This is an optimization exercise on Yosys and OpenROAD, whose aim is small area, not a production implementation.
RTL that was checked went through simulation tests only; none was proved equivalent to the original.
Some runs may be left out. An edit can pass the tests and still lose a function that they never use.
No functional check of the RTL was part of runs 2 to 4.

==> flow/design.v <==
module pctrl(
   input             clk,
   input             nRst,
   input       [7:0] address,
   input             rx,
   output reg  [2:0] opcode
);
   parameter      OUT_DATA1      = 3'h0,
                  OUT_DATA2      = 3'h1,
                  OUT_RES        = 3'h2,
                  OUT_RES_ADD    = 3'h3,
                  LOAD_RES       = 3'h4,
                  MUL            = 3'h5,
                  MUL_ADD        = 3'h6,
                  NO_OP          = 3'h7;
   parameter      IDLE           = 3'h0,
                  FETCH          = 3'h1,
                  DECODE         = 3'h2,
                  EXECUTE        = 3'h3,
                  WAIT           = 3'h4;
   reg      [3:0]    state;
   reg      [7:0]    shifter;
   reg      [6:0]    count;
   always @(posedge clk or negedge nRst) begin
      if (!nRst) begin
         opcode   <= NO_OP; 
         state    <= IDLE;
         shifter  <= 0;
         count    <= 0;
       end else begin
         count <= count - 1'b1;
         case(state) 
            IDLE:       if(!rx) begin
                           count       <= 8;
                           state       <= FETCH;
                        end
            FETCH:      begin
                           shifter     <= {rx,shifter[7:1]}; 
                           if(count == 0)
                              if(shifter == address) begin
                                 count <= 7'd6;
                                 state <= DECODE;
                              end else begin 
                                 count <= 7'd50;
                                 state <= WAIT;
                              end
                        end
            DECODE:     begin
                           shifter     <= {rx,shifter[7:1]}; 
                           if(count == 0) begin
                              opcode   <= shifter[3:1];      
                              state    <= EXECUTE;
                              case(shifter[3:1])
                                 OUT_RES,
                                 OUT_RES_ADD:   count    <= 7'd127;
                                 default:       count    <= 7'd31;
                              endcase
                           end
                        end
            EXECUTE:    begin
                           if(opcode == MUL)       opcode <= NO_OP;
                           if(opcode == MUL_ADD)   opcode <= NO_OP;
                           if(count == 0) begin 
                              state <= IDLE;
                              opcode <= NO_OP;
                           end
                        end
            WAIT:       begin
                           count <= count - 1'b1;
                           if(count == 1) begin
                              state <= IDLE;
                              shifter <= 0;
                           end 
                        end
            default:    state <= IDLE;
          endcase
       end
   end
endmodule
module pdata(
   input             clk,
   input             nRst,
   input             rx,
   input    [2:0]    opcode,
   output            tx
);
   parameter      SIZE        = 32;
   parameter      OUT_DATA1   = 3'h0,
                  OUT_DATA2   = 3'h1,
                  OUT_RES     = 3'h2,
                  OUT_RES_ADD = 3'h3,
                  LOAD_RES    = 3'h4,
                  MUL         = 3'h5,
                  MUL_ADD     = 3'h6,
                  NO_OP       = 3'h7;
   reg   [SIZE-1:0]        data_1;
   reg   [SIZE-1:0]        data_2;
   reg   [(4*SIZE)-1:0]    acc;
   assign   tx = 
      (opcode == OUT_DATA1  )    ? data_1[0]:
      (opcode == OUT_DATA2  )    ? data_2[0]:
      (opcode == OUT_RES    )    ? acc[0]:
      (opcode == OUT_RES_ADD)    ? acc[0]:
                                 1'b0; 
   always @(posedge clk or negedge nRst) begin
      if (!nRst) begin
         data_1         <= 0;
         data_2         <= 0;  
         acc            <= 0;
      end else begin
         case(opcode)
            OUT_DATA1:  data_1      <= {rx,data_1[SIZE-1:1]};
            OUT_DATA2:  data_2      <= {rx,data_2[SIZE-1:1]};
            OUT_RES,
            OUT_RES_ADD:    acc     <= {1'b0,acc[(4*SIZE)-1:1]};  
            MUL:        acc         <= data_1*data_2;
            MUL_ADD:    acc         <= acc + (data_1*data_2);
         endcase
      end
   end
endmodule
module percept(
   input             clk,
   input             nRst,
   input [7:0]       address,
   input             rx,
   output            tx
);
   wire  [2:0] opcode;
   pctrl pctrl(
      .clk           (clk        ),
      .nRst          (nRst       ),
      .address       (address    ),
      .rx            (rx         ),
      .opcode        (opcode     )
   );
   pdata pdata(
      .clk           (clk        ),
      .nRst          (nRst       ),
      .rx            (rx         ),
      .opcode        (opcode     ),
      .tx            (tx         )
   );
endmodule
module bank(
   input             clk,
   input             nRst,
   input             rx,
   output            tx
);
   wire   [7:0] address [3:0];
   wire   [3:0] tx_i;
   genvar i;
   generate
      for (i=0; i <= 3; i=i+1)  begin: bank
         percept percept_inst (  
            .clk           (clk        ),
            .nRst          (nRst       ),
            .address       (address[i] ),
            .rx            (rx         ),
            .tx            (tx_i[i]    )
         );  
      end  
   endgenerate
   assign tx = |tx_i;
   assign address[0] = 0;
   assign address[1] = 1;
   assign address[2] = 2;
   assign address[3] = 4;
endmodule
==> flow/run.sh <==
#!/bin/bash
# synth_recipe.tcl (not shown) runs the flow's synth.tcl, then flattens the netlist and writes it again
# the make line also repeats each setting of config.mk as NAME=value (left out here)
make -C /OpenROAD-flow-scripts/flow DESIGN_CONFIG=/design/flow/config.mk WORK_HOME=/design/flow/orfs CLKGATE_MAP_FILE= SYNTH_SCRIPT=/design/flow/synth_recipe.tcl finish
==> flow/config.mk <==
export PLATFORM = sky130hd
export DESIGN_NAME = bank
export DESIGN_NICKNAME = bank
export VERILOG_FILES = /design/flow/design.v
export SDC_FILE = /design/flow/constraint.sdc
export NUM_CORES = 4
export LEC_CHECK = 0
export CAP_MARGIN = 20
export CORE_MARGIN = 2
export CORE_UTILIZATION = 40
export PLACE_DENSITY = 0.6
export SLEW_MARGIN = 20
==> flow/constraint.sdc <==
create_clock -name core_clock -period 14.0 [get_ports {clk}]
set_input_delay 2.8000 -clock core_clock [delete_from_list [all_inputs] [get_ports {clk}]]
set_output_delay 2.8000 -clock core_clock [all_outputs]
set_load 0.01 [all_outputs]
==> summary.txt, run 1 <==
Run status
  – Status: timing/DRC/antenna clean

Route
  – WL final: 567 mm
  – Antenna-violating nets left: 0
  – DR vias/cell: 5.52
  – Via count: 155000
  – Iteration-0 DRC Markers: ~11000

Finish
  – N_diodes: 3
  – Finished Layout Cells: 28100
  – Layout fillers: 48700
  – Fraction of area in multi-input gates: 0.757
  – Bufs w/o clock: 348
  – Dominant kind of cell by area: multi-input gates
  – FF+latch area: approximately 21000 um^2
  – Data buffer area share: 0.0130
  – Clock network area share: 0.0225
  – Post-layout util: 0.422
  – Multi-input logic area: 156000 um^2
  – Count of flip-flops and latches: 852

Clock network
  – Post-CTS setup repair buffer count: 0
  – Worst skew pair latency: between 0.8 and 0.9 ns
  – Hold-fix buffers, CTS: 0
  – Worst-path clk slew: around 0.060 ns
  – PostCTS Resize Cnt: 0
  – CTS tree: yes
  – Max H-tree Level: 4

Worst setup path
  – R2r startpoint: bank[1].percept_inst.pdata.data_2[24]
  – Crit path arrival time: 13.48 ns
  – Crit-path max FO: 22
  – CP max stage delay: 0.74 ns
  – Critical path startpoint: bank[1].percept_inst.pdata.data_2[24]
  – Slowest CP cell: nor3_1
  – Worst path top cell family by delay: adder cells
  – Critical path buffers and inverters: 5
  – End of the worst register-to-register path: bank[1].percept_inst.pdata.acc[95]
  – Worst Setup EP: bank[1].percept_inst.pdata.acc[95]
  – Crit path kind: flop to flop
  – CP dominant cell by count: fa_1
  – CP startpoint kind: flop

Synthesis
  – Cell area after synthesis: 196000 um^2
  – Synth Area in Compound Gates: 0.113
  – Count leader, synth: fa_1
  – Post-synthesis mux area share: 0.0206
  – Yosys Warn Count: 3
  – Commonest cells post-synth: 3588 x fa_1, 3534 x inv_1, 2864 x nand2_1
  – Top cells by area, synth: fa_1 37%, dfrtp_1 11%, ha_1 8.6%
  – Adder-Cell Fraction of Synth Area: 0.453
  – Yosys reg bits: 852
  – Register area share after synthesis: 0.109
  – Async SR Flop Fraction: 1.00
  – Post-synthesis xor/xnor area fraction: 0.0233
  – Top_reg_cell synth: dfrtp_1
  – Net count after synthesis: 27400
  – Largest family of logic cells by synthesized area: adder cells
  – Cell accounting for the most synthesized area: fa_1
  – Mean area per synthesized cell: 8.76 um^2

Floorplan
  – Tap Count: 6475
  – Die width: 704 um
  – DIE AREA: between 400000 and 500000 um^2
  – Die height: roughly 700 um
  – Ports: 4

Hold path
  – HP Class: flop to flop
  – Hold Startpoint: bank[2].percept_inst.pctrl.shifter[0]

STA
  – Max-slew headroom: 0.219
  – Fmax: roughly 78 MHz
  – Worst-margin pin slew: 1.17 ns
  – Tcrit/Tclk final: 0.910
  – Max-slew violations: 0
  – Hold slack: slightly below 0.5 ns
  – Final hold vios: 0

Placement
  – Post-DP HPWL: ~430 mm
  – Post-Place Cell Area: between 200000 and 250000 um^2
  – Worst slack, placed: 1.11 ns
  – Placed cell count: 27800
  – Buffers on Ports: 3

Global routing
  – Grt ovf: 0
  – Largest net degree at the start of global routing: 139
  – GR Util All Layers: 0.230
  – Vias in the first global route: 162000
==> run 1: metal layers <==
layer	wire, um	track usage
met1	251000	0.322
met2	271000	0.385
met4	13400	0.0526
met5	12	0
met3	31600	0.0224
==> run 1: sequential cells by signal, summed over array words and instances, names as in the netlist <==
signal	cells
bank.percept_inst.pctrl.opcode	12
bank.percept_inst.pdata.acc	512
bank.percept_inst.pctrl.shifter	32
bank.percept_inst.pctrl.state	12
bank.percept_inst.pdata.data_2	128
bank.percept_inst.pdata.data_1	128
bank.percept_inst.pctrl.count	28
==> run 1: cell usage in the layout (no fill, tap or decap), drive strengths merged, types with 36 or more instances in the layout <==
master / count
o21ai: 643
nand4: 243
nor2: 733
o22ai: 218
nand2: 2864
nor2b: 58
o211ai: 146
mux2: 268
and2: 2331
inv: 3548
buf: 347
dfrtp: 840
a211oi: 139
xor2: 218
a21o: 354
o21bai: 101
xnor2: 303
nand3: 320
clkinv: 36
a221oi: 74
ha: 1356
a221o: 40
a21boi: 45
or2: 39
or3: 72
and3: 159
nor3: 242
a31oi: 118
nand2b: 77
fa: 3588
clkbuf: 182
a21oi: 909
o21a: 75
o221ai: 72
a22oi: 70
mux2i: 103
o31ai: 68
nor4: 90
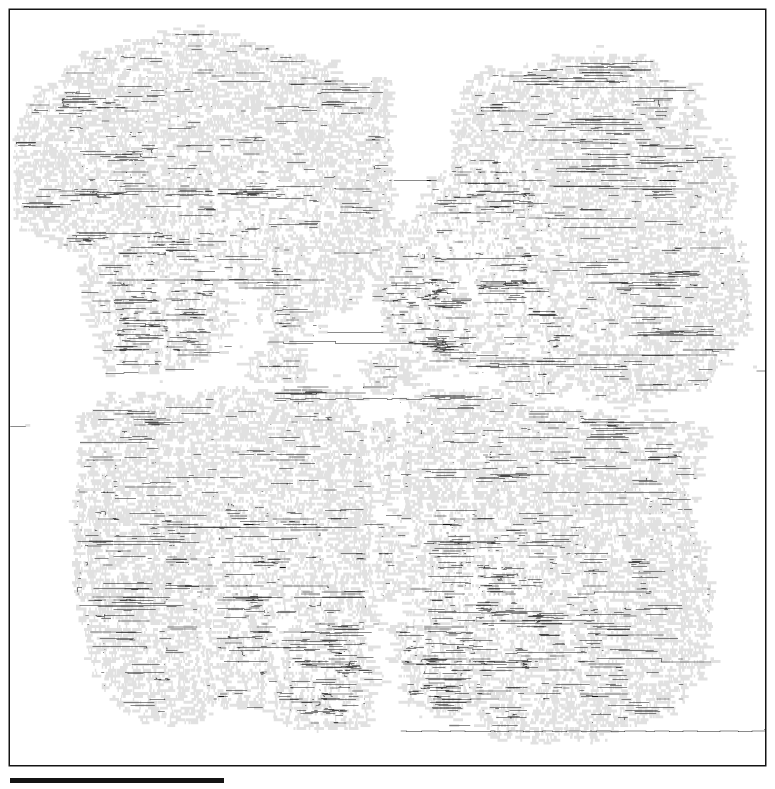
Run 1: M3 wires
Scale bar: 200 um.
The longest straight run is 167 um. The layer carries 31.6 mm of wire.

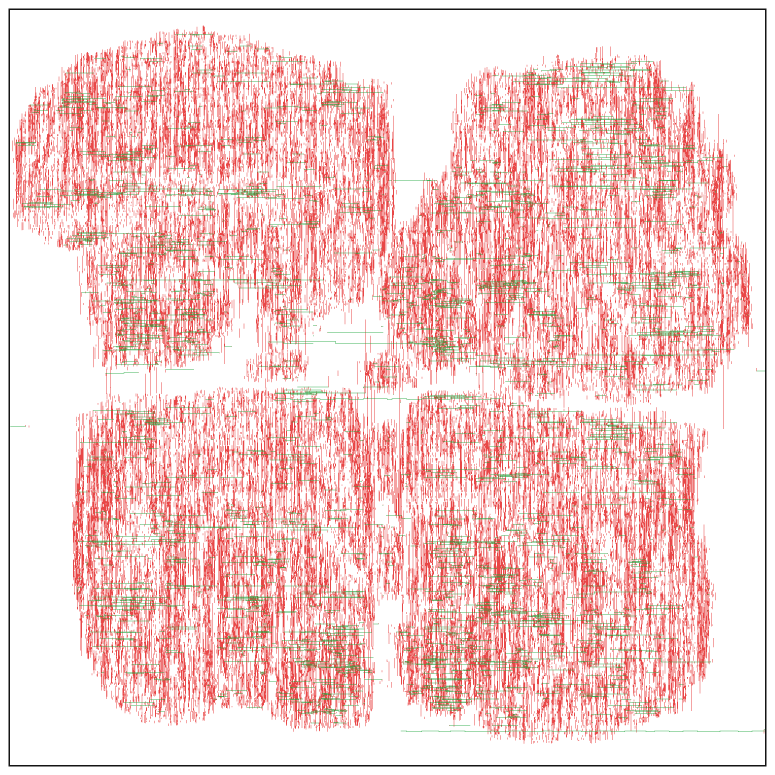
Run 1: wiring by layer
Two of the layers only.
Key: met2 = red [wire length 271 mm]; met3 = green [wire length 31.6 mm]

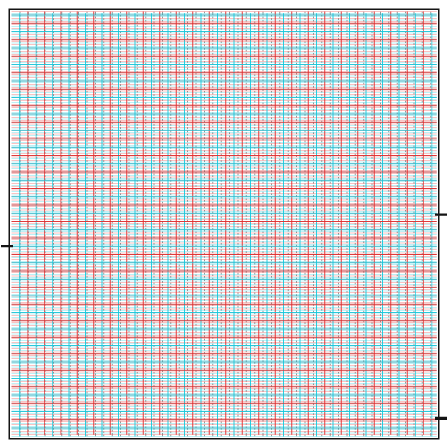
Run 1: power grid
Pins as bars on the die edge. Tap cells in grey.
Key: VSS = cyan; VDD = red
The core has 257 rows. 258 met1 rails follow the rows. 51 straps on met4.

==> run 2: a larger rewrite; changed files in full <==
==> flow/design.v <==
module pctrl #(
   parameter [7:0]   ADDR = 8'd0
)(
   input             clk,
   input             nRst,
   input             rx,
   output reg        busy,
   output reg  [7:0] cnt,
   output reg        mine,
   output reg  [2:0] op
);
   wire last = mine ? (op[2:1] == 2'b01 ? (cnt == 8'd144) : (cnt == 8'd48))
                    : (cnt == 8'd59);
   always @(posedge clk or negedge nRst) begin
      if (!nRst)
         busy <= 1'b0;
      else if (!busy)
         busy <= !rx;
      else if (last)
         busy <= 1'b0;
   end
   always @(posedge clk) begin
      if (!busy) begin
         cnt   <= 8'd1;
         mine  <= 1'b1;
      end else begin
         cnt   <= cnt + 1'b1;
         if (cnt[7:4] == 4'd0 && cnt[3:0] != 4'd0 && cnt[3:0] <= 4'd8)
            if (rx != ADDR[cnt[2:0] - 3'd1]) mine <= 1'b0;
         if (cnt == 8'd9)  op[0] <= rx;
         if (cnt == 8'd10) op[1] <= rx;
         if (cnt == 8'd11) op[2] <= rx;
      end
   end
endmodule
module pdata(
   input             clk,
   input             nRst,
   input             rx,
   input             busy,
   input      [7:0]  cnt,
   input             mine,
   input      [2:0]  op,
   output            tx
);
   reg   [31:0]   d1;
   reg   [31:0]   d2;
   reg   [31:0]   l;
   reg   [31:0]   m;
   reg   [63:0]   up;
   reg            c;
   reg            z1, z2, za;
   reg            mul;
   reg   [5:0]    phi;
   wire  exec     = busy & mine & (cnt >= 8'd17);
   wire  out_d1   = exec & (op == 3'd0);
   wire  out_d2   = exec & (op == 3'd1);
   wire  out_res  = exec & (op[2:1] == 2'b01);
   wire  res_lo   = out_res & (cnt <= 8'd80);
   wire  start    = busy & mine & (cnt == 8'd12) & (op == 3'd5 || op == 3'd6);
   wire  clr      = start & (~op[1] | za);
   wire  s1       = mul | res_lo;
   wire  s2       = phi[5] & ~mul & ~out_res;
   wire  h        = ~s1 & ~s2 & ~clr;
   wire        b     = mul & d2[0] & ~z1 & ~z2;
   wire [32:0] ax    = {m[0], l};
   wire [32:0] ay    = {c, d1 & {32{b}}};
   wire [33:0] cy;
   wire [32:0] res;
   assign cy[0] = 1'b0;
   genvar i;
   generate
      for (i = 0; i < 33; i = i + 1) begin : fa
         assign res[i]  = ax[i] ^ ay[i] ^ cy[i];
         assign cy[i+1] = (ax[i] & ay[i]) | (cy[i] & (ax[i] ^ ay[i]));
      end
   endgenerate
   wire [33:0] sum   = {cy[33], res};
   wire [63:0] ring  = {m, l};
   wire [63:0] ring2 = {ring[1:0], ring[63:2]};
   wire        u_sh  = (out_res & ~res_lo & (cnt[1:0] == 2'd0)) | s2;
   wire        u_h   = ~u_sh & ~clr;
   wire [4:0]  uinc  = {1'b0, up[3:0]} + {4'd0, c};
   wire [3:0]  utop  = s2 ? uinc[3:0] : 4'd0;
   wire [1:0]  usel  = cnt[1:0] - 2'd1;
   wire        tap   = res_lo ? l[0] : up[usel];
   assign tx = (out_d1 & ~z1 & d1[0]) | (out_d2 & ~z2 & d2[0]) |
               (out_res & ~za & tap);
   always @(posedge clk) begin
      if (out_d1)       d1 <= {rx, d1[31:1]};
      if (out_d2)       d2 <= {rx, d2[31:1]};
      else if (mul)     d2 <= {d2[0], d2[31:1]};
      l  <= ({32{h}}  & l)
          | ({32{s1}} & res[32:1])
          | ({32{s2}} & ring2[31:0]);
      m  <= ({32{h}}  & m)
          | ({32{s1}} & {mul & res[0], m[31:1]})
          | ({32{s2}} & ring2[63:32]);
      up <= ({64{u_h}}  & up)
          | ({64{u_sh}} & {utop, up[63:4]});
      c  <= mul ? sum[33] : (s2 & uinc[4]);
   end
   always @(posedge clk or negedge nRst) begin
      if (!nRst) begin
         z1    <= 1'b1;
         z2    <= 1'b1;
         za    <= 1'b1;
         mul   <= 1'b0;
         phi   <= 6'd0;
      end else begin
         if (out_d1 && cnt == 8'd48) z1 <= 1'b0;
         if (out_d2 && cnt == 8'd48) z2 <= 1'b0;
         if (start)                  za <= 1'b0;
         if (start)
            mul <= 1'b1;
         else if (phi == 6'd31)
            mul <= 1'b0;
         if (s1)      phi <= phi + 6'd1;
         else if (s2) phi <= phi + 6'd2;
      end
   end
endmodule
module percept #(
   parameter [7:0]   ADDR = 8'd0
)(
   input             clk,
   input             nRst,
   input             rx,
   output            tx
);
   wire        busy;
   wire [7:0]  cnt;
   wire        mine;
   wire [2:0]  op;
   pctrl #(.ADDR(ADDR)) pctrl (
      .clk     (clk),
      .nRst    (nRst),
      .rx      (rx),
      .busy    (busy),
      .cnt     (cnt),
      .mine    (mine),
      .op      (op)
   );
   pdata pdata (
      .clk     (clk),
      .nRst    (nRst),
      .rx      (rx),
      .busy    (busy),
      .cnt     (cnt),
      .mine    (mine),
      .op      (op),
      .tx      (tx)
   );
endmodule
module bank(
   input             clk,
   input             nRst,
   input             rx,
   output            tx
);
   wire   [3:0] tx_i;
   percept #(.ADDR(8'd0)) p0 (.clk(clk), .nRst(nRst), .rx(rx), .tx(tx_i[0]));
   percept #(.ADDR(8'd1)) p1 (.clk(clk), .nRst(nRst), .rx(rx), .tx(tx_i[1]));
   percept #(.ADDR(8'd2)) p2 (.clk(clk), .nRst(nRst), .rx(rx), .tx(tx_i[2]));
   percept #(.ADDR(8'd4)) p3 (.clk(clk), .nRst(nRst), .rx(rx), .tx(tx_i[3]));
   assign tx = |tx_i;
endmodule
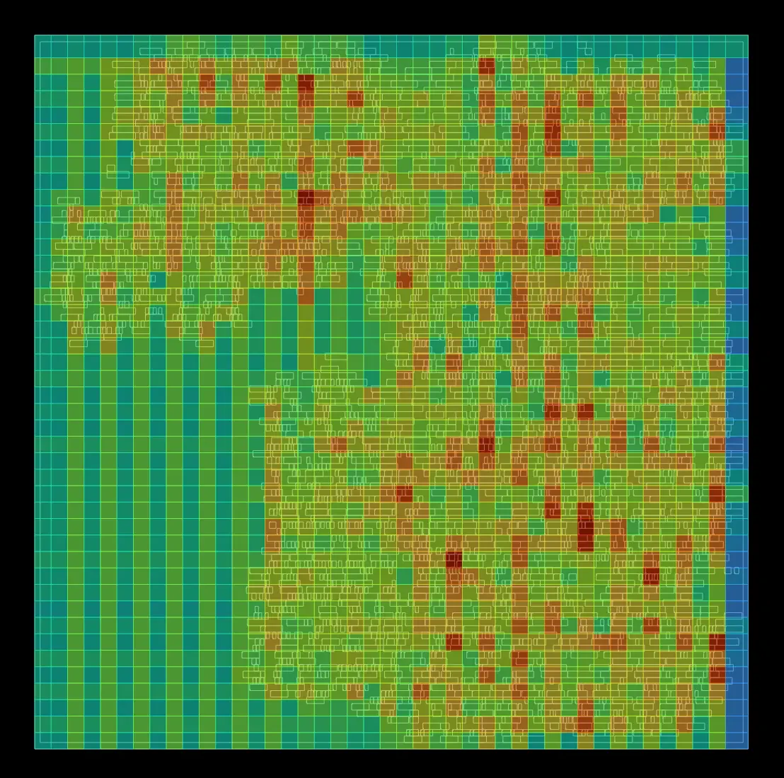
Run 2: routing congestion
GR Util met2: 0.195
GR Util All Layers: 0.133

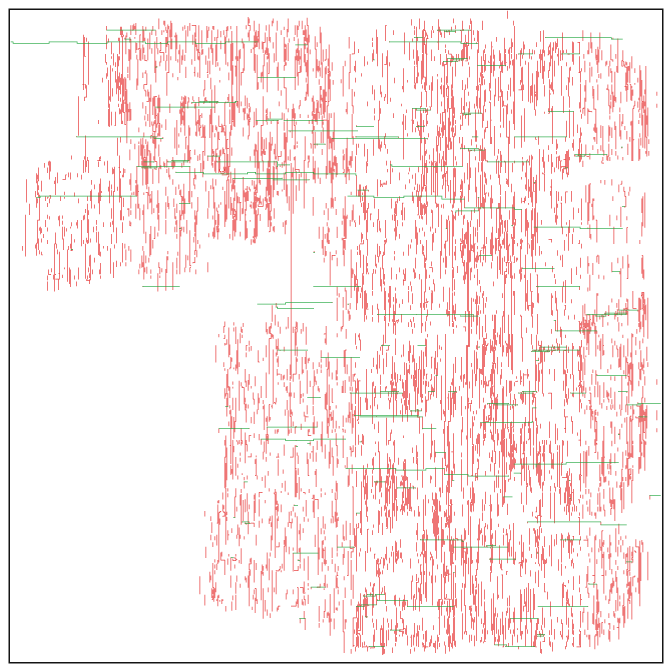
Run 2: wiring by layer
Two of the layers only.
Key: met2 = red [wire length 25.2 mm]; met3 = green [wire length 2210 um]

==> summary.txt, run 2 <==
Finish
  – Commonest non-fill, non-tap cell in the layout: nand2_1
  – Post-layout util: 0.454 (+0.0321)
  – Commonest non-fill, non-tap cells in the layout: 654 x nand2_1, 552 x dfxtp_1, 289 x inv_1
  – Layout fillers: 7982 (-84%)
  – N_diodes: 0 (-3)
  – Finished Layout Cells: 4396 (-84%)

Route
  – DRC Markers: 0
  – Routed length on met3: 2.21 mm (-93%)
  – Top routing layer in use: met4
  – DR vias/cell: 5.06 (-8.3%)
  – WL final: 59.4 mm (-90%)
  – Met1 WL: 30.5 mm (-88%)
  – Antenna-violating nets left: 0 (unchanged)
  – Met2 WL: 25.2 mm (-91%)
  – Iteration-0 DRC Markers: 2322 (-78%)
  – Via count: 22300 (-86%)

Global routing
  – Largest net degree at the start of global routing: 122 (-12%)
  – GR peak layer: met1

Placement
  – Placed cell count: 4224 (-85%)
  – Post-Place Cell Area: 36100 um^2 (-82%)
  – Post-DP HPWL: 34.2 mm (-92%)
  – Worst slack, placed: -0.493 ns (-1.60 ns)
  – Routability cong.: 0.755
  – Buffers on Ports: 3 (unchanged)

Synthesis
  – Async SR Flop Fraction: 0.0509 (-0.949)
  – Top_reg_cell synth: dfxtp_1
  – Count leader, synth: nand2_1
  – Cell area after synthesis: 34900 um^2 (-82%)
  – Mean area per synthesized cell: 10.8 um^2 (+23%)
  – Net count after synthesis: 3400 (-88%)
  – Commonest cells post-synth: 656 x nand2_1, 552 x dfxtp_1, 290 x inv_1
  – Cell accounting for the most synthesized area: dfxtp_1
  – Yosys reg bits: 864 (+1.4%)
  – Yosys Warn Count: 5 (+2)
  – Register area share after synthesis: 0.580 (+0.471)
  – Top cells by area, synth: dfxtp_1 32%, edfxtp_1 23%, fa_1 7.3%

Worst setup path
  – CP dominant cell by count: fa_2
  – Crit path arrival time: 13.90 ns (+0.42 ns)
  – Critical path buffers and inverters: 5 (unchanged)
  – Worst path top cell family by delay: adder cells
  – CP startpoint kind: flop
  – Slowest CP cell: fa_1
  – CP max stage delay: 0.43 ns (-0.31 ns)
  – Crit path kind: flop to flop
  – Crit-path max FO: 2 (-91%)

Floorplan
  – Die height: 299 um (-58%)
  – Ports: 4 (unchanged)
  – DIE AREA: 89600 um^2 (-82%)

Hold path
  – HP Class: flop to flop

STA
  – Final hold vios: 0 (unchanged)
  – Worst-margin pin slew: 0.948 ns (-0.218 ns)
  – Fmax: 74.7 MHz (-4.8%)
  – Max-slew headroom: 0.368 (+0.149)
  – Hold slack: 0.395 ns (-0.0940 ns)

Clock network
  – Worst skew pair latency: 0.64 ns (-0.25 ns)
  – Post-CTS setup repair buffer count: 0 (unchanged)
  – CTS tree: yes
  – Max H-tree Level: 3 (-1)
  – Hold-fix buffers, CTS: 0 (unchanged)
  – PostCTS Resize Cnt: 32 (+32)
  – Worst-path clk slew: 0.06 ns (about the same)

Run status
  – Status: timing/DRC/antenna clean
-- run 2: logic make-up after synthesis --
| group | count (synthesis) | synth area share |
|---|---|---|
| AOI/OAI and AO/OA | 637 | 0.137 |
| DFF | 864 | 0.580 |
| and+or+nand+nor | 1007 | 0.126 |
| adders and majority gates | 169 | 0.0882 |
| xor gates and xnor gates | 40 | 0.0100 |
| muxes | 11 | 0.00477 |
| buffers and inverters | 500 | 0.0550 |
-- run 2: worst paths after layout --
| kind | from | endpoint |
|---|---|---|
| setup / recovery | p2.pdata.z1 | p2.pdata.l[31] |
| hold / removal | p0.pdata.d2[27] | p0.pdata.d2[26] |
| setup reg to reg | p2.pdata.z1 | p2.pdata.l[31] |
| hold reg to reg | p0.pdata.d2[27] | p0.pdata.d2[26] |
| max in group asynchronous | nRst | p3.pdata.mul |
| min in group asynchronous | nRst | p0.pdata.phi[5] |
-- run 2: final cells by class --
type / count / area (um^2) / area share
clock buffer: 123 / 2600 / 0.0661
clock inverter: 47 / 414 / 0.0105
inverter: 290 / 1090 / 0.0277
multi-input combinational: 1864 / 13200 / 0.334
sequential: 864 / 20200 / 0.514
tap: 1155 / 1450 / 0.0367
timing repair buffer: 53 / 433 / 0.0110
--- run 3 (changed files replaced; the others as in run 2) ---
==> flow/design.v <==
module pctrl #(
   parameter [7:0]   ADDR = 8'd0
)(
   input             clk,
   input             nRst,
   input             rx,
   output reg        busy,
   output reg  [7:0] cnt,
   output reg        mine,
   output reg  [2:0] op
);
   wire last = mine ? (op[2:1] == 2'b01 ? (cnt == 8'd159) : (cnt == 8'd63))
                    : (cnt == 8'd74);
   always @(posedge clk or negedge nRst) begin
      if (!nRst)
         busy <= 1'b0;
      else if (!busy)
         busy <= !rx;
      else if (last)
         busy <= 1'b0;
   end
   always @(posedge clk) begin
      if (!busy) begin
         cnt   <= 8'd16;
         mine  <= 1'b1;
      end else begin
         cnt   <= cnt + 1'b1;
         if (cnt[7:3] == 5'b00010 && rx != ADDR[cnt[2:0]]) mine <= 1'b0;
         if (cnt == 8'd24) op[0] <= rx;
         if (cnt == 8'd25) op[1] <= rx;
         if (cnt == 8'd26) op[2] <= rx;
      end
   end
endmodule
module pdata(
   input             clk,
   input             nRst,
   input             rx,
   input             busy,
   input      [7:0]  cnt,
   input             mine,
   input      [2:0]  op,
   output            tx
);
   reg   [31:0]   d1;
   reg   [31:0]   d2;
   reg   [31:0]   l;
   reg   [31:0]   m;
   reg   [63:0]   up;
   reg            c;
   reg            pc;
   reg            z1, z2, za;
   wire  act      = busy & mine;
   wire  exec     = act & (cnt[7:5] != 3'd0);
   wire  mulop    = op[2] & (op[1] ^ op[0]);
   wire  out_d1   = exec & (op == 3'd0);
   wire  out_d2   = exec & (op == 3'd1);
   wire  out_res  = exec & (op[2:1] == 2'b01);
   wire  res_lo   = out_res & (cnt[7:5] == 3'd1 || cnt[7:5] == 3'd2);
   wire  res_hi   = out_res & ~res_lo;
   wire  step     = act & mulop & (cnt[7:5] == 3'd1);
   wire  start    = act & mulop & (cnt == 8'd31);
   wire  clr      = start & (~op[1] | za);
   wire  last     = step & (cnt == 8'd63);
   wire  s1       = (step & ~last) | res_lo;
   wire  h        = ~s1 & ~last & ~clr;
   reg         b;
   always @(posedge clk)
      b <= act & mulop & (cnt >= 8'd31) & (cnt <= 8'd62) & ~z1 & ~z2 &
           ((cnt == 8'd31) ? d2[0] : d2[1]);
   wire [32:0] ax    = {m[0], l};
   wire [32:0] ay    = {c, d1 & {32{b}}};
   wire [33:0] cy;
   wire [32:0] res;
   assign cy[0] = 1'b0;
   genvar i;
   generate
      for (i = 0; i < 33; i = i + 1) begin : fa
         assign res[i]  = ax[i] ^ ay[i] ^ cy[i];
         assign cy[i+1] = (ax[i] & ay[i]) | (cy[i] & (ax[i] ^ ay[i]));
      end
   endgenerate
   wire        zap   = za | ~op[1];
   wire [1:0]  uin   = up[1:0] & {2{~zap}};
   wire        u0    = uin[0] ^ pc;
   wire        uc0   = uin[0] & pc;
   wire        u1    = uin[1] ^ uc0;
   wire        uc1   = uin[1] & uc0;
   wire        u_sh  = step | (res_hi & cnt[0]);
   wire        tapu  = up[cnt[0]];
   wire        tap   = res_lo ? l[0] : (tapu ^ pc);
   assign tx = (out_d1 & ~z1 & d1[0]) | (out_d2 & ~z2 & d2[0]) |
               (out_res & ~za & tap);
   always @(posedge clk) begin
      if (out_d1)       d1 <= {rx, d1[31:1]};
      if (out_d2)       d2 <= {rx, d2[31:1]};
      else if (step)    d2 <= {d2[0], d2[31:1]};
      l  <= ({32{h}}    & l)
          | ({32{s1}}   & res[32:1])
          | ({32{last}} & {res[0], m[31:1]});
      m  <= ({32{h}}    & m)
          | ({32{s1}}   & {step & res[0], m[31:1]})
          | ({32{last}} & res[32:1]);
      if (u_sh)
         up <= {(step ? {u1, u0} : 2'b00), up[63:2]};
      c  <= step & cy[33];
      if (clr || (res_hi && cnt == 8'd159))
         pc <= 1'b0;
      else if (step)
         pc <= last ? cy[33] : uc1;
      else if (res_hi)
         pc <= pc & tapu;
   end
   always @(posedge clk or negedge nRst) begin
      if (!nRst) begin
         z1    <= 1'b1;
         z2    <= 1'b1;
         za    <= 1'b1;
      end else begin
         if (out_d1 && cnt == 8'd63) z1 <= 1'b0;
         if (out_d2 && cnt == 8'd63) z2 <= 1'b0;
         if (last)                   za <= 1'b0;
      end
   end
endmodule
module percept #(
   parameter [7:0]   ADDR = 8'd0
)(
   input             clk,
   input             nRst,
   input             rx,
   output            tx
);
   wire        busy;
   wire [7:0]  cnt;
   wire        mine;
   wire [2:0]  op;
   pctrl #(.ADDR(ADDR)) pctrl (
      .clk     (clk),
      .nRst    (nRst),
      .rx      (rx),
      .busy    (busy),
      .cnt     (cnt),
      .mine    (mine),
      .op      (op)
   );
   pdata pdata (
      .clk     (clk),
      .nRst    (nRst),
      .rx      (rx),
      .busy    (busy),
      .cnt     (cnt),
      .mine    (mine),
      .op      (op),
      .tx      (tx)
   );
endmodule
module bank(
   input             clk,
   input             nRst,
   input             rx,
   output            tx
);
   wire   [3:0] tx_i;
   percept #(.ADDR(8'd0)) p0 (.clk(clk), .nRst(nRst), .rx(rx), .tx(tx_i[0]));
   percept #(.ADDR(8'd1)) p1 (.clk(clk), .nRst(nRst), .rx(rx), .tx(tx_i[1]));
   percept #(.ADDR(8'd2)) p2 (.clk(clk), .nRst(nRst), .rx(rx), .tx(tx_i[2]));
   percept #(.ADDR(8'd4)) p3 (.clk(clk), .nRst(nRst), .rx(rx), .tx(tx_i[3]));
   assign tx = |tx_i;
endmodule
==> flow/config.mk <==
export PLATFORM = sky130hd
export DESIGN_NAME = bank
export DESIGN_NICKNAME = bank
export VERILOG_FILES = /design/flow/design.v
export SDC_FILE = /design/flow/constraint.sdc
export NUM_CORES = 4
export LEC_CHECK = 0
export CAP_MARGIN = 20
export CORE_MARGIN = 2
export CORE_UTILIZATION = 70
export CTS_BUF_LIST = sky130_fd_sc_hd__clkbuf_16
export CTS_CLUSTER_DIAMETER = 50
export CTS_CLUSTER_SIZE = 40
export PLACE_DENSITY = 0.8
export SETUP_SLACK_MARGIN = 0.05
export SLEW_MARGIN = 20
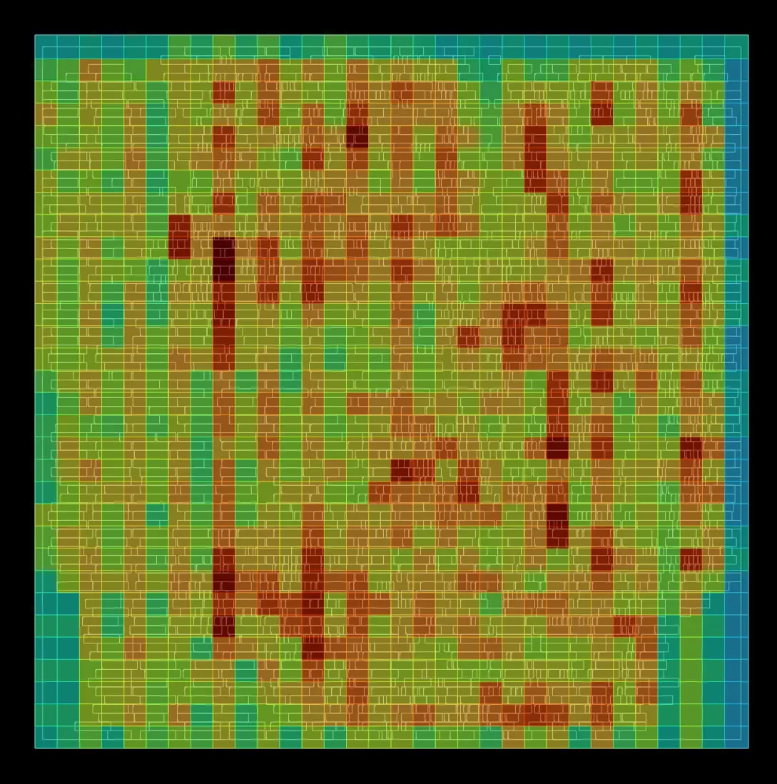
Run 3: routing congestion
post-layout util: 0.775
GR Util met1: 0.341
GR Util All Layers: 0.229
met3 usage: 0.0328
GR Util met2: 0.360

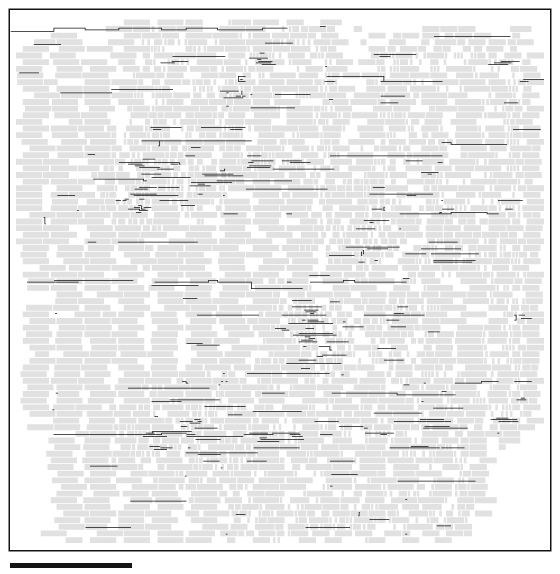
Run 3: M3 wires
Scale bar: 50 um.
177 nets have wire on it. The layer carries 2770 um of wire. The longest straight run is 45.8 um. The layer holds 5.0% of the routed length.

==> summary.txt, run 3 <==
Synthesis
  – Synth Area in Compound Gates: 0.0942 (-0.0426)
  – Top_reg_cell synth: edfxtp_1
  – Mean area per synthesized cell: 14.2 um^2 (+32%)
  – Yosys top cell area share: 0.476
  – Number of distinct library cells after synthesis: 72
  – Count leader, synth: edfxtp_1
  – Largest family of logic cells by synthesized area: compound AO/OA/AOI/OAI gates
  – EDFF count, synth: 524
  – Commonest cells post-synth: 524 x edfxtp_1, 304 x dfxtp_1, 246 x nor2_1
  – Async SR Flop Fraction: 0.0190 (-0.0320)
  – Synthesized instance count: 2324
  – Post-synthesis mux area share: 0.00420 (-0.000570)
  – Top cells by area, synth: edfxtp_1 48%, dfxtp_1 18%, fa_1 7.8%
  – Cell accounting for the most synthesized area: edfxtp_1
  – Post-synthesis xor/xnor area fraction: 0.00689 (-0.00316)
  – Yosys Warn Count: 5 (unchanged)
  – Yosys reg bits: 844 (-2.3%)
  – Synth Area in Simple Gates: 0.0924 (-0.0331)
  – Cell area after synthesis: 33100 um^2 (-5.2%)
  – Register area share after synthesis: 0.673 (+0.0931)
  – Adder-Cell Fraction of Synth Area: 0.0927 (+0.00448)
  – Net count after synthesis: 2495 (-27%)

Worst setup path
  – FF-to-FF setup slack: 0.49 ns
  – End of the worst register-to-register path: p0.pdata.pc
  – Critical Path RT: 14.51 ns
  – Worst Setup EP: p0.pdata.pc
  – Crit path kind: flop to flop
  – CP dominant cell by count: fa_2
  – CP endpoint kind: flop
  – Critical path startpoint: p0.pdata.d1[0]
  – Crit path arrival time: 14.02 ns (+0.12 ns)
  – R2r startpoint: p0.pdata.d1[0]
  – Cells on worst reg2reg path: 40
  – Crit-path max FO: 2 (unchanged)
  – CP startpoint kind: flop
  – CP max stage delay: 0.44 ns (about the same)
  – Slowest CP cell: fa_1

Placement
  – Post-Place Cell Area: 33800 um^2 (-6.5%)
  – Post-DP HPWL: 32.6 mm (-4.9%)
  – Routability cong.: 0.839 (+11%)
  – Worst slack, placed: -0.514 ns (-0.0215 ns)
  – Placed cell count: 2868 (-32%)
  – Buffers on Ports: 3 (unchanged)

Hold path
  – WHS Endpoint: p1.pdata.d2[21]
  – HP Class: flop to flop
  – Worst Hold Depth: 0
  – Hold Startpoint: p1.pdata.d2[22]

Global routing
  – First-pass GRT wire length: 92.6 mm
  – Antenna violations before repair: 0
  – Grt ovf: 0
  – Largest net degree at the start of global routing: 65 (-47%)
  – Vias in the first global route: about 18000
  – GR peak layer: met2

STA
  – Final hold vios: 0 (unchanged)
  – Max-slew violations: 0
  – Worst setup margin: approximately 0.49 ns
  – Sum of negative setup slack: 0 ns
  – Hold slack: 0.392 ns (-0.00279 ns)
  – Tcrit/Tclk final: 0.965
  – Max-slew headroom: 0.260 (-0.107)
  – Skew final: 0.0486 ns
  – Tmin final: around 14 ns
  – # setup viols final: 0
  – Worst-margin pin slew: 1.11 ns (+0.161 ns)
  – Fmax: 74.0 MHz (-0.94%)

Floorplan
  – FP Rows: ~80
  – Ports: 4 (unchanged)
  – Core area: 46600 um^2
  – Initial Utilization: 0.710
  – DIE AREA: 49000 um^2 (-45%)
  – Die height: 221 um (-26%)
  – Die width: 221 um

Run
  – Max-cap viol count: 0

Clock network
  – CTS Buf Count: 55
  – Longest Clk Path Bufs: 3
  – Clock net sink count: 844
  – Root Driver: clkbuf_16
  – Worst skew pair latency: 0.65 ns (about the same)
  – CTS tree: yes
  – Max H-tree Level: 2 (-1)
  – Worst-path clk slew: 0.12 ns (+0.06 ns)

Route
  – WL final: 55.9 mm (-5.9%)
  – Antenna-violating nets left: 0 (unchanged)
  – WL/cell: 18.8 um
  – First-pass iteration count of the detailed router: 7
  – DRC Markers: 0 (unchanged)
  – DR vias/cell: 6.13 (+21%)
  – Iteration-0 DRC Markers: 1611 (-31%)
  – Via count: 18200 (-18%)

Finish
  – Layout Nets: 2491
  – Commonest non-fill, non-tap cells in the layout: 524 x edfxtp_1, 304 x dfxtp_1, 243 x nor2_1
  – Finished Layout Cells: 2973 (-32%)
  – Final instance area: 36100 um^2
  – Commonest non-fill, non-tap cell in the layout: edfxtp_1
  – N_diodes: 0 (unchanged)
  – Proportion of layout cells with a drive suffix above 1: 0.124
  – P&R area growth vs syn: 9.15%
  – Layout fillers: 2591 (-68%)

Run status
  – Status: timing/DRC/antenna clean
## run 3: layout make-up
cell class / count / area (um^2) / area share
flip-flops and latches: 844 / 22200 / 0.616
multi-input cells: 1199 / 9910 / 0.275
clock buffers: 60 / 1500 / 0.0416
well taps: 607 / 759 / 0.0211
clock inverters: 43 / 633 / 0.0175
inverters: 168 / 631 / 0.0175
repair buffers: 52 / 400 / 0.0111
## run 3: layer usage
| metal | share of wire | vias up |
|---|---|---|
| met5 | 0 | - |
| met4 | 0.019 | 0 |
| met3 | 0.050 | 82 |
| met2 | 0.47 | 537 |
| met1 | 0.46 | 9197 |
| li1 | - | 8403 |
## run 3: timing repair
action / CTS / global route
gates resized for setup: 39 / 27
setup buffers: 1 / 0
setup endpoints to repair: 27 / 21
hold buffers: 0 / 0
pin swaps: 1 / 2
## run 3: worst max-delay path, delay by kind of cell (launching register included)
kind / cells / cell delay, ns
adder cells (fa/ha/maj): 33 / 12.20
AO/OA/AOI/OAI: 2 / 0.41
AND/OR/NAND/NOR: 2 / 0.26
buffers and inverters: 3 / 0.20
flip-flops: 1 / 0.35
==> run 3 -> run 4 <==
--- a/flow/config.mk
+++ b/flow/config.mk
@@ -9,8 +9,8 @@
 export CORE_MARGIN = 2
 export CORE_UTILIZATION = 70
 export CTS_BUF_LIST = sky130_fd_sc_hd__clkbuf_16
-export CTS_CLUSTER_DIAMETER = 50
-export CTS_CLUSTER_SIZE = 40
+export CTS_CLUSTER_DIAMETER = 80
+export CTS_CLUSTER_SIZE = 30
 export PLACE_DENSITY = 0.8
 export SETUP_SLACK_MARGIN = 0.05
 export SLEW_MARGIN = 20
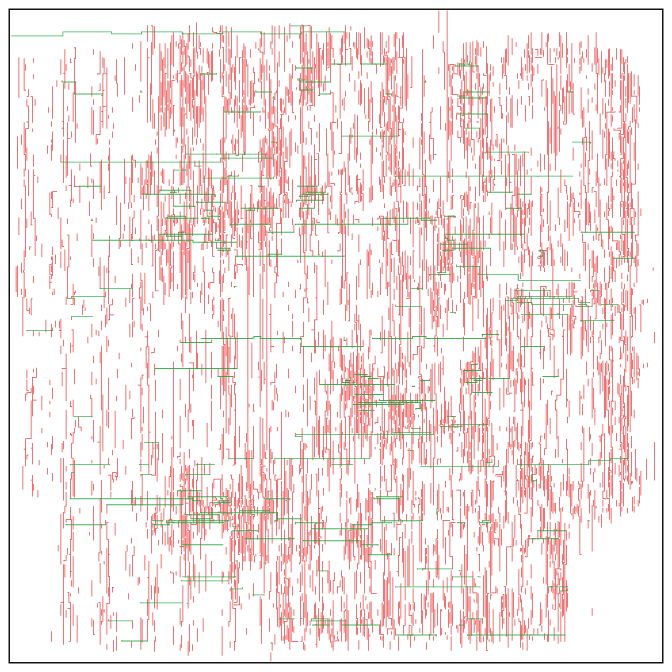
Run 4: wiring by layer
Two of the layers only.
Key: met3 = green [wire length 2390 um]; met2 = red [wire length 25.0 mm]

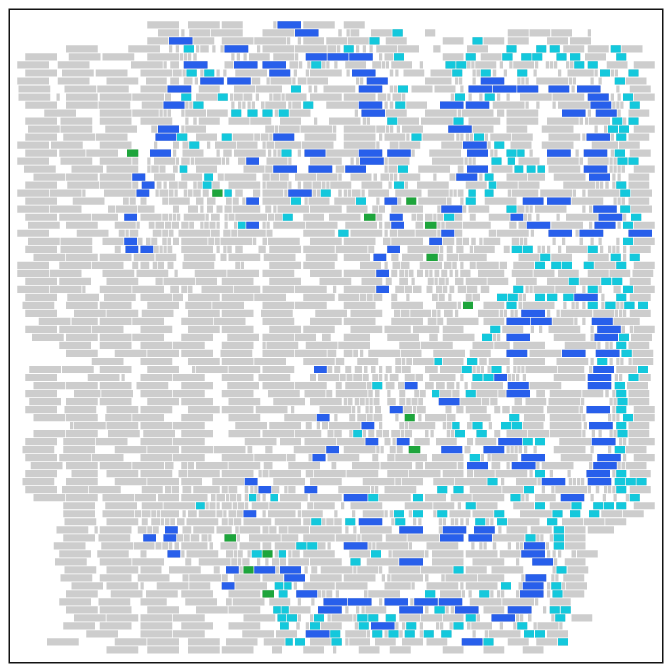
Run 4: gate-type map
Key: multiplexers = green [cells 13, most used mux2_2]; adder and majority cells = blue [cells 168, most used fa_2, where all over the die]; AND-OR and OR-AND gates = cyan [cells 246, most used a221o_1]

==> summary.txt, run 4 <==
Clock network
  – Worst skew pair latency: 0.61 ns (-0.04 ns)
  – Post-CTS setup repair buffer count: 1 (unchanged)
  – Clock net sink count: 844 (unchanged)
  – Max H-tree Level: 2 (unchanged)
  – Hold-fix buffers, CTS: 0 (unchanged)
  – PostCTS Resize Cnt: 39 (unchanged)
  – Worst-path clk slew: 0.11 ns (about the same)
  – CTS Buf Count: 35 (-36%)
  – Longest Clk Path Bufs: 3 (unchanged)
  – Root Driver: clkbuf_16
  – CTS tree: yes

Route
  – Via count: 17900 (-1.5%)
  – Iteration-0 DRC Markers: 1646 (+2.2%)
  – Antenna-violating nets left: 0 (unchanged)
  – Top routing layer in use: met4
  – WL final: 53.7 mm (-4.0%)
  – Met1 WL: 25.3 mm (-1.4%)
  – First-pass iteration count of the detailed router: 6 (-1)
  – DR vias/cell: 6.12 (-0.21%)
  – DRC Markers: 0 (unchanged)
  – Met2 WL: 25.0 mm (-5.5%)
  – Routed length on met3: 2.39 mm (-14%)
  – WL/cell: 18.3 um (-2.7%)

Finish
  – FF+latch area: 22200 um^2 (unchanged)
  – P&R area growth vs syn: 6.02%
  – Finished Layout Cells: 2935 (-1.3%)
  – Commonest non-fill, non-tap cells in the layout: 524 x edfxtp_1, 304 x dfxtp_1, 243 x nor2_1
  – Commonest non-fill, non-tap cell in the layout: edfxtp_1
  – Multi-input logic area: 9910 um^2 (about the same)
  – Layout fillers: 2733 (+5.5%)
  – N_diodes: 0 (unchanged)
  – Proportion of layout cells with a drive suffix above 1: 0.103 (-0.0212)
  – Layout Nets: 2472 (-0.76%)

Synthesis
  – Top cells by area, synth: edfxtp_1 48%, dfxtp_1 18%, fa_1 7.8%
  – Register area share after synthesis: 0.673 (unchanged)
  – Synthesized instance count: 2324 (unchanged)
  – Commonest cells post-synth: 524 x edfxtp_1, 304 x dfxtp_1, 246 x nor2_1
  – Top_reg_cell synth: edfxtp_1
  – Number of distinct library cells after synthesis: 72 (unchanged)
  – Async SR Flop Fraction: 0.0190 (unchanged)
  – Yosys Warn Count: 5 (unchanged)
  – Cell area after synthesis: 33100 um^2 (unchanged)
  – Yosys top cell area share: 0.476 (unchanged)
  – Mean area per synthesized cell: 14.2 um^2 (unchanged)
  – Cell accounting for the most synthesized area: edfxtp_1
  – Count leader, synth: edfxtp_1
  – EDFF count, synth: 524 (unchanged)
  – Yosys reg bits: 844 (unchanged)
  – Net count after synthesis: 2495 (unchanged)

STA
  – Skew final: 0.0250 ns (-0.0236 ns)
  – Worst setup margin: 0.486 ns (-0.00443 ns)
  – Tmin final: 13.51 ns (+0.00443 ns)
  – Fmax: 74.0 MHz (about the same)
  – Unrepaired setup endpoints after global routing: yes
  – Worst-margin pin slew: 1.11 ns (-0.00341 ns)
  – Max-slew headroom: 0.263 (+0.00227)
  – # setup viols final: 0 (unchanged)
  – Final hold vios: 0 (unchanged)
  – Sum of negative setup slack: 0 ns (unchanged)
  – Max-slew violations: 0 (unchanged)
  – Tcrit/Tclk final: 0.965 (about the same)

Floorplan
  – Die height: 221 um (unchanged)
  – DIE AREA: 49000 um^2 (unchanged)
  – Ports: 4 (unchanged)
  – Die width: 221 um (unchanged)
  – FP Rows: 79 (unchanged)
  – Initial Utilization: 0.710 (unchanged)
  – Core area: 46600 um^2 (unchanged)

Global routing
  – Met3 usage: 0.0266 (-0.00624)
  – GR peak layer: met2
  – Grt ovf: 0 (unchanged)
  – Antenna violations before repair: 0 (unchanged)
  – GR Util All Layers: 0.219 (-0.0105)
  – First-pass GRT wire length: 88.9 mm (-4.0%)
  – GR Util met2: 0.339 (-0.0215)
  – Largest net degree at the start of global routing: 65 (unchanged)
  – Vias in the first global route: 17700 (-3.1%)
  – GR Util met1: 0.335 (-0.00608)

Worst setup path
  – CP startpoint kind: flop
  – Crit path depth: 39 (-2.5%)
  – Critical path buffers and inverters: 3 (unchanged)
  – Crit path arrival time: 14.00 ns (-0.02 ns)
  – CP endpoint kind: flop
  – Cells on worst reg2reg path: 39 (-2.5%)
  – FF-to-FF setup slack: 0.49 ns (about the same)
  – Worst Setup EP: p1.pdata.l[31]
  – Critical path startpoint: p1.pdata.d1[0]
  – Slowest CP cell: fa_1
  – Crit path kind: flop to flop
  – Critical Path RT: 14.49 ns (-0.02 ns)
  – CP max stage delay: 0.55 ns (+0.11 ns)
  – End of the worst register-to-register path: p1.pdata.l[31]
  – CP dominant cell by count: fa_2
  – Crit-path max FO: 2 (unchanged)
  – R2r startpoint: p1.pdata.d1[0]
  – Worst path top cell family by delay: adder cells

Hold path
  – Hold Startpoint: p3.pdata.d2[10]
  – HP Class: flop to flop
  – Worst Hold Depth: 0 (unchanged)
  – WHS Endpoint: p3.pdata.d2[9]

Placement
  – Routability cong.: 0.839 (unchanged)
  – Placed cell count: 2868 (unchanged)
  – Worst slack, placed: -0.514 ns (unchanged)
  – Buffers on Ports: 3 (unchanged)
  – Post-DP HPWL: 32.6 mm (unchanged)

Run status
  – Status: timing/DRC/antenna clean

Run
  – Max-cap viol count: 0 (unchanged)
## run 4: cells by family (layout without fill, tap and decap cells)
logic type	after synthesis	count (layout)	share of synthesized area
xor gates and xnor gates	26	26	0.00689
AOI/OAI and AO/OA	345	345	0.0942
adders and majority gates	168	168	0.0927
and+or+nand+nor	647	647	0.0924
buffers and inverters	281	285	0.0369
muxes	13	13	0.00420
DFF	844	844	0.673
## run 4: metrics by stage
stage / hold WS, ns / utilization / cell area (um^2)
finish: 0.414 / 0.753 / 35000
global route: 0.434 / 0.753 / 35000
CTS: 0.418 / 0.751 / 35000
detailed placement: 0.405 / 0.725 / 33800
global placement: 0.401 / 0.725 / 33700
floorplan: 0.400 / - / 33100
## run 4: cell type report
class                           instances  share of cell area
Tap cell                              607              0.0217
Timing Repair Buffer                   53              0.0116
Clock buffer                           37              0.0264
Inverter                              168              0.0180
Multi-Input combinational cell       1199               0.283
Clock inverter                         27             0.00493
Sequential cell                       844               0.635
==> run 4 -> run 5 <==
--- a/flow/design.v
+++ b/flow/design.v
@@ -61,9 +61,9 @@
    wire  step     = act & mulop & (cnt[7:5] == 3'd1);
    wire  start    = act & mulop & (cnt == 8'd31);
    wire  clr      = start & (~op[1] | za);
-   wire  last     = step & (cnt == 8'd63);
-   wire  s1       = (step & ~last) | res_lo;
-   wire  h        = ~s1 & ~last & ~clr;
+   wire  swap     = ~busy & mine & mulop & (cnt == 8'd64);
+   wire  s1       = step | res_lo;
+   wire  h        = ~s1 & ~swap & ~clr;
    reg         b;
    always @(posedge clk)
       b <= act & mulop & (cnt >= 8'd31) & (cnt <= 8'd62) & ~z1 & ~z2 &
@@ -97,17 +97,17 @@
       else if (step)    d2 <= {d2[0], d2[31:1]};
       l  <= ({32{h}}    & l)
           | ({32{s1}}   & res[32:1])
-          | ({32{last}} & {res[0], m[31:1]});
+          | ({32{swap}} & m);
       m  <= ({32{h}}    & m)
           | ({32{s1}}   & {step & res[0], m[31:1]})
-          | ({32{last}} & res[32:1]);
+          | ({32{swap}} & l);
       if (u_sh)
          up <= {(step ? {u1, u0} : 2'b00), up[63:2]};
       c  <= step & cy[33];
       if (clr || (res_hi && cnt == 8'd159))
          pc <= 1'b0;
       else if (step)
-         pc <= last ? cy[33] : uc1;
+         pc <= (cnt == 8'd63) ? cy[33] : uc1;
       else if (res_hi)
          pc <= pc & tapu;
    end
@@ -119,7 +119,7 @@
       end else begin
          if (out_d1 && cnt == 8'd63) z1 <= 1'b0;
          if (out_d2 && cnt == 8'd63) z2 <= 1'b0;
-         if (last)                   za <= 1'b0;
+         if (step   && cnt == 8'd63) za <= 1'b0;
       end
    end
 endmodule
==> flow/config.mk (replaced) <==
export PLATFORM = sky130hd
export DESIGN_NAME = bank
export DESIGN_NICKNAME = bank
export VERILOG_FILES = /design/flow/design.v
export SDC_FILE = /design/flow/constraint.sdc
export NUM_CORES = 4
export LEC_CHECK = 0
export CAP_MARGIN = 20
export CORE_MARGIN = 2
export CORE_UTILIZATION = 65
export CTS_BUF_LIST = sky130_fd_sc_hd__clkbuf_8 sky130_fd_sc_hd__clkbuf_16
export CTS_CLUSTER_DIAMETER = 80
export CTS_CLUSTER_SIZE = 30
export PLACE_DENSITY = 0.75
export SETUP_SLACK_MARGIN = 0.1
export SLEW_MARGIN = 20
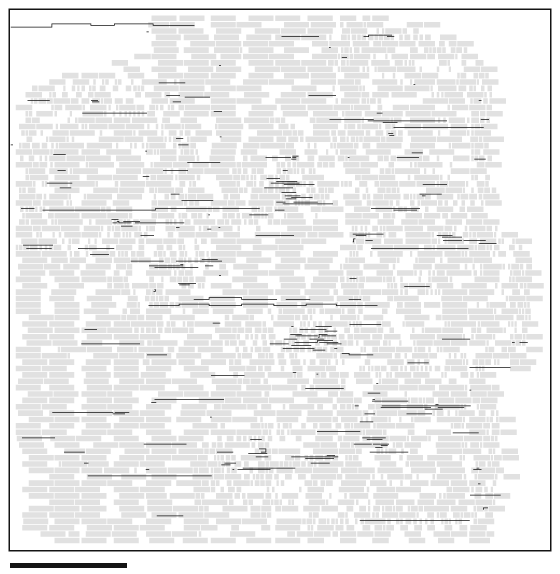
Run 5: M3 wires
Scale bar: 50 um.
The longest straight run is 52.7 um. The layer holds 3.7% of the routed length. 135 nets have wire on it.

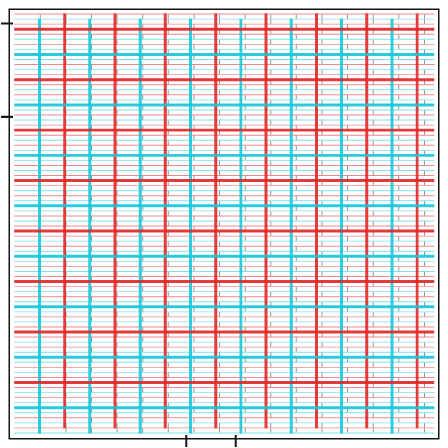
Run 5: power grid
Pins as bars on the die edge. Tap cells in grey.
Key: VDD = red; VSS = cyan
680 tap cells. 16 straps on met4. The core has 83 rows. 84 met1 rails follow the rows.

==> summary.txt, run 5 <==
Run
  – Max-cap viol count: 0 (unchanged)

Clock network
  – Worst skew pair latency: 0.61 ns (about the same)
  – Longest Clk Path Bufs: 3 (unchanged)
  – Worst-path clk slew: 0.10 ns (about the same)
  – Hold-fix buffers, CTS: 0 (unchanged)
  – Post-CTS setup repair buffer count: 1 (unchanged)
  – Root Driver: clkbuf_16
  – CTS tree: yes
  – CTS Buf Count: 37 (+5.7%)
  – Max H-tree Level: 2 (unchanged)
  – PostCTS Resize Cnt: 27 (-31%)
  – Clock net sink count: 844 (unchanged)

Floorplan
  – Die height: 231 um (+4.2%)
  – Core area: 51100 um^2 (+9.7%)
  – Initial Utilization: 0.654 (-0.0564)
  – DIE AREA: 53200 um^2 (+8.6%)
  – Die width: 231 um (+4.2%)

Run status
  – Status: timing/DRC/antenna clean

Route
  – Met1 WL: 25.9 mm (+2.5%)
  – Routed length on met3: 1.99 mm (-16%)
  – DR vias/cell: 5.89 (-3.6%)
  – Via count: 18500 (+2.8%)
  – Top routing layer in use: met4
  – Iteration-0 DRC Markers: 1769 (+7.5%)
  – WL/cell: 17.3 um (-5.5%)
  – DRC Markers: 0 (unchanged)
  – Met2 WL: 25.2 mm (+0.98%)
  – Antenna-violating nets left: 0 (unchanged)
  – First-pass iteration count of the detailed router: 5 (-1)
  – WL final: 54.1 mm (+0.78%)

STA
  – Worst-margin pin slew: 0.923 ns (-0.183 ns)
  – Max-slew headroom: 0.383 (+0.120)
  – Fmax: 74.7 MHz (+0.95%)
  – Unrepaired setup endpoints after global routing: yes
  – Final hold vios: 0 (unchanged)
  – # setup viols final: 0 (unchanged)
  – Worst setup margin: 0.613 ns (+0.127 ns)
  – Sum of negative setup slack: 0 ns (unchanged)

Global routing
  – GR peak layer: met2
  – GR Util met1: 0.317 (-0.0177)
  – Grt ovf: 0 (unchanged)
  – Largest net degree at the start of global routing: 96 (+48%)
  – Met3 usage: 0.0216 (-0.00494)

Finish
  – Commonest non-fill, non-tap cell in the layout: edfxtp_1
  – N_diodes: 0 (unchanged)
  – P&R area growth vs syn: 6.49%
  – Layout Nets: 2593 (+4.9%)
  – Commonest non-fill, non-tap cells in the layout: 524 x edfxtp_1, 301 x dfxtp_1, 276 x nand2_1

Synthesis
  – Cell area after synthesis: 33400 um^2 (+1.0%)
  – Cell accounting for the most synthesized area: edfxtp_1
  – Adder-Cell Fraction of Synth Area: 0.0917 (-0.000948)
  – Largest family of logic cells by synthesized area: simple AND/OR/NAND/NOR gates
  – Post-synthesis xor/xnor area fraction: 0.00656 (-0.000333)
  – Commonest cells post-synth: 524 x edfxtp_1, 304 x dfxtp_1, 279 x nand2_1
  – Async SR Flop Fraction: 0.0190 (unchanged)
  – Net count after synthesis: 2633 (+5.5%)
  – Synth Area in Simple Gates: 0.113 (+0.0206)
  – Yosys reg bits: 844 (unchanged)
  – Post-synthesis mux area share: 0.00259 (-0.00162)
  – Synth Area in Compound Gates: 0.0864 (-0.00782)
  – EDFF count, synth: 524 (unchanged)
  – Top_reg_cell synth: edfxtp_1
  – Yosys top cell area share: 0.471 (-0.00487)
  – Top cells by area, synth: edfxtp_1 47%, dfxtp_1 18%, fa_1 7.7%
  – Count leader, synth: edfxtp_1
  – Mean area per synthesized cell: 13.6 um^2 (-4.6%)
  – Register area share after synthesis: 0.666 (-0.00688)
  – Number of distinct library cells after synthesis: 69 (-4.2%)

Worst setup path
  – Crit-path max FO: 2 (unchanged)
  – End of the worst register-to-register path: p2.pdata.l[31]
  – Critical Path RT: 14.51 ns (+0.02 ns)
  – Cells on worst reg2reg path: 39 (unchanged)
  – CP startpoint kind: flop
  – Critical path startpoint: p2.pdata.d1[0]
  – R2r startpoint: p2.pdata.d1[0]
  – CP dominant cell by count: fa_1
  – CP max stage delay: 0.53 ns (-0.02 ns)
  – Slowest CP cell: fa_1
  – CP endpoint kind: flop
  – FF-to-FF setup slack: 0.61 ns (+0.13 ns)
  – Crit path arrival time: 13.90 ns (-0.10 ns)

Hold path
  – Hold Startpoint: p3.pdata.up[5]
  – WHS Endpoint: p3.pdata.up[3]

Placement
  – Buffers on Ports: 3 (unchanged)
  – Routability cong.: 0.853 (+1.6%)
  – Post-DP HPWL: 32.5 mm (about the same)
==> run 5: changes by cell type after synthesis, moves of 20 or more <==
cell and change:
nand2_1 +76, clkbuf_1 +47, a221o_1 -96, a22oi_1 +77, nor3_1 +34, o211ai_1 +34
nand2b_1 +37, nor2_1 -130, nand3_1 +80, buf_2 -20
==> run 5: worst max-delay path: cells and delay by family (launching register included) <==
kind	cells	cell delay [ns]
flip-flops	1	0.38
buffers and inverters	3	0.19
AND/OR/NAND/NOR	2	0.19
adder cells (fa/ha/maj)	33	12.25
AO/OA/AOI/OAI	1	0.28
==> run 5: metrics by stage <==
stage               cells  instance area, um^2  hold slack [ns]
finish               3131                35600            0.416
global route         3131                35600            0.413
CTS                  3129                35400            0.417
detailed placement   3059                34200            0.405
global placement     3057                34200            0.402
floorplan            2462                33400            0.400
==> run 5: area by class of cell <==
class                      count  area (um^2)  area share
sequential                   844        22200       0.625
multi-input combinational   1328        10300       0.289
clock buffer                  39          965      0.0271
tap                          680          851      0.0239
inverter                     161          604      0.0170
timing repair buffer          50          399      0.0112
clock inverter                29          213     0.00598
==> run 5 -> run 6 <==
--- a/flow/design.v
+++ b/flow/design.v
@@ -9,8 +9,10 @@
    output reg        mine,
    output reg  [2:0] op
 );
-   wire last = mine ? (op[2:1] == 2'b01 ? (cnt == 8'd159) : (cnt == 8'd63))
-                    : (cnt == 8'd74);
+   wire end_res = cnt[7] & (cnt[5:0] == 6'd63);
+   wire end_op  = cnt[6] & (cnt[4:0] == 5'd31);
+   wire end_mis = cnt[6] & cnt[5] & (cnt[3:0] == 4'b1010);
+   wire last    = mine ? (op[2:1] == 2'b01 ? end_res : end_op) : end_mis;
    always @(posedge clk or negedge nRst) begin
       if (!nRst)
          busy <= 1'b0;
@@ -21,14 +23,14 @@
    end
    always @(posedge clk) begin
       if (!busy) begin
-         cnt   <= 8'd16;
+         cnt   <= 8'd48;
          mine  <= 1'b1;
       end else begin
          cnt   <= cnt + 1'b1;
-         if (cnt[7:3] == 5'b00010 && rx != ADDR[cnt[2:0]]) mine <= 1'b0;
-         if (cnt == 8'd24) op[0] <= rx;
-         if (cnt == 8'd25) op[1] <= rx;
-         if (cnt == 8'd26) op[2] <= rx;
+         if (cnt[7:3] == 5'b00110 && rx != ADDR[cnt[2:0]]) mine <= 1'b0;
+         if (cnt == 8'd56) op[0] <= rx;
+         if (cnt == 8'd57) op[1] <= rx;
+         if (cnt == 8'd58) op[2] <= rx;
       end
    end
 endmodule
@@ -51,23 +53,22 @@
    reg            pc;
    reg            z1, z2, za;
    wire  act      = busy & mine;
-   wire  exec     = act & (cnt[7:5] != 3'd0);
+   wire  exec     = act & (cnt[7] | cnt[6]);
    wire  mulop    = op[2] & (op[1] ^ op[0]);
    wire  out_d1   = exec & (op == 3'd0);
    wire  out_d2   = exec & (op == 3'd1);
    wire  out_res  = exec & (op[2:1] == 2'b01);
-   wire  res_lo   = out_res & (cnt[7:5] == 3'd1 || cnt[7:5] == 3'd2);
-   wire  res_hi   = out_res & ~res_lo;
-   wire  step     = act & mulop & (cnt[7:5] == 3'd1);
-   wire  start    = act & mulop & (cnt == 8'd31);
+   wire  res_lo   = out_res & ~cnt[7];
+   wire  res_hi   = out_res & cnt[7];
+   wire  step     = act & mulop & ~cnt[7] & cnt[6] & ~cnt[5];
+   wire  start    = act & mulop & ~cnt[7] & ~cnt[6] & (cnt[3:0] == 4'hf);
    wire  clr      = start & (~op[1] | za);
-   wire  swap     = ~busy & mine & mulop & (cnt == 8'd64);
-   wire  s1       = step | res_lo;
-   wire  h        = ~s1 & ~swap & ~clr;
+   wire  last     = step & (cnt[4:0] == 5'd31);
+   wire  s1       = (step & ~last) | res_lo;
+   wire  h        = ~s1 & ~last & ~clr;
    reg         b;
    always @(posedge clk)
-      b <= act & mulop & (cnt >= 8'd31) & (cnt <= 8'd62) & ~z1 & ~z2 &
-           ((cnt == 8'd31) ? d2[0] : d2[1]);
+      b <= ~z1 & ~z2 & (start ? d2[0] : (step & ~last & d2[1]));
    wire [32:0] ax    = {m[0], l};
    wire [32:0] ay    = {c, d1 & {32{b}}};
    wire [33:0] cy;
@@ -97,17 +98,17 @@
       else if (step)    d2 <= {d2[0], d2[31:1]};
       l  <= ({32{h}}    & l)
           | ({32{s1}}   & res[32:1])
-          | ({32{swap}} & m);
+          | ({32{last}} & {res[0], m[31:1]});
       m  <= ({32{h}}    & m)
           | ({32{s1}}   & {step & res[0], m[31:1]})
-          | ({32{swap}} & l);
+          | ({32{last}} & res[32:1]);
       if (u_sh)
          up <= {(step ? {u1, u0} : 2'b00), up[63:2]};
       c  <= step & cy[33];
-      if (clr || (res_hi && cnt == 8'd159))
+      if (clr || (res_hi && cnt[5:0] == 6'd63))
          pc <= 1'b0;
       else if (step)
-         pc <= (cnt == 8'd63) ? cy[33] : uc1;
+         pc <= last ? cy[33] : uc1;
       else if (res_hi)
          pc <= pc & tapu;
    end
@@ -117,9 +118,9 @@
          z2    <= 1'b1;
          za    <= 1'b1;
       end else begin
-         if (out_d1 && cnt == 8'd63) z1 <= 1'b0;
-         if (out_d2 && cnt == 8'd63) z2 <= 1'b0;
-         if (step   && cnt == 8'd63) za <= 1'b0;
+         if (out_d1 && cnt[4:0] == 5'd31) z1 <= 1'b0;
+         if (out_d2 && cnt[4:0] == 5'd31) z2 <= 1'b0;
+         if (last)                   za <= 1'b0;
       end
    end
 endmodule
==> flow/config.mk (replaced) <==
export PLATFORM = sky130hd
export DESIGN_NAME = bank
export DESIGN_NICKNAME = bank
export VERILOG_FILES = /design/flow/design.v
export SDC_FILE = /design/flow/constraint.sdc
export NUM_CORES = 4
export LEC_CHECK = 0
export CAP_MARGIN = 20
export CORE_MARGIN = 2
export CORE_UTILIZATION = 70
export CTS_BUF_LIST = sky130_fd_sc_hd__clkbuf_16
export CTS_CLUSTER_DIAMETER = 80
export CTS_CLUSTER_SIZE = 30
export GPL_TIMING_DRIVEN = 0
export PLACE_DENSITY = 0.8
export SETUP_SLACK_MARGIN = 0.05
export SLEW_MARGIN = 20
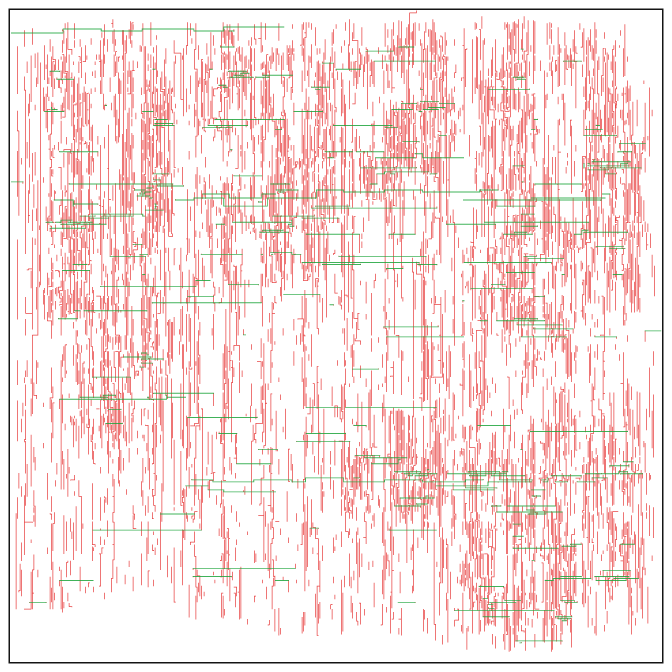
Run 6: wiring by layer
Two of the layers only.
Key: met3 = green [wire length 2910 um]; met2 = red [wire length 28.2 mm]

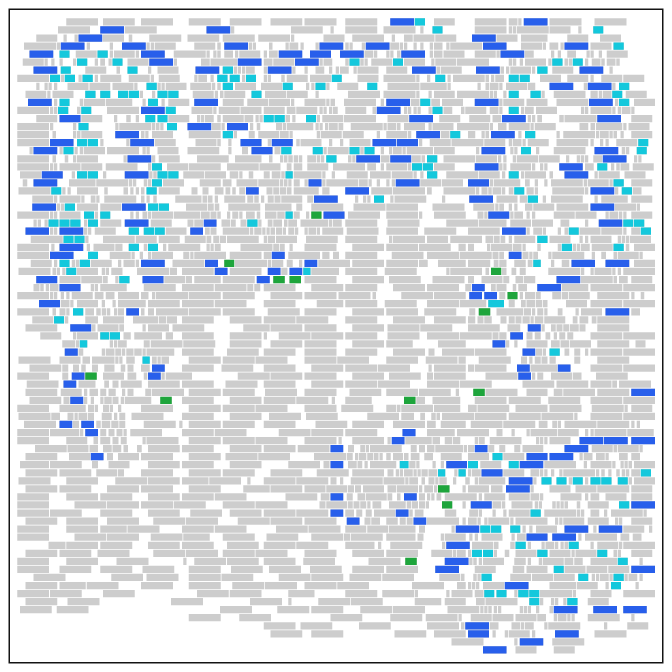
Run 6: gate-type map
Key: multiplexers = green [cells 14, most used mux2_2]; AND-OR and OR-AND gates = cyan [cells 168, most used a221o_1, where all over the die]; adder and majority cells = blue [cells 172, most used fa_2, where all over the die]

==> summary.txt, run 6 <==
Run status
  – Status: timing/DRC/antenna clean

Worst setup path
  – Critical path startpoint: p3.pdata.b
  – CP endpoint kind: flop
  – End of the worst register-to-register path: p3.pdata.m[31]
  – Slowest CP cell: fa_1
  – CP startpoint kind: flop
  – Critical Path RT: 14.49 ns (-0.02 ns)
  – Cells on worst reg2reg path: 40 (+2.6%)
  – CP dominant cell by count: fa_2
  – Worst path top cell family by delay: adder cells
  – Crit path arrival time: 14.07 ns (+0.17 ns)

Finish
  – Clock network area share: 0.0322 (-0.000949)
  – Multi-input combinational cell count: 1164 (-12%)
  – P&R area growth vs syn: 7.67%
  – # clk buffers: 38 (-2.6%)
  – Multi-input logic area: 9680 um^2 (-5.9%)
  – Count of flip-flops and latches: 844 (unchanged)
  – Layout Nets: 2527 (-2.5%)
  – N_diodes: 1 (+1)
  – Dominant kind of cell by area: flip-flops and latches
  – Commonest non-fill, non-tap cell in the layout: edfxtp_1
  – FF+latch area: 22200 um^2 (about the same)
  – Commonest non-fill, non-tap cells in the layout: 524 x edfxtp_1, 300 x dfxtp_1, 244 x nand2_1
  – Seq/total area: 0.631 (+0.00573)

Synthesis
  – Adder-Cell Fraction of Synth Area: 0.0951 (+0.00337)
  – Net count after synthesis: 2472 (-6.1%)
  – EDFF count, synth: 524 (unchanged)
  – Post-synthesis xor/xnor area fraction: 0.00589 (-0.000671)
  – Synth Area in Simple Gates: 0.0900 (-0.0231)
  – Count leader, synth: edfxtp_1
  – Synth Area in Compound Gates: 0.0899 (+0.00349)
  – Register area share after synthesis: 0.679 (+0.0134)
  – Cell area after synthesis: 32700 um^2 (-2.0%)
  – Async SR Flop Fraction: 0.0190 (unchanged)
  – Yosys top cell area share: 0.481 (+0.00945)
  – Commonest cells post-synth: 524 x edfxtp_1, 304 x dfxtp_1, 247 x nand2_1
  – Top cells by area, synth: edfxtp_1 48%, dfxtp_1 19%, fa_1 7.8%
  – Top_reg_cell synth: edfxtp_1

Hold path
  – WHS Endpoint: p0.pdata.d2[1]

STA
  – # setup viols final: 0 (unchanged)
  – Max-slew headroom: 0.279 (-0.104)
  – Fmax: 73.7 MHz (-1.4%)
  – Sum of negative setup slack: 0 ns (unchanged)
  – Final hold vios: 0 (unchanged)
  – Worst-margin pin slew: 1.08 ns (+0.157 ns)

Floorplan
  – Die width: 220 um (-4.5%)
  – Die height: 220 um (-4.5%)
  – Initial Utilization: 0.706 (+0.0526)
  – Tap Count: 607 (-11%)
  – Core area: 46400 um^2 (-9.3%)

Global routing
  – Grt ovf: 0 (unchanged)
  – Largest net degree at the start of global routing: 65 (-32%)

Route
  – Iteration-0 DRC Markers: 1484 (-16%)
  – Via count: 18300 (-0.56%)
  – WL/cell: 19.4 um (+12%)
  – Antenna-violating nets left: 0 (unchanged)
  – DR vias/cell: 6.14 (+4.3%)
  – DRC Markers: 0 (unchanged)
  – WL final: 58.0 mm (+7.2%)
  – First-pass iteration count of the detailed router: 6 (+1)

Clock network
  – Max H-tree Level: 2 (unchanged)
  – CTS tree: yes
  – Hold-fix buffers, CTS: 0 (unchanged)

Placement
  – Routability cong.: 0.847 (-0.73%)
  – Buffers on Ports: 3 (unchanged)
run 6: worst register-to-register path, delay by kind of cell (launching register included):
family,cells,cell delay (ns)
adder cells (fa/ha/maj),33,12.31
flip-flops,1,0.39
AO/OA/AOI/OAI,2,0.36
buffers and inverters,4,0.30
AND/OR/NAND/NOR,1,0.13
run 6: metal layers:
| layer | vias to the layer above | GRT usage | wire length, um | part of all wire |
|---|---|---|---|---|
| li1 | 8392 | - | - | - |
| met1 | 9304 | 0.343 | 25700 | 0.44 |
| met2 | 565 | 0.404 | 28200 | 0.49 |
| met3 | 86 | 0.0322 | 2910 | 0.050 |
| met4 | 0 | 0.0685 | 1160 | 0.020 |
| met5 | - | 0 | 0 | 0 |
run 6: metrics by stage:
step	instance area [um^2]	worst slack [ns]	std cells	utilization	hold WS, ns
final	35300	0.427	2986	0.760	0.405
after global routing	35300	0.0191	2986	0.760	0.421
after CTS	35200	0.0581	2984	0.759	0.412
after detailed placement	33900	-0.688	2919	0.731	0.405
after global placement	33600	-0.595	2907	0.725	0.403
after floorplan	32800	0.0525	2297	-	0.400
==> run 6 -> run 7 <==
--- a/flow/config.mk
+++ b/flow/config.mk
@@ -11,7 +11,6 @@
 export CTS_BUF_LIST = sky130_fd_sc_hd__clkbuf_16
 export CTS_CLUSTER_DIAMETER = 80
 export CTS_CLUSTER_SIZE = 30
-export GPL_TIMING_DRIVEN = 0
 export PLACE_DENSITY = 0.8
 export SETUP_SLACK_MARGIN = 0.05
 export SLEW_MARGIN = 20
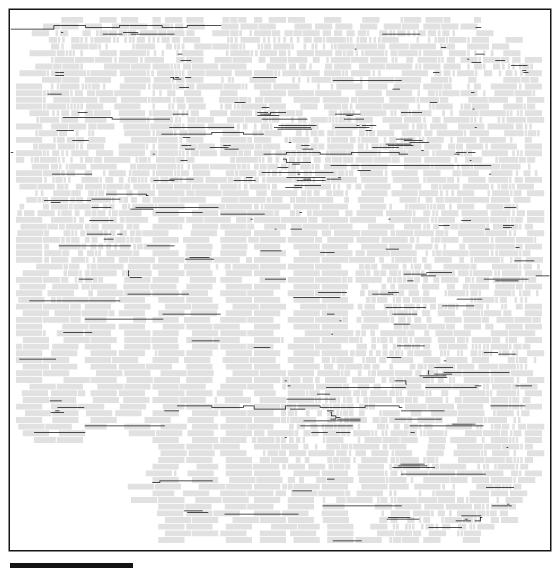
Run 7: M3 wires
Scale bar: 50 um.
The wires run mostly horizontal. The layer holds 4.3% of the routed length. The longest straight run is 65.3 um. 155 nets have wire on it. The layer carries 2330 um of wire.

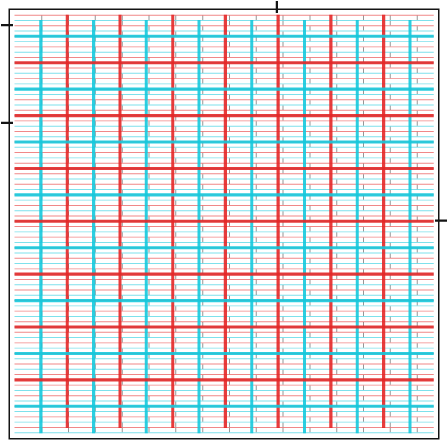
Run 7: power grid
Pins as bars on the die edge. Tap cells in grey.
Key: VSS = cyan; VDD = red
15 straps on met5. 607 tap cells.

==> summary.txt, run 7 <==
Run status
  – Status: timing/DRC/antenna clean

Worst setup path
  – Critical path startpoint: p1.pdata.d1[0]
  – CP dominant cell by count: fa_2
  – Worst path top cell family by delay: adder cells
  – Cells on worst reg2reg path: 40 (unchanged)
  – Slowest CP cell: fa_1
  – Crit path arrival time: 13.95 ns (-0.12 ns)
  – End of the worst register-to-register path: p1.pdata.pc
  – CP endpoint kind: flop
  – Worst Setup EP: p1.pdata.pc
  – Critical Path RT: 14.50 ns (about the same)
  – Crit-path max FO: 2
  – Crit path depth: 40

Placement
  – Routability cong.: 0.834 (-1.5%)
  – Buffers on Ports: 3 (unchanged)
  – Worst slack, placed: -0.486 ns (+0.202 ns)

Route
  – Met2 WL: 26.6 mm (-5.8%)
  – Antenna-violating nets left: 0 (unchanged)
  – Top routing layer in use: met4
  – Routed length on met3: 2.33 mm (-20%)
  – Via count: 17700 (-3.3%)
  – Met1 WL: 24.4 mm (-5.1%)
  – First-pass iteration count of the detailed router: 8 (+2)
  – WL/cell: 18.6 um (-4.1%)
  – WL final: 54.2 mm (-6.5%)
  – DRC Markers: 0 (unchanged)
  – Iteration-0 DRC Markers: 1409 (-5.1%)
  – DR vias/cell: 6.10 (-0.76%)

STA
  – Worst setup margin: 0.550 ns (+0.123 ns)
  – Sum of negative setup slack: 0 ns (unchanged)
  – Worst-margin pin slew: 1.16 ns (+0.0840 ns)
  – # setup viols final: 0 (unchanged)
  – Max-slew headroom: 0.225 (-0.0542)
  – Final hold vios: 0 (unchanged)
  – Tmin final: ~13 ns

Global routing
  – GR Util met1: 0.327 (-0.0162)
  – GR peak layer: met2
  – Grt ovf: 0 (unchanged)
  – Largest net degree at the start of global routing: 65 (unchanged)
  – Met3 usage: 0.0324 (+0.000275)
  – GR Util met2: 0.378 (-0.0260)

Floorplan
  – Core area: 46400 um^2 (unchanged)
  – Initial Utilization: 0.706 (unchanged)
  – Die width: 220 um (unchanged)
  – Die height: 220 um (unchanged)

Clock network
  – Hold-fix buffers, CTS: 0 (unchanged)
  – CTS tree: yes
  – Max H-tree Level: 2 (unchanged)

Hold path
  – WHS Endpoint: p1.pdata.up[18]

Run
  – Max-cap viol count: 0

Synthesis
  – Register area share after synthesis: 0.679 (unchanged)
  – Top cells by area, synth: edfxtp_1 48%, dfxtp_1 19%, fa_1 7.8%
  – Count leader, synth: edfxtp_1
  – EDFF count, synth: 524 (unchanged)
  – Top_reg_cell synth: edfxtp_1
  – Async SR Flop Fraction: 0.0190 (unchanged)
  – Net count after synthesis: 2472 (unchanged)
  – Commonest cells post-synth: 524 x edfxtp_1, 304 x dfxtp_1, 247 x nand2_1
  – Yosys top cell area share: 0.481 (unchanged)

Finish
  – Commonest non-fill, non-tap cell in the layout: edfxtp_1
  – Layout Nets: 2451 (-3.0%)
  – P&R area growth vs syn: 6.57%
  – Commonest non-fill, non-tap cells in the layout: 524 x edfxtp_1, 304 x dfxtp_1, 246 x nand2_1
  – N_diodes: 0 (-1)
run 7: cell counts after synthesis:
Identical to the previous run, type by type.
run 7: logic make-up after synthesis:
family,count (synthesis),share of synthesized area
compound gates,328,0.0899
buf+inv,289,0.0353
simple gates,628,0.0900
mux,14,0.00462
fa+ha+maj,172,0.0951
xor+xnor,22,0.00589
flops,844,0.679
run 7: final cells by class:
type                    instances  area (um^2)
clock inverters                28          200
multi-input cells            1164         9710
repair buffers                 51          405
clock buffers                  36          901
well taps                     607          759
fillers                      2740        11500
flip-flops and latches        844        22200
inverters                     180          676
run 7: metrics by stage:
| step | std cells | hold WS [ns] | util | cell area, um^2 |
|---|---|---|---|---|
| after floorplan | 2297 | 0.400 | - | 32800 |
| after CTS | 2906 | 0.421 | 0.750 | 34800 |
| after detailed placement | 2842 | 0.405 | 0.724 | 33600 |
| after global placement | 2841 | 0.402 | 0.724 | 33600 |
| after global routing | 2910 | 0.425 | 0.753 | 34900 |
| final | 2910 | 0.421 | 0.753 | 34900 |
==> run 7 -> run 8 <==
--- a/flow/config.mk
+++ b/flow/config.mk
@@ -5,7 +5,7 @@
 export SDC_FILE = /design/flow/constraint.sdc
 export NUM_CORES = 4
 export LEC_CHECK = 0
-export CAP_MARGIN = 20
+export CAP_MARGIN = 5
 export CORE_MARGIN = 2
 export CORE_UTILIZATION = 70
 export CTS_BUF_LIST = sky130_fd_sc_hd__clkbuf_16
@@ -13,4 +13,4 @@
 export CTS_CLUSTER_SIZE = 30
 export PLACE_DENSITY = 0.8
 export SETUP_SLACK_MARGIN = 0.05
-export SLEW_MARGIN = 20
+export SLEW_MARGIN = 5
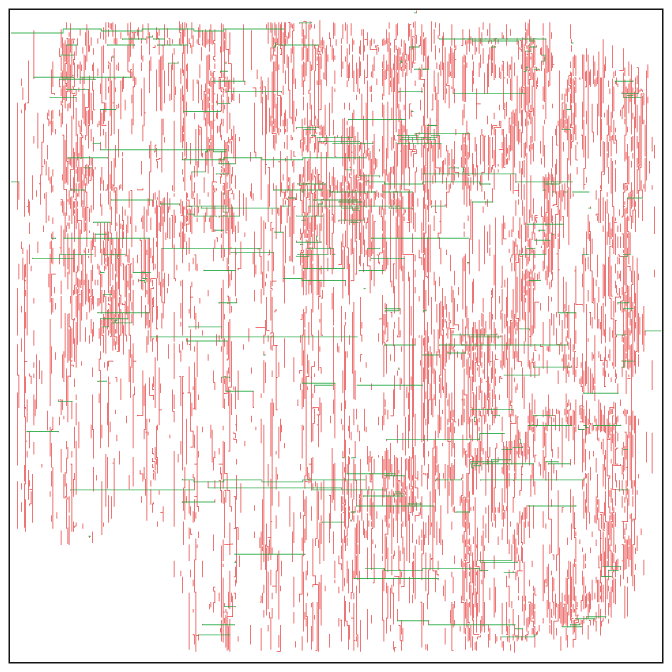
Run 8: wiring by layer
Two of the layers only.
Key: met3 = green [wire length 2490 um]; met2 = red [wire length 26.2 mm]

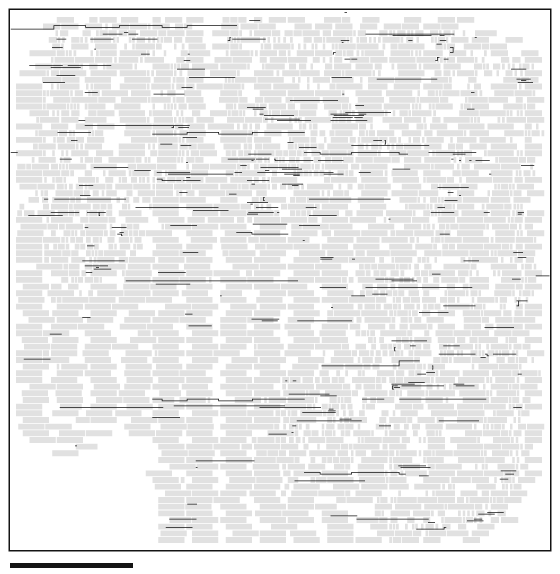
Run 8: M3 wires
Scale bar: 50 um.
The layer carries 2490 um of wire. The layer holds 4.6% of the routed length. The wires run mostly horizontal. The longest straight run is 69.9 um. 167 nets have wire on it.

==> summary.txt, run 8 <==
Placement
  – Buffers on Ports: 3 (unchanged)
  – Post-Place Cell Area: 33600 um^2 (about the same)
  – Post-DP HPWL: 32.5 mm
  – Worst slack, placed: -0.482 ns (+0.00404 ns)
  – Routability cong.: 0.834 (unchanged)
  – Placed cell count: 2841 (-0.035%)

Finish
  – Layout Nets: 2452 (+0.041%)
  – Proportion of layout cells with a drive suffix above 1: 0.105
  – Finished Layout Cells: 2912 (+0.069%)
  – Post-layout util: 0.753 (+0.000864)
  – P&R area growth vs syn: 6.70%
  – Final instance area: 34900 um^2 (+0.11%)
  – Commonest non-fill, non-tap cells in the layout: 524 x edfxtp_1, 304 x dfxtp_1, 246 x nand2_1
  – N_diodes: 0 (unchanged)
  – Commonest non-fill, non-tap cell in the layout: edfxtp_1

Route
  – Met2 WL: 26.2 mm (-1.5%)
  – Routed length on met3: 2.49 mm (+6.8%)
  – WL/cell: 18.6 um (about the same)
  – First-pass iteration count of the detailed router: 5 (-3)
  – DR vias/cell: 6.14 (+0.73%)
  – DRC Markers: 0 (unchanged)
  – Met1 WL: 24.4 mm (+0.16%)
  – Antenna-violating nets left: 0 (unchanged)
  – Iteration-0 DRC Markers: 1416 (+0.50%)
  – Top routing layer in use: met5
  – Via count: 17900 (+0.80%)
  – WL final: 54.2 mm (about the same)

STA
  – Sum of negative setup slack: 0 ns (unchanged)
  – Tcrit/Tclk final: 0.964
  – Max-slew headroom: 0.124 (-0.100)
  – Worst setup margin: 0.510 ns (-0.0396 ns)
  – Hold slack: 0.415 ns (-0.00603 ns)
  – Unrepaired setup endpoints after global routing: no
  – Fmax: 74.1 MHz
  – # setup viols final: 0 (unchanged)
  – Final hold vios: 0 (unchanged)
  – Max-slew violations: 0
  – Skew final: 0.0284 ns
  – Worst-margin pin slew: 1.31 ns (+0.151 ns)
  – Tmin final: 13.49 ns (+0.0396 ns)

Synthesis
  – Async SR Flop Fraction: 0.0190 (unchanged)
  – Number of distinct library cells after synthesis: 66
  – Yosys Warn Count: 5
  – Synth Area in Compound Gates: 0.0899 (unchanged)
  – Register area share after synthesis: 0.679 (unchanged)
  – Cell area after synthesis: 32700 um^2
  – Yosys reg bits: around 840
  – Post-synthesis xor/xnor area fraction: 0.00589 (unchanged)
  – Commonest cells post-synth: 524 x edfxtp_1, 304 x dfxtp_1, 247 x nand2_1
  – Yosys top cell area share: 0.481 (unchanged)
  – Net count after synthesis: 2472 (unchanged)
  – Largest family of logic cells by synthesized area: adder cells
  – Synth Area in Simple Gates: 0.0900 (unchanged)
  – EDFF count, synth: 524 (unchanged)
  – Count leader, synth: edfxtp_1
  – Top cells by area, synth: edfxtp_1 48%, dfxtp_1 19%, fa_1 7.8%
  – Top_reg_cell synth: edfxtp_1
  – Adder-Cell Fraction of Synth Area: 0.0951 (unchanged)
  – Synthesized instance count: around 2300
  – Post-synthesis mux area share: 0.00462 (unchanged)
  – Mean area per synthesized cell: 14.3 um^2
  – Cell accounting for the most synthesized area: edfxtp_1

Global routing
  – Grt ovf: 0 (unchanged)
  – GR Util met2: 0.380 (+0.00157)
  – GR Util met1: 0.320 (-0.00688)
  – Antenna violations before repair: 2
  – First-pass GRT wire length: slightly below 90 mm
  – Vias in the first global route: 17700
  – GR peak layer: met2
  – Largest net degree at the start of global routing: 65 (unchanged)
  – Met3 usage: 0.0337 (+0.00124)
  – GR Util All Layers: 0.228

Clock network
  – Root Driver: clkbuf_16
  – Longest Clk Path Bufs: 3
  – Max H-tree Level: 2 (unchanged)
  – Hold-fix buffers, CTS: 0 (unchanged)
  – CTS tree: yes
  – CTS Buf Count: 36
  – Worst-path clk slew: 0.10 ns
  – Clock net sink count: roughly 840
  – Worst skew pair latency: between 0.6 and 0.7 ns

Hold path
  – HP Class: flop to flop
  – Hold Startpoint: p0.pdata.up[24]
  – Worst Hold Depth: 0
  – WHS Endpoint: p0.pdata.up[22]

Worst setup path
  – CP endpoint kind: flop
  – Slowest CP cell: fa_1
  – CP max stage delay: 0.56 ns
  – Crit-path max FO: 2 (unchanged)
  – R2r startpoint: p3.pdata.d1[0]
  – CP dominant cell by count: fa_2
  – Critical Path RT: 14.50 ns (about the same)
  – Cells on worst reg2reg path: 40 (unchanged)
  – End of the worst register-to-register path: p3.pdata.m[31]
  – FF-to-FF setup slack: 0.51 ns
  – Crit path arrival time: 13.99 ns (+0.04 ns)
  – Crit path kind: flop to flop
  – CP startpoint kind: flop

Floorplan
  – DIE AREA: 48500 um^2
  – Die width: 220 um (unchanged)
  – Core area: 46400 um^2 (unchanged)
  – Initial Utilization: 0.706 (unchanged)
  – FP Rows: 79
  – Die height: 220 um (unchanged)
  – Ports: 4

Run
  – Max-cap viol count: 0 (unchanged)

Run status
  – Status: timing/DRC/antenna clean
## run 8: cell counts after synthesis
No cell type changed its count.
## run 8: repair_timing
action                     4_1_cts  5_1_grt
buffers inserted                 1        3
pin swaps                        1        8
setup endpoints to repair       23       19
resized for setup               36       28
## run 8: worst max-delay path: cells and delay by family, from the launching register on
kind | cells | cell delay, ns
AOI/OAI and AO/OA | 2 | 0.35
adders and majority gates | 33 | 12.27
buffers and inverters | 4 | 0.22
DFF | 1 | 0.40
and+or+nand+nor | 1 | 0.15
## run 8: worst max-delay path by stage
stage | start | to | slack (ns) | cells after the start
floorplan | p1.pdata.b | p1.pdata.pc | 0.05 | 40
global placement | p1.pdata.d1[0] | p1.pdata.pc | -0.24 | 40
detailed placement | p0.pdata.d1[0] | p0.pdata.pc | -0.48 | 40
CTS | p0.pdata.d1[0] | p0.pdata.pc | 0.01 | 40
global route | p3.pdata.d1[0] | p3.pdata.m[31] | 0.001 | 40
finish | p3.pdata.d1[0] | p3.pdata.m[31] | 0.51 | 40
## run 8: cell type report
cell class	instances	area, um^2
clock buffers	38	951
clock inverters	28	201
fillers	2719	11400
inverters	180	676
multi-input cells	1164	9710
flip-flops and latches	844	22200
well taps	607	759
repair buffers	51	398
==> run 8 -> run 9 <==
==> flow/config.mk (replaced) <==
export PLATFORM = sky130hd
export DESIGN_NAME = bank
export DESIGN_NICKNAME = bank
export VERILOG_FILES = /design/flow/design.v
export SDC_FILE = /design/flow/constraint.sdc
export NUM_CORES = 4
export LEC_CHECK = 0
export CAP_MARGIN = 20
export CORE_MARGIN = 2
export CORE_UTILIZATION = 75
export CTS_BUF_LIST = sky130_fd_sc_hd__clkbuf_16
export CTS_CLUSTER_DIAMETER = 70
export CTS_CLUSTER_SIZE = 32
export PLACE_DENSITY = 0.88
export SETUP_SLACK_MARGIN = 0.05
export SLEW_MARGIN = 20
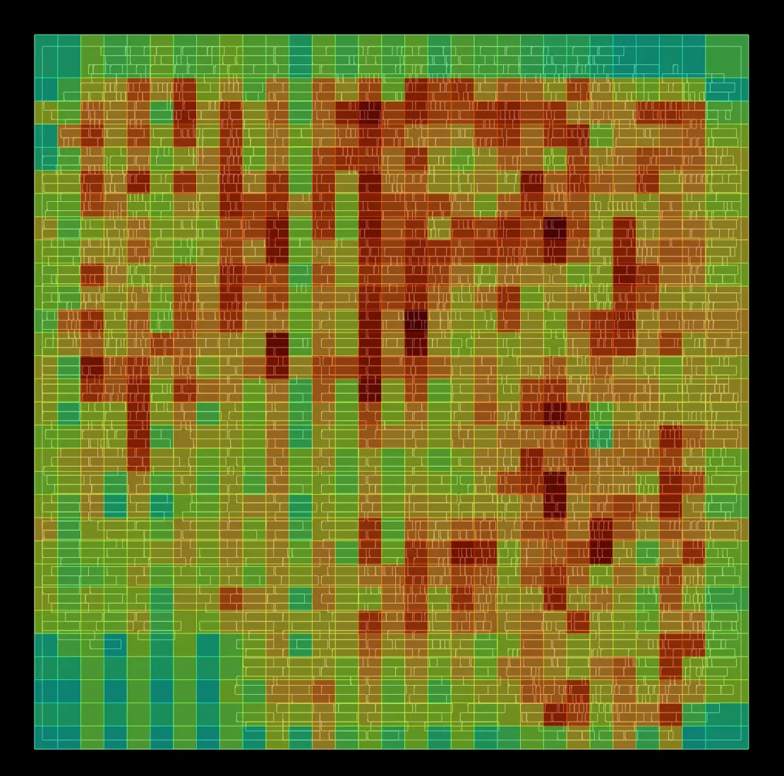
Run 9: routing congestion
GR peak layer: met2
post-layout util: 0.811
met3 usage: 0.0319
GR Util All Layers: 0.269

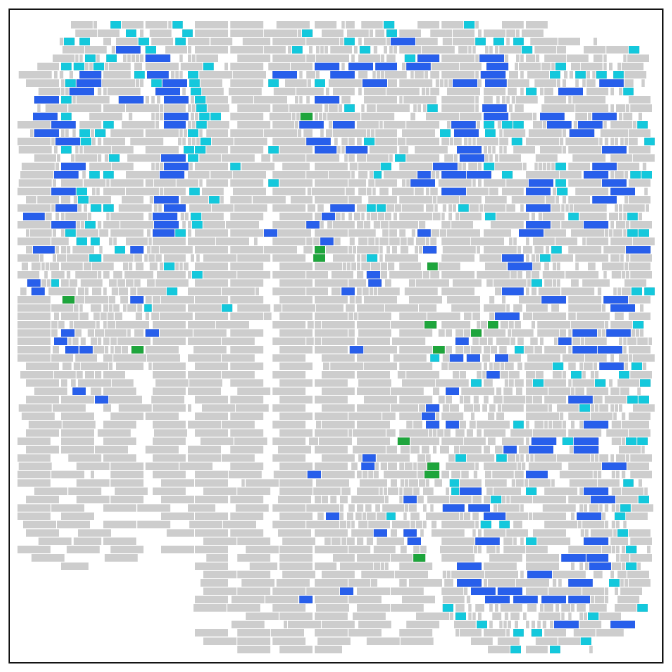
Run 9: gate-type map
Key: AND-OR and OR-AND gates = cyan [cells 168, most used a221o_1, where all over the die]; multiplexers = green [cells 14, most used mux2_2]; adder and majority cells = blue [cells 172, most used fa_2, where all over the die]

==> summary.txt, run 9 <==
Run status
  – Status: timing/DRC/antenna clean

Floorplan
  – Core area: 43100 um^2 (-7.1%)
  – Die width: 213 um (-3.3%)
  – DIE AREA: 45300 um^2 (-6.5%)
  – Die height: 213 um (-3.3%)
  – Initial Utilization: 0.760 (+0.0538)
  – FP Rows: 76 (-3.8%)

Global routing
  – Largest net degree at the start of global routing: 65 (unchanged)
  – Vias in the first global route: 18500 (+4.2%)
  – Antenna violations before repair: 0 (-2)
  – First-pass GRT wire length: 95.5 mm (+7.4%)
  – Grt ovf: 0 (unchanged)

Clock network
  – CTS tree: yes
  – Max H-tree Level: 2 (unchanged)
  – Worst-path clk slew: 0.12 ns (+0.02 ns)
  – Worst skew pair latency: 0.60 ns (about the same)
  – Root Driver: clkbuf_16
  – Longest Clk Path Bufs: 3 (unchanged)
  – Hold-fix buffers, CTS: 0 (unchanged)
  – CTS Buf Count: 37 (+2.8%)

Hold path
  – Hold Startpoint: p3.pdata.up[31]
  – Worst Hold Depth: 0 (unchanged)
  – WHS Endpoint: p3.pdata.up[29]

Finish
  – N_diodes: 0 (unchanged)
  – P&R area growth vs syn: 6.72% (about the same)
  – Finished Layout Cells: 2885 (-0.93%)
  – Final instance area: 34900 um^2 (about the same)
  – Proportion of layout cells with a drive suffix above 1: 0.112 (+0.00675)

STA
  – Final hold vios: 0 (unchanged)
  – Max-slew headroom: 0.418 (+0.294)
  – Worst-margin pin slew: 0.872 ns (-0.441 ns)
  – Hold slack: 0.412 ns (-0.00229 ns)
  – Unrepaired setup endpoints after global routing: yes
  – Worst setup margin: 0.424 ns (-0.0860 ns)

Placement
  – Buffers on Ports: 3 (unchanged)
  – Post-DP HPWL: 35.2 mm (+8.2%)
  – Placed cell count: 2818 (-0.81%)
  – Post-Place Cell Area: 33500 um^2 (about the same)

Worst setup path
  – CP max stage delay: 0.44 ns (-0.12 ns)
  – CP dominant cell by count: fa_2
  – Critical path buffers and inverters: 3 (-1)
  – CP endpoint kind: flop
  – Critical path startpoint: p2.pdata.d1[0]
  – Critical Path RT: 14.51 ns (about the same)
  – Crit path kind: flop to flop
  – Cells on worst reg2reg path: 41 (+2.5%)
  – CP startpoint kind: flop
  – End of the worst register-to-register path: p2.pdata.pc
  – R2r startpoint: p2.pdata.d1[0]
  – Worst path top cell family by delay: adder cells
  – Worst Setup EP: p2.pdata.pc
  – FF-to-FF setup slack: 0.42 ns (-0.09 ns)

Route
  – DR vias/cell: 6.37 (+3.7%)
  – Iteration-0 DRC Markers: 1857 (+31%)
  – DRC Markers: 0 (unchanged)
  – WL/cell: 20.7 um (+11%)

Synthesis
  – Cell area after synthesis: 32700 um^2 (unchanged)
  – EDFF count, synth: 524 (unchanged)
  – Yosys top cell area share: 0.481 (unchanged)
  – Synthesized instance count: 2297 (unchanged)
  – Yosys Warn Count: 5 (unchanged)
  – Cell accounting for the most synthesized area: edfxtp_1
run 9: final cells by class:
class	count	area (um^2)	area share
Sequential cell	844	22200	0.636
Clock inverter	28	258	0.00738
Clock buffer	37	926	0.0265
Multi-Input combinational cell	1164	9740	0.279
Tap cell	585	732	0.0209
Inverter	180	676	0.0193
Timing Repair Buffer	47	370	0.0106
run 9: logic make-up (layout without fill, tap and decap cells):
logic type,count (synthesis),after routing,synth area share
buffers and inverters,289,292,0.0353
AO/OA/AOI/OAI,328,328,0.0899
XOR/XNOR,22,22,0.00589
AND/OR/NAND/NOR,628,628,0.0900
multiplexers,14,14,0.00462
adder cells (fa/ha/maj),172,172,0.0951
flip-flops,844,844,0.679
run 9: per-layer routing:
metal	track usage	vias up	share of wire	wire length (um)
li1	-	8245	-	-
met3	0.0319	152	0.059	3530
met1	0.369	9180	0.41	24400
met4	0.0916	0	0.030	1760
met5	0	-	0	0
met2	0.455	795	0.50	30000
run 9: timing repair:
item / 4_1_cts / 5_1_grt
setup buffers: 1 / 1
endpoints found under the setup margin: 28 / 14
resized for setup: 44 / 27
pin swaps: 5 / 8
==> run 9 -> run 10 <==
==> flow/flow/run.sh (new file) <==
#!/bin/bash
set -o pipefail
export CTS_ARGS="-sink_clustering_enable -repair_clock_nets -sink_clustering_size 18 -sink_clustering_max_diameter 80 -buf_list {sky130_fd_sc_hd__clkbuf_8 sky130_fd_sc_hd__clkbuf_16} -sink_clustering_buffer sky130_fd_sc_hd__clkbuf_8 -dont_use_dummy_load"
bash standard.sh > standard.log 2>&1
==> flow/standard.sh (new file) <==
#!/bin/bash
# synth_recipe.tcl (not shown) runs the flow's synth.tcl, then flattens the netlist and writes it again
# the make line also repeats each setting of config.mk as NAME=value (left out here)
make -C /OpenROAD-flow-scripts/flow DESIGN_CONFIG=/design/flow/config.mk WORK_HOME=/design/flow/orfs CLKGATE_MAP_FILE= SYNTH_SCRIPT=/design/flow/synth_recipe.tcl "${@:-finish}"
--- a/flow/config.mk
+++ b/flow/config.mk
@@ -7,10 +7,10 @@
 export LEC_CHECK = 0
 export CAP_MARGIN = 20
 export CORE_MARGIN = 2
-export CORE_UTILIZATION = 75
+export CORE_UTILIZATION = 70
 export CTS_BUF_LIST = sky130_fd_sc_hd__clkbuf_16
-export CTS_CLUSTER_DIAMETER = 70
-export CTS_CLUSTER_SIZE = 32
-export PLACE_DENSITY = 0.88
+export CTS_CLUSTER_DIAMETER = 80
+export CTS_CLUSTER_SIZE = 18
+export PLACE_DENSITY = 0.8
 export SETUP_SLACK_MARGIN = 0.05
 export SLEW_MARGIN = 20
removed: flow/run.sh
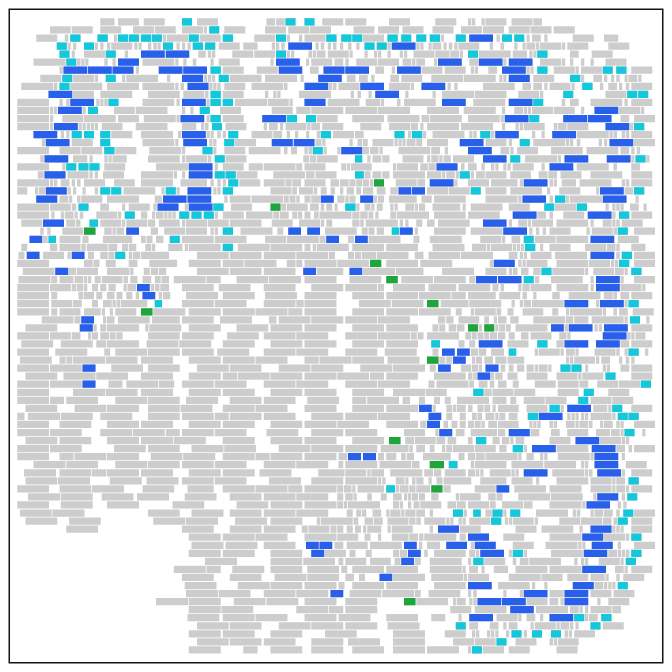
Run 10: gate-type map
Key: adder and majority cells = blue [cells 172, most used fa_2, where all over the die]; multiplexers = green [cells 14, most used mux2_2]; AND-OR and OR-AND gates = cyan [cells 168, most used a221o_1, where all over the die]

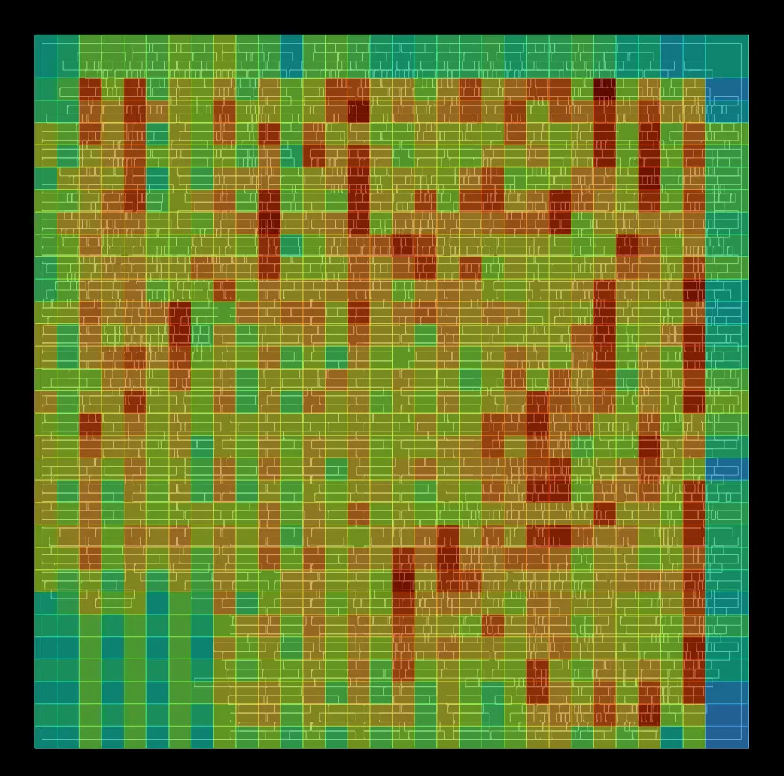
Run 10: routing congestion
GR Util All Layers: 0.225
WL/cell: 18.6 um
met3 usage: 0.0373

==> summary.txt, run 10 <==
Run status
  – Status: timing/DRC/antenna clean

Floorplan
  – Core area: 46400 um^2 (+7.6%)
  – Initial Utilization: 0.706 (-0.0538)
  – FP Rows: 79 (+3.9%)
  – Ports: 4
  – DIE AREA: 48500 um^2 (+7.0%)
  – Die height: 220 um (+3.4%)
  – Die width: 220 um (+3.4%)

Route
  – DRC Markers: 0 (unchanged)
  – Met2 WL: 25.7 mm (-14%)
  – Top routing layer in use: met5
  – Antenna-violating nets left: 0
  – WL final: 53.9 mm
  – DR vias/cell: 6.13 (-3.7%)
  – Met1 WL: 24.8 mm (+1.7%)
  – First-pass iteration count of the detailed router: 5
  – Iteration-0 DRC Markers: 1523 (-18%)
  – Via count: 17800
  – Routed length on met3: 2.40 mm (-32%)

Clock network
  – Hold-fix buffers, CTS: 0 (unchanged)
  – Worst skew pair latency: 0.58 ns (-0.02 ns)
  – Longest Clk Path Bufs: 3 (unchanged)
  – CTS Buf Count: 52 (+41%)
  – Root Driver: clkbuf_16
  – Clock net sink count: 844
  – CTS tree: yes
  – Max H-tree Level: 2 (unchanged)
  – Worst-path clk slew: 0.11 ns (about the same)

STA
  – # setup viols final: 0
  – Sum of negative setup slack: 0 ns
  – Worst-margin pin slew: 1.19 ns (+0.313 ns)
  – Tmin final: 13.45 ns
  – Skew final: 0.0222 ns
  – Final hold vios: 0 (unchanged)
  – Fmax: 74.3 MHz
  – Tcrit/Tclk final: 0.961
  – Max-slew violations: 0
  – Hold slack: 0.418 ns (+0.00514 ns)
  – Max-slew headroom: 0.210 (-0.209)
  – Unrepaired setup endpoints after global routing: no
  – Worst setup margin: 0.549 ns (+0.125 ns)

Finish
  – Multi-input logic area: 9710 um^2 (-0.30%)
  – Proportion of layout cells with a drive suffix above 1: 0.108 (-0.00349)
  – Finished Layout Cells: 2898 (+0.45%)
  – FF+latch area: 22200 um^2 (unchanged)
  – Layout Nets: 2468
  – Commonest non-fill, non-tap cells in the layout: 524 x edfxtp_1, 304 x dfxtp_1, 246 x nand2_1
  – Commonest non-fill, non-tap cell in the layout: edfxtp_1
  – Final instance area: 34600 um^2 (-1.1%)
  – N_diodes: 0 (unchanged)
  – Layout fillers: 2806
  – P&R area growth vs syn: 5.55%

Global routing
  – Largest net degree at the start of global routing: 65 (unchanged)
  – Grt ovf: 0 (unchanged)
  – Antenna violations before repair: 1 (+1)
  – First-pass GRT wire length: 87.7 mm (-8.3%)
  – GR Util met2: 0.365 (-0.0900)
  – GR peak layer: met2
  – Vias in the first global route: 17700 (-4.3%)
  – GR Util met1: 0.322 (-0.0463)

Worst setup path
  – CP endpoint kind: flop
  – Crit path kind: flop to flop
  – CP max stage delay: 0.43 ns (about the same)
  – Critical Path RT: 14.48 ns (-0.03 ns)
  – Worst path top cell family by delay: adder cells
  – End of the worst register-to-register path: p1.pdata.pc
  – Crit-path max FO: 2
  – CP startpoint kind: flop
  – Cells on worst reg2reg path: 40 (-2.4%)
  – Critical path startpoint: p1.pdata.d1[0]
  – Worst Setup EP: p1.pdata.pc
  – R2r startpoint: p1.pdata.d1[0]
  – Critical path buffers and inverters: 3 (unchanged)
  – CP dominant cell by count: fa_2
  – FF-to-FF setup slack: 0.55 ns (+0.13 ns)
  – Crit path depth: 40
  – Slowest CP cell: fa_1
  – Crit path arrival time: 13.93 ns

Placement
  – Post-DP HPWL: 32.8 mm (-6.8%)
  – Post-Place Cell Area: 33600 um^2 (+0.12%)
  – Routability cong.: 0.834
  – Buffers on Ports: 3 (unchanged)
  – Worst slack, placed: -0.486 ns
  – Placed cell count: 2842 (+0.85%)

Hold path
  – HP Class: flop to flop
  – WHS Endpoint: p2.pdata.up[12]
  – Worst Hold Depth: 0 (unchanged)
  – Hold Startpoint: p2.pdata.up[14]

Synthesis
  – Post-synthesis mux area share: 0.00462 (unchanged)
  – Cell area after synthesis: 32700 um^2 (unchanged)
  – Largest family of logic cells by synthesized area: adder cells
  – Async SR Flop Fraction: 0.0190
  – Commonest cells post-synth: 524 x edfxtp_1, 304 x dfxtp_1, 247 x nand2_1
  – Synth Area in Simple Gates: 0.0900 (unchanged)
  – Mean area per synthesized cell: 14.3 um^2
  – Yosys Warn Count: 5 (unchanged)
  – Top_reg_cell synth: edfxtp_1
  – Synth Area in Compound Gates: 0.0899 (unchanged)
  – Adder-Cell Fraction of Synth Area: 0.0951 (unchanged)
  – Top cells by area, synth: edfxtp_1 48%, dfxtp_1 19%, fa_1 7.8%
  – Cell accounting for the most synthesized area: edfxtp_1
  – EDFF count, synth: 524 (unchanged)
  – Number of distinct library cells after synthesis: 66
  – Net count after synthesis: 2472
  – Post-synthesis xor/xnor area fraction: 0.00589 (unchanged)
  – Yosys reg bits: ~840
  – Register area share after synthesis: 0.679
  – Synthesized instance count: 2297 (unchanged)
  – Yosys top cell area share: 0.481 (unchanged)
  – Count leader, synth: edfxtp_1

Run
  – Max-cap viol count: 0
run 10: cell count changes in the layout (fill, tap and decap cells not counted), moves of 2 or more:
cell | before | now
fa_1 | 25 | 28
clkinv_2 | 2 | 0
inv_6 | 6 | 0
clkbuf_16 | 37 | 5
clkbuf_8 | 0 | 47
inv_12 | 3 | 0
a211oi_1 | 4 | 6
inv_16 | 2 | 0
a21o_2 | 5 | 3
a211oi_2 | 2 | 0
inv_1 | 190 | 180
buf_4 | 42 | 47
a21o_1 | 2 | 4
fa_2 | 103 | 100
run 10: repair_timing:
action                                  4_1_cts  5_1_grt
endpoints found under the setup margin       22       17
pin swaps                                     1        8
buffers inserted                              1        3
resized for setup                            35       29
run 10: through the flow:
| step | utilization |
|---|---|
| after global placement | 0.724 |
| after floorplan | - |
| final | 0.745 |
| after detailed placement | 0.724 |
| after global routing | 0.745 |
| after CTS | 0.743 |
run 10: final cells by class:
cell class | count | area share
tap | 607 | 0.0220
timing repair buffer | 51 | 0.0115
sequential | 844 | 0.644
clock buffer | 52 | 0.0223
inverter | 180 | 0.0196
multi-input combinational | 1164 | 0.281
==> run 10 -> run 11 <==
--- a/flow/design.v
+++ b/flow/design.v
@@ -81,8 +81,7 @@
          assign cy[i+1] = (ax[i] & ay[i]) | (cy[i] & (ax[i] ^ ay[i]));
       end
    endgenerate
-   wire        zap   = za | ~op[1];
-   wire [1:0]  uin   = up[1:0] & {2{~zap}};
+   wire [1:0]  uin   = up[1:0];
    wire        u0    = uin[0] ^ pc;
    wire        uc0   = uin[0] & pc;
    wire        u1    = uin[1] ^ uc0;
@@ -102,8 +101,8 @@
       m  <= ({32{h}}    & m)
           | ({32{s1}}   & {step & res[0], m[31:1]})
           | ({32{last}} & res[32:1]);
-      if (u_sh)
-         up <= {(step ? {u1, u0} : 2'b00), up[63:2]};
+      up <= ({64{~u_sh & ~clr}} & up)
+          | ({64{u_sh}} & {(step ? {u1, u0} : 2'b00), up[63:2]});
       c  <= step & cy[33];
       if (clr || (res_hi && cnt[5:0] == 6'd63))
          pc <= 1'b0;
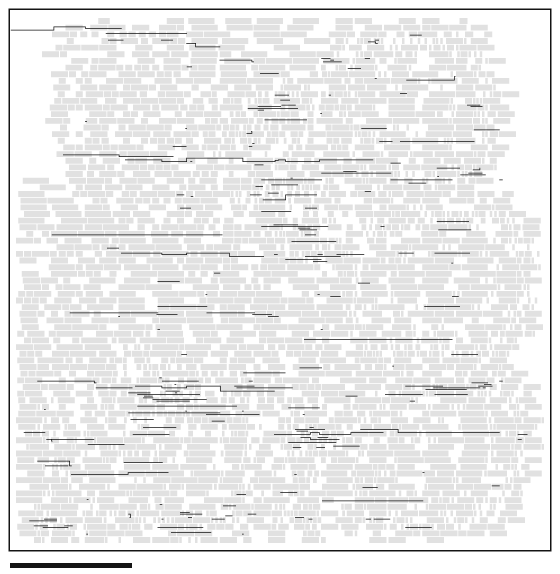
Run 11: M3 wires
Scale bar: 50 um.
The layer holds 3.9% of the routed length. The wires run mostly horizontal. The longest straight run is 69.5 um. The layer carries 2190 um of wire.

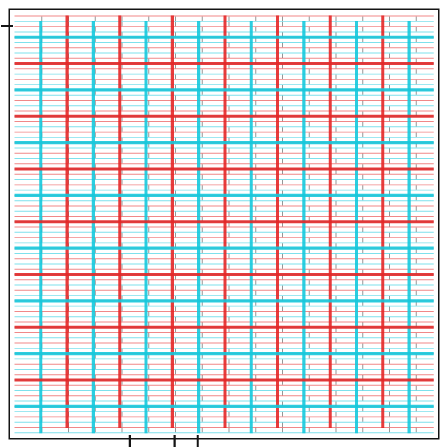
Run 11: power grid
Pins as bars on the die edge. Tap cells in grey.
Key: VDD = red; VSS = cyan
607 tap cells. 4 signal pins sit on the boundary. 15 straps on met5. 15 straps on met4. 80 met1 rails follow the rows.

==> summary.txt, run 11 <==
Synthesis
  – Yosys Warn Count: 5 (unchanged)
  – Top_reg_cell synth: dfxtp_1
  – Async SR Flop Fraction: 0.0190 (unchanged)
  – Number of distinct library cells after synthesis: 78 (+18%)
  – Commonest cells post-synth: 560 x dfxtp_1, 281 x nand2_1, 268 x edfxtp_1
  – Register area share after synthesis: 0.598 (-0.0809)
  – Yosys reg bits: 844 (unchanged)
  – Post-synthesis mux area share: 0.00400 (-0.000629)
  – Cell accounting for the most synthesized area: dfxtp_1
  – Adder-Cell Fraction of Synth Area: 0.0947 (-0.000420)
  – Synthesized instance count: 2638 (+15%)
  – Post-synthesis xor/xnor area fraction: 0.00586 (-0.0000260)
  – Top cells by area, synth: dfxtp_1 34%, edfxtp_1 24%, fa_1 7.8%
  – Synth Area in Compound Gates: 0.160 (+0.0703)
  – Yosys top cell area share: 0.341 (-0.140)
  – EDFF count, synth: 268 (-49%)
  – Largest family of logic cells by synthesized area: compound AO/OA/AOI/OAI gates
  – Synth Area in Simple Gates: 0.0890 (-0.000968)

Global routing
  – Grt ovf: 0 (unchanged)
  – GR Util All Layers: 0.234 (+0.00962)
  – Vias in the first global route: 19300 (+9.2%)
  – Antenna violations before repair: 0 (-1)
  – GR Util met1: 0.345 (+0.0229)
  – First-pass GRT wire length: 94.8 mm (+8.1%)
  – GR Util met2: 0.367 (+0.00219)
  – Largest net degree at the start of global routing: 65 (unchanged)

Finish
  – Post-layout util: 0.740 (-0.00573)
  – Inverters excl. clock: 214 (+19%)
  – Layout fillers: 3023 (+7.7%)
  – N_diodes: 0 (unchanged)
  – Proportion of layout cells with a drive suffix above 1: 0.0997 (-0.00852)
  – Commonest non-fill, non-tap cells in the layout: 560 x dfxtp_1, 280 x nand2_1, 268 x edfxtp_1
  – P&R area growth vs syn: 4.49%
  – # clk buffers: 52 (unchanged)
  – Commonest non-fill, non-tap cell in the layout: dfxtp_1
  – Data buffer area share: 0.0113 (-0.000227)
  – Multi-input logic area: 12000 um^2 (+23%)
  – Clock network area share: 0.0225 (+0.000125)
  – Count of flip-flops and latches: 844 (unchanged)
  – FF+latch area: 19700 um^2 (-12%)
  – Multi-input combinational cell count: 1418 (+22%)
  – Seq/total area: 0.573 (-0.0710)
  – Fraction of area in multi-input gates: 0.348 (+0.0671)
  – Dominant kind of cell by area: flip-flops and latches
  – Final instance area: 34400 um^2 (-0.56%)
  – Layout Nets: 2754 (+12%)

Run status
  – Status: timing/DRC/antenna clean

Floorplan
  – Die width: 221 um (+0.22%)
  – Tap Count: 607 (unchanged)
  – Die height: 221 um (+0.22%)
  – DIE AREA: 48700 um^2 (+0.44%)
  – Initial Utilization: 0.708 (+0.00162)

Worst setup path
  – End of the worst register-to-register path: p0.pdata.m[31]
  – CP startpoint kind: flop
  – CP dominant cell by count: fa_2
  – Worst path top cell family by delay: adder cells
  – Crit path kind: flop to flop
  – R2r startpoint: p0.pdata.d1[0]
  – Crit path arrival time: 13.96 ns (+0.03 ns)
  – Slowest CP cell: fa_1
  – Critical path startpoint: p0.pdata.d1[0]
  – Critical path buffers and inverters: 3 (unchanged)

Hold path
  – Hold Startpoint: p1.pdata.d2[28]
  – Worst Hold Depth: 0 (unchanged)

Route
  – Antenna-violating nets left: 0 (unchanged)
  – Top routing layer in use: met4
  – WL/cell: 17.6 um (-5.6%)
  – DR vias/cell: 6.15 (+0.30%)
  – Routed length on met3: 2.19 mm (-8.7%)
  – Met1 WL: 26.7 mm (+7.5%)
  – Iteration-0 DRC Markers: 1618 (+6.2%)
  – DRC Markers: 0 (unchanged)

Clock network
  – Max H-tree Level: 2 (unchanged)
  – Clock net sink count: 844 (unchanged)
  – Post-CTS setup repair buffer count: 0 (-1)
  – Hold-fix buffers, CTS: 0 (unchanged)
  – Worst skew pair latency: 0.58 ns (about the same)
  – Worst-path clk slew: 0.11 ns (about the same)
  – Root Driver: clkbuf_16
  – CTS Buf Count: 52 (unchanged)
  – CTS tree: yes

Placement
  – Routability cong.: 0.858 (+2.9%)
  – Buffers on Ports: 3 (unchanged)
  – Post-Place Cell Area: 33300 um^2 (-0.70%)
  – Worst slack, placed: -0.525 ns (-0.0390 ns)

STA
  – Max-slew violations: 0 (unchanged)
  – Tmin final: 13.50 ns (+0.0445 ns)
  – # setup viols final: 0 (unchanged)
  – Worst-margin pin slew: 1.05 ns (-0.134 ns)
  – Final hold vios: 0 (unchanged)
  – Unrepaired setup endpoints after global routing: no
run 11: changes by cell type in the layout (fill, tap and decap cells not counted), moves of 12 or more:
| cell | before | now |
|---|---|---|
| a22o_1 | 0 | 257 |
| dfxtp_1 | 304 | 560 |
| edfxtp_1 | 524 | 268 |
| a221o_1 | 153 | 96 |
| o221ai_1 | 98 | 155 |
| nor2_1 | 170 | 119 |
| inv_1 | 180 | 214 |
| nand2_1 | 246 | 280 |
| nand2b_1 | 11 | 43 |
| and2_1 | 69 | 45 |
| and3_1 | 17 | 5 |
run 11: metrics by stage:
stage | instances | setup TNS (ns)
floorplan | 2638 | 0
global placement | 3128 | -1.32
detailed placement | 3128 | -4.77
CTS | 3180 | 0
global route | 3184 | 0
finish | 3184 | 0
run 11: how the worst max path moves through the flow:
stage,end,cells after the start
after floorplan,p3.pdata.pc,41
after CTS,p2.pdata.pc,41
after detailed placement,p1.pdata.pc,40
after global placement,p3.pdata.pc,41
final,p0.pdata.m[31],39
after global routing,p3.pdata.pc,41

afterwards: timing with drivers on the ports:
How much do the figures lean on ideal ports? The routed layouts below were timed once more, with nothing changed but the port constraints.
Step 1 assumes that a clkbuf_16 drives the clock port and a buf_2 every other input.
Step 2 times the ports against the registers' clock, not the clock port: input delays grow and output delays shrink by t, the midpoint of the rising clock arrivals with the driver on.
Three values: no drivers, after step 1, after step 2; two values: the first two.
| run | t, ns | slack for setup (ns) | slew at the worst register clock pin (ns) | cell pins on the clock port's net |
|---|---|---|---|---|
| run 1 | 0.992 | 1.257 / 1.257 / 1.257 | 0.07 / 0.07 | 1 |
| run 2 | 0.679 | 0.618 / 0.618 / 0.618 | 0.07 / 0.07 | 1 |
| run 3 | 0.685 | 0.491 / 0.491 / 0.491 | 0.12 / 0.12 | 1 |
| run 4 | 0.647 | 0.486 / 0.486 / 0.486 | 0.11 / 0.11 | 1 |
| run 5 | 0.660 | 0.613 / 0.613 / 0.613 | 0.11 / 0.11 | 1 |
| run 6 | 0.637 | 0.427 / 0.427 / 0.427 | 0.11 / 0.11 | 1 |
| run 7 | 0.641 | 0.550 / 0.550 / 0.550 | 0.12 / 0.12 | 1 |
| run 8 | 0.651 | 0.510 / 0.510 / 0.510 | 0.12 / 0.12 | 1 |
| run 9 | 0.649 | 0.424 / 0.424 / 0.424 | 0.12 / 0.12 | 1 |
| run 10 | 0.619 | 0.549 / 0.549 / 0.549 | 0.11 / 0.11 | 1 |
| run 11 | 0.627 | 0.505 / 0.505 / 0.505 | 0.11 / 0.11 | 1 |
After both steps setup and hold are still met in every run listed.
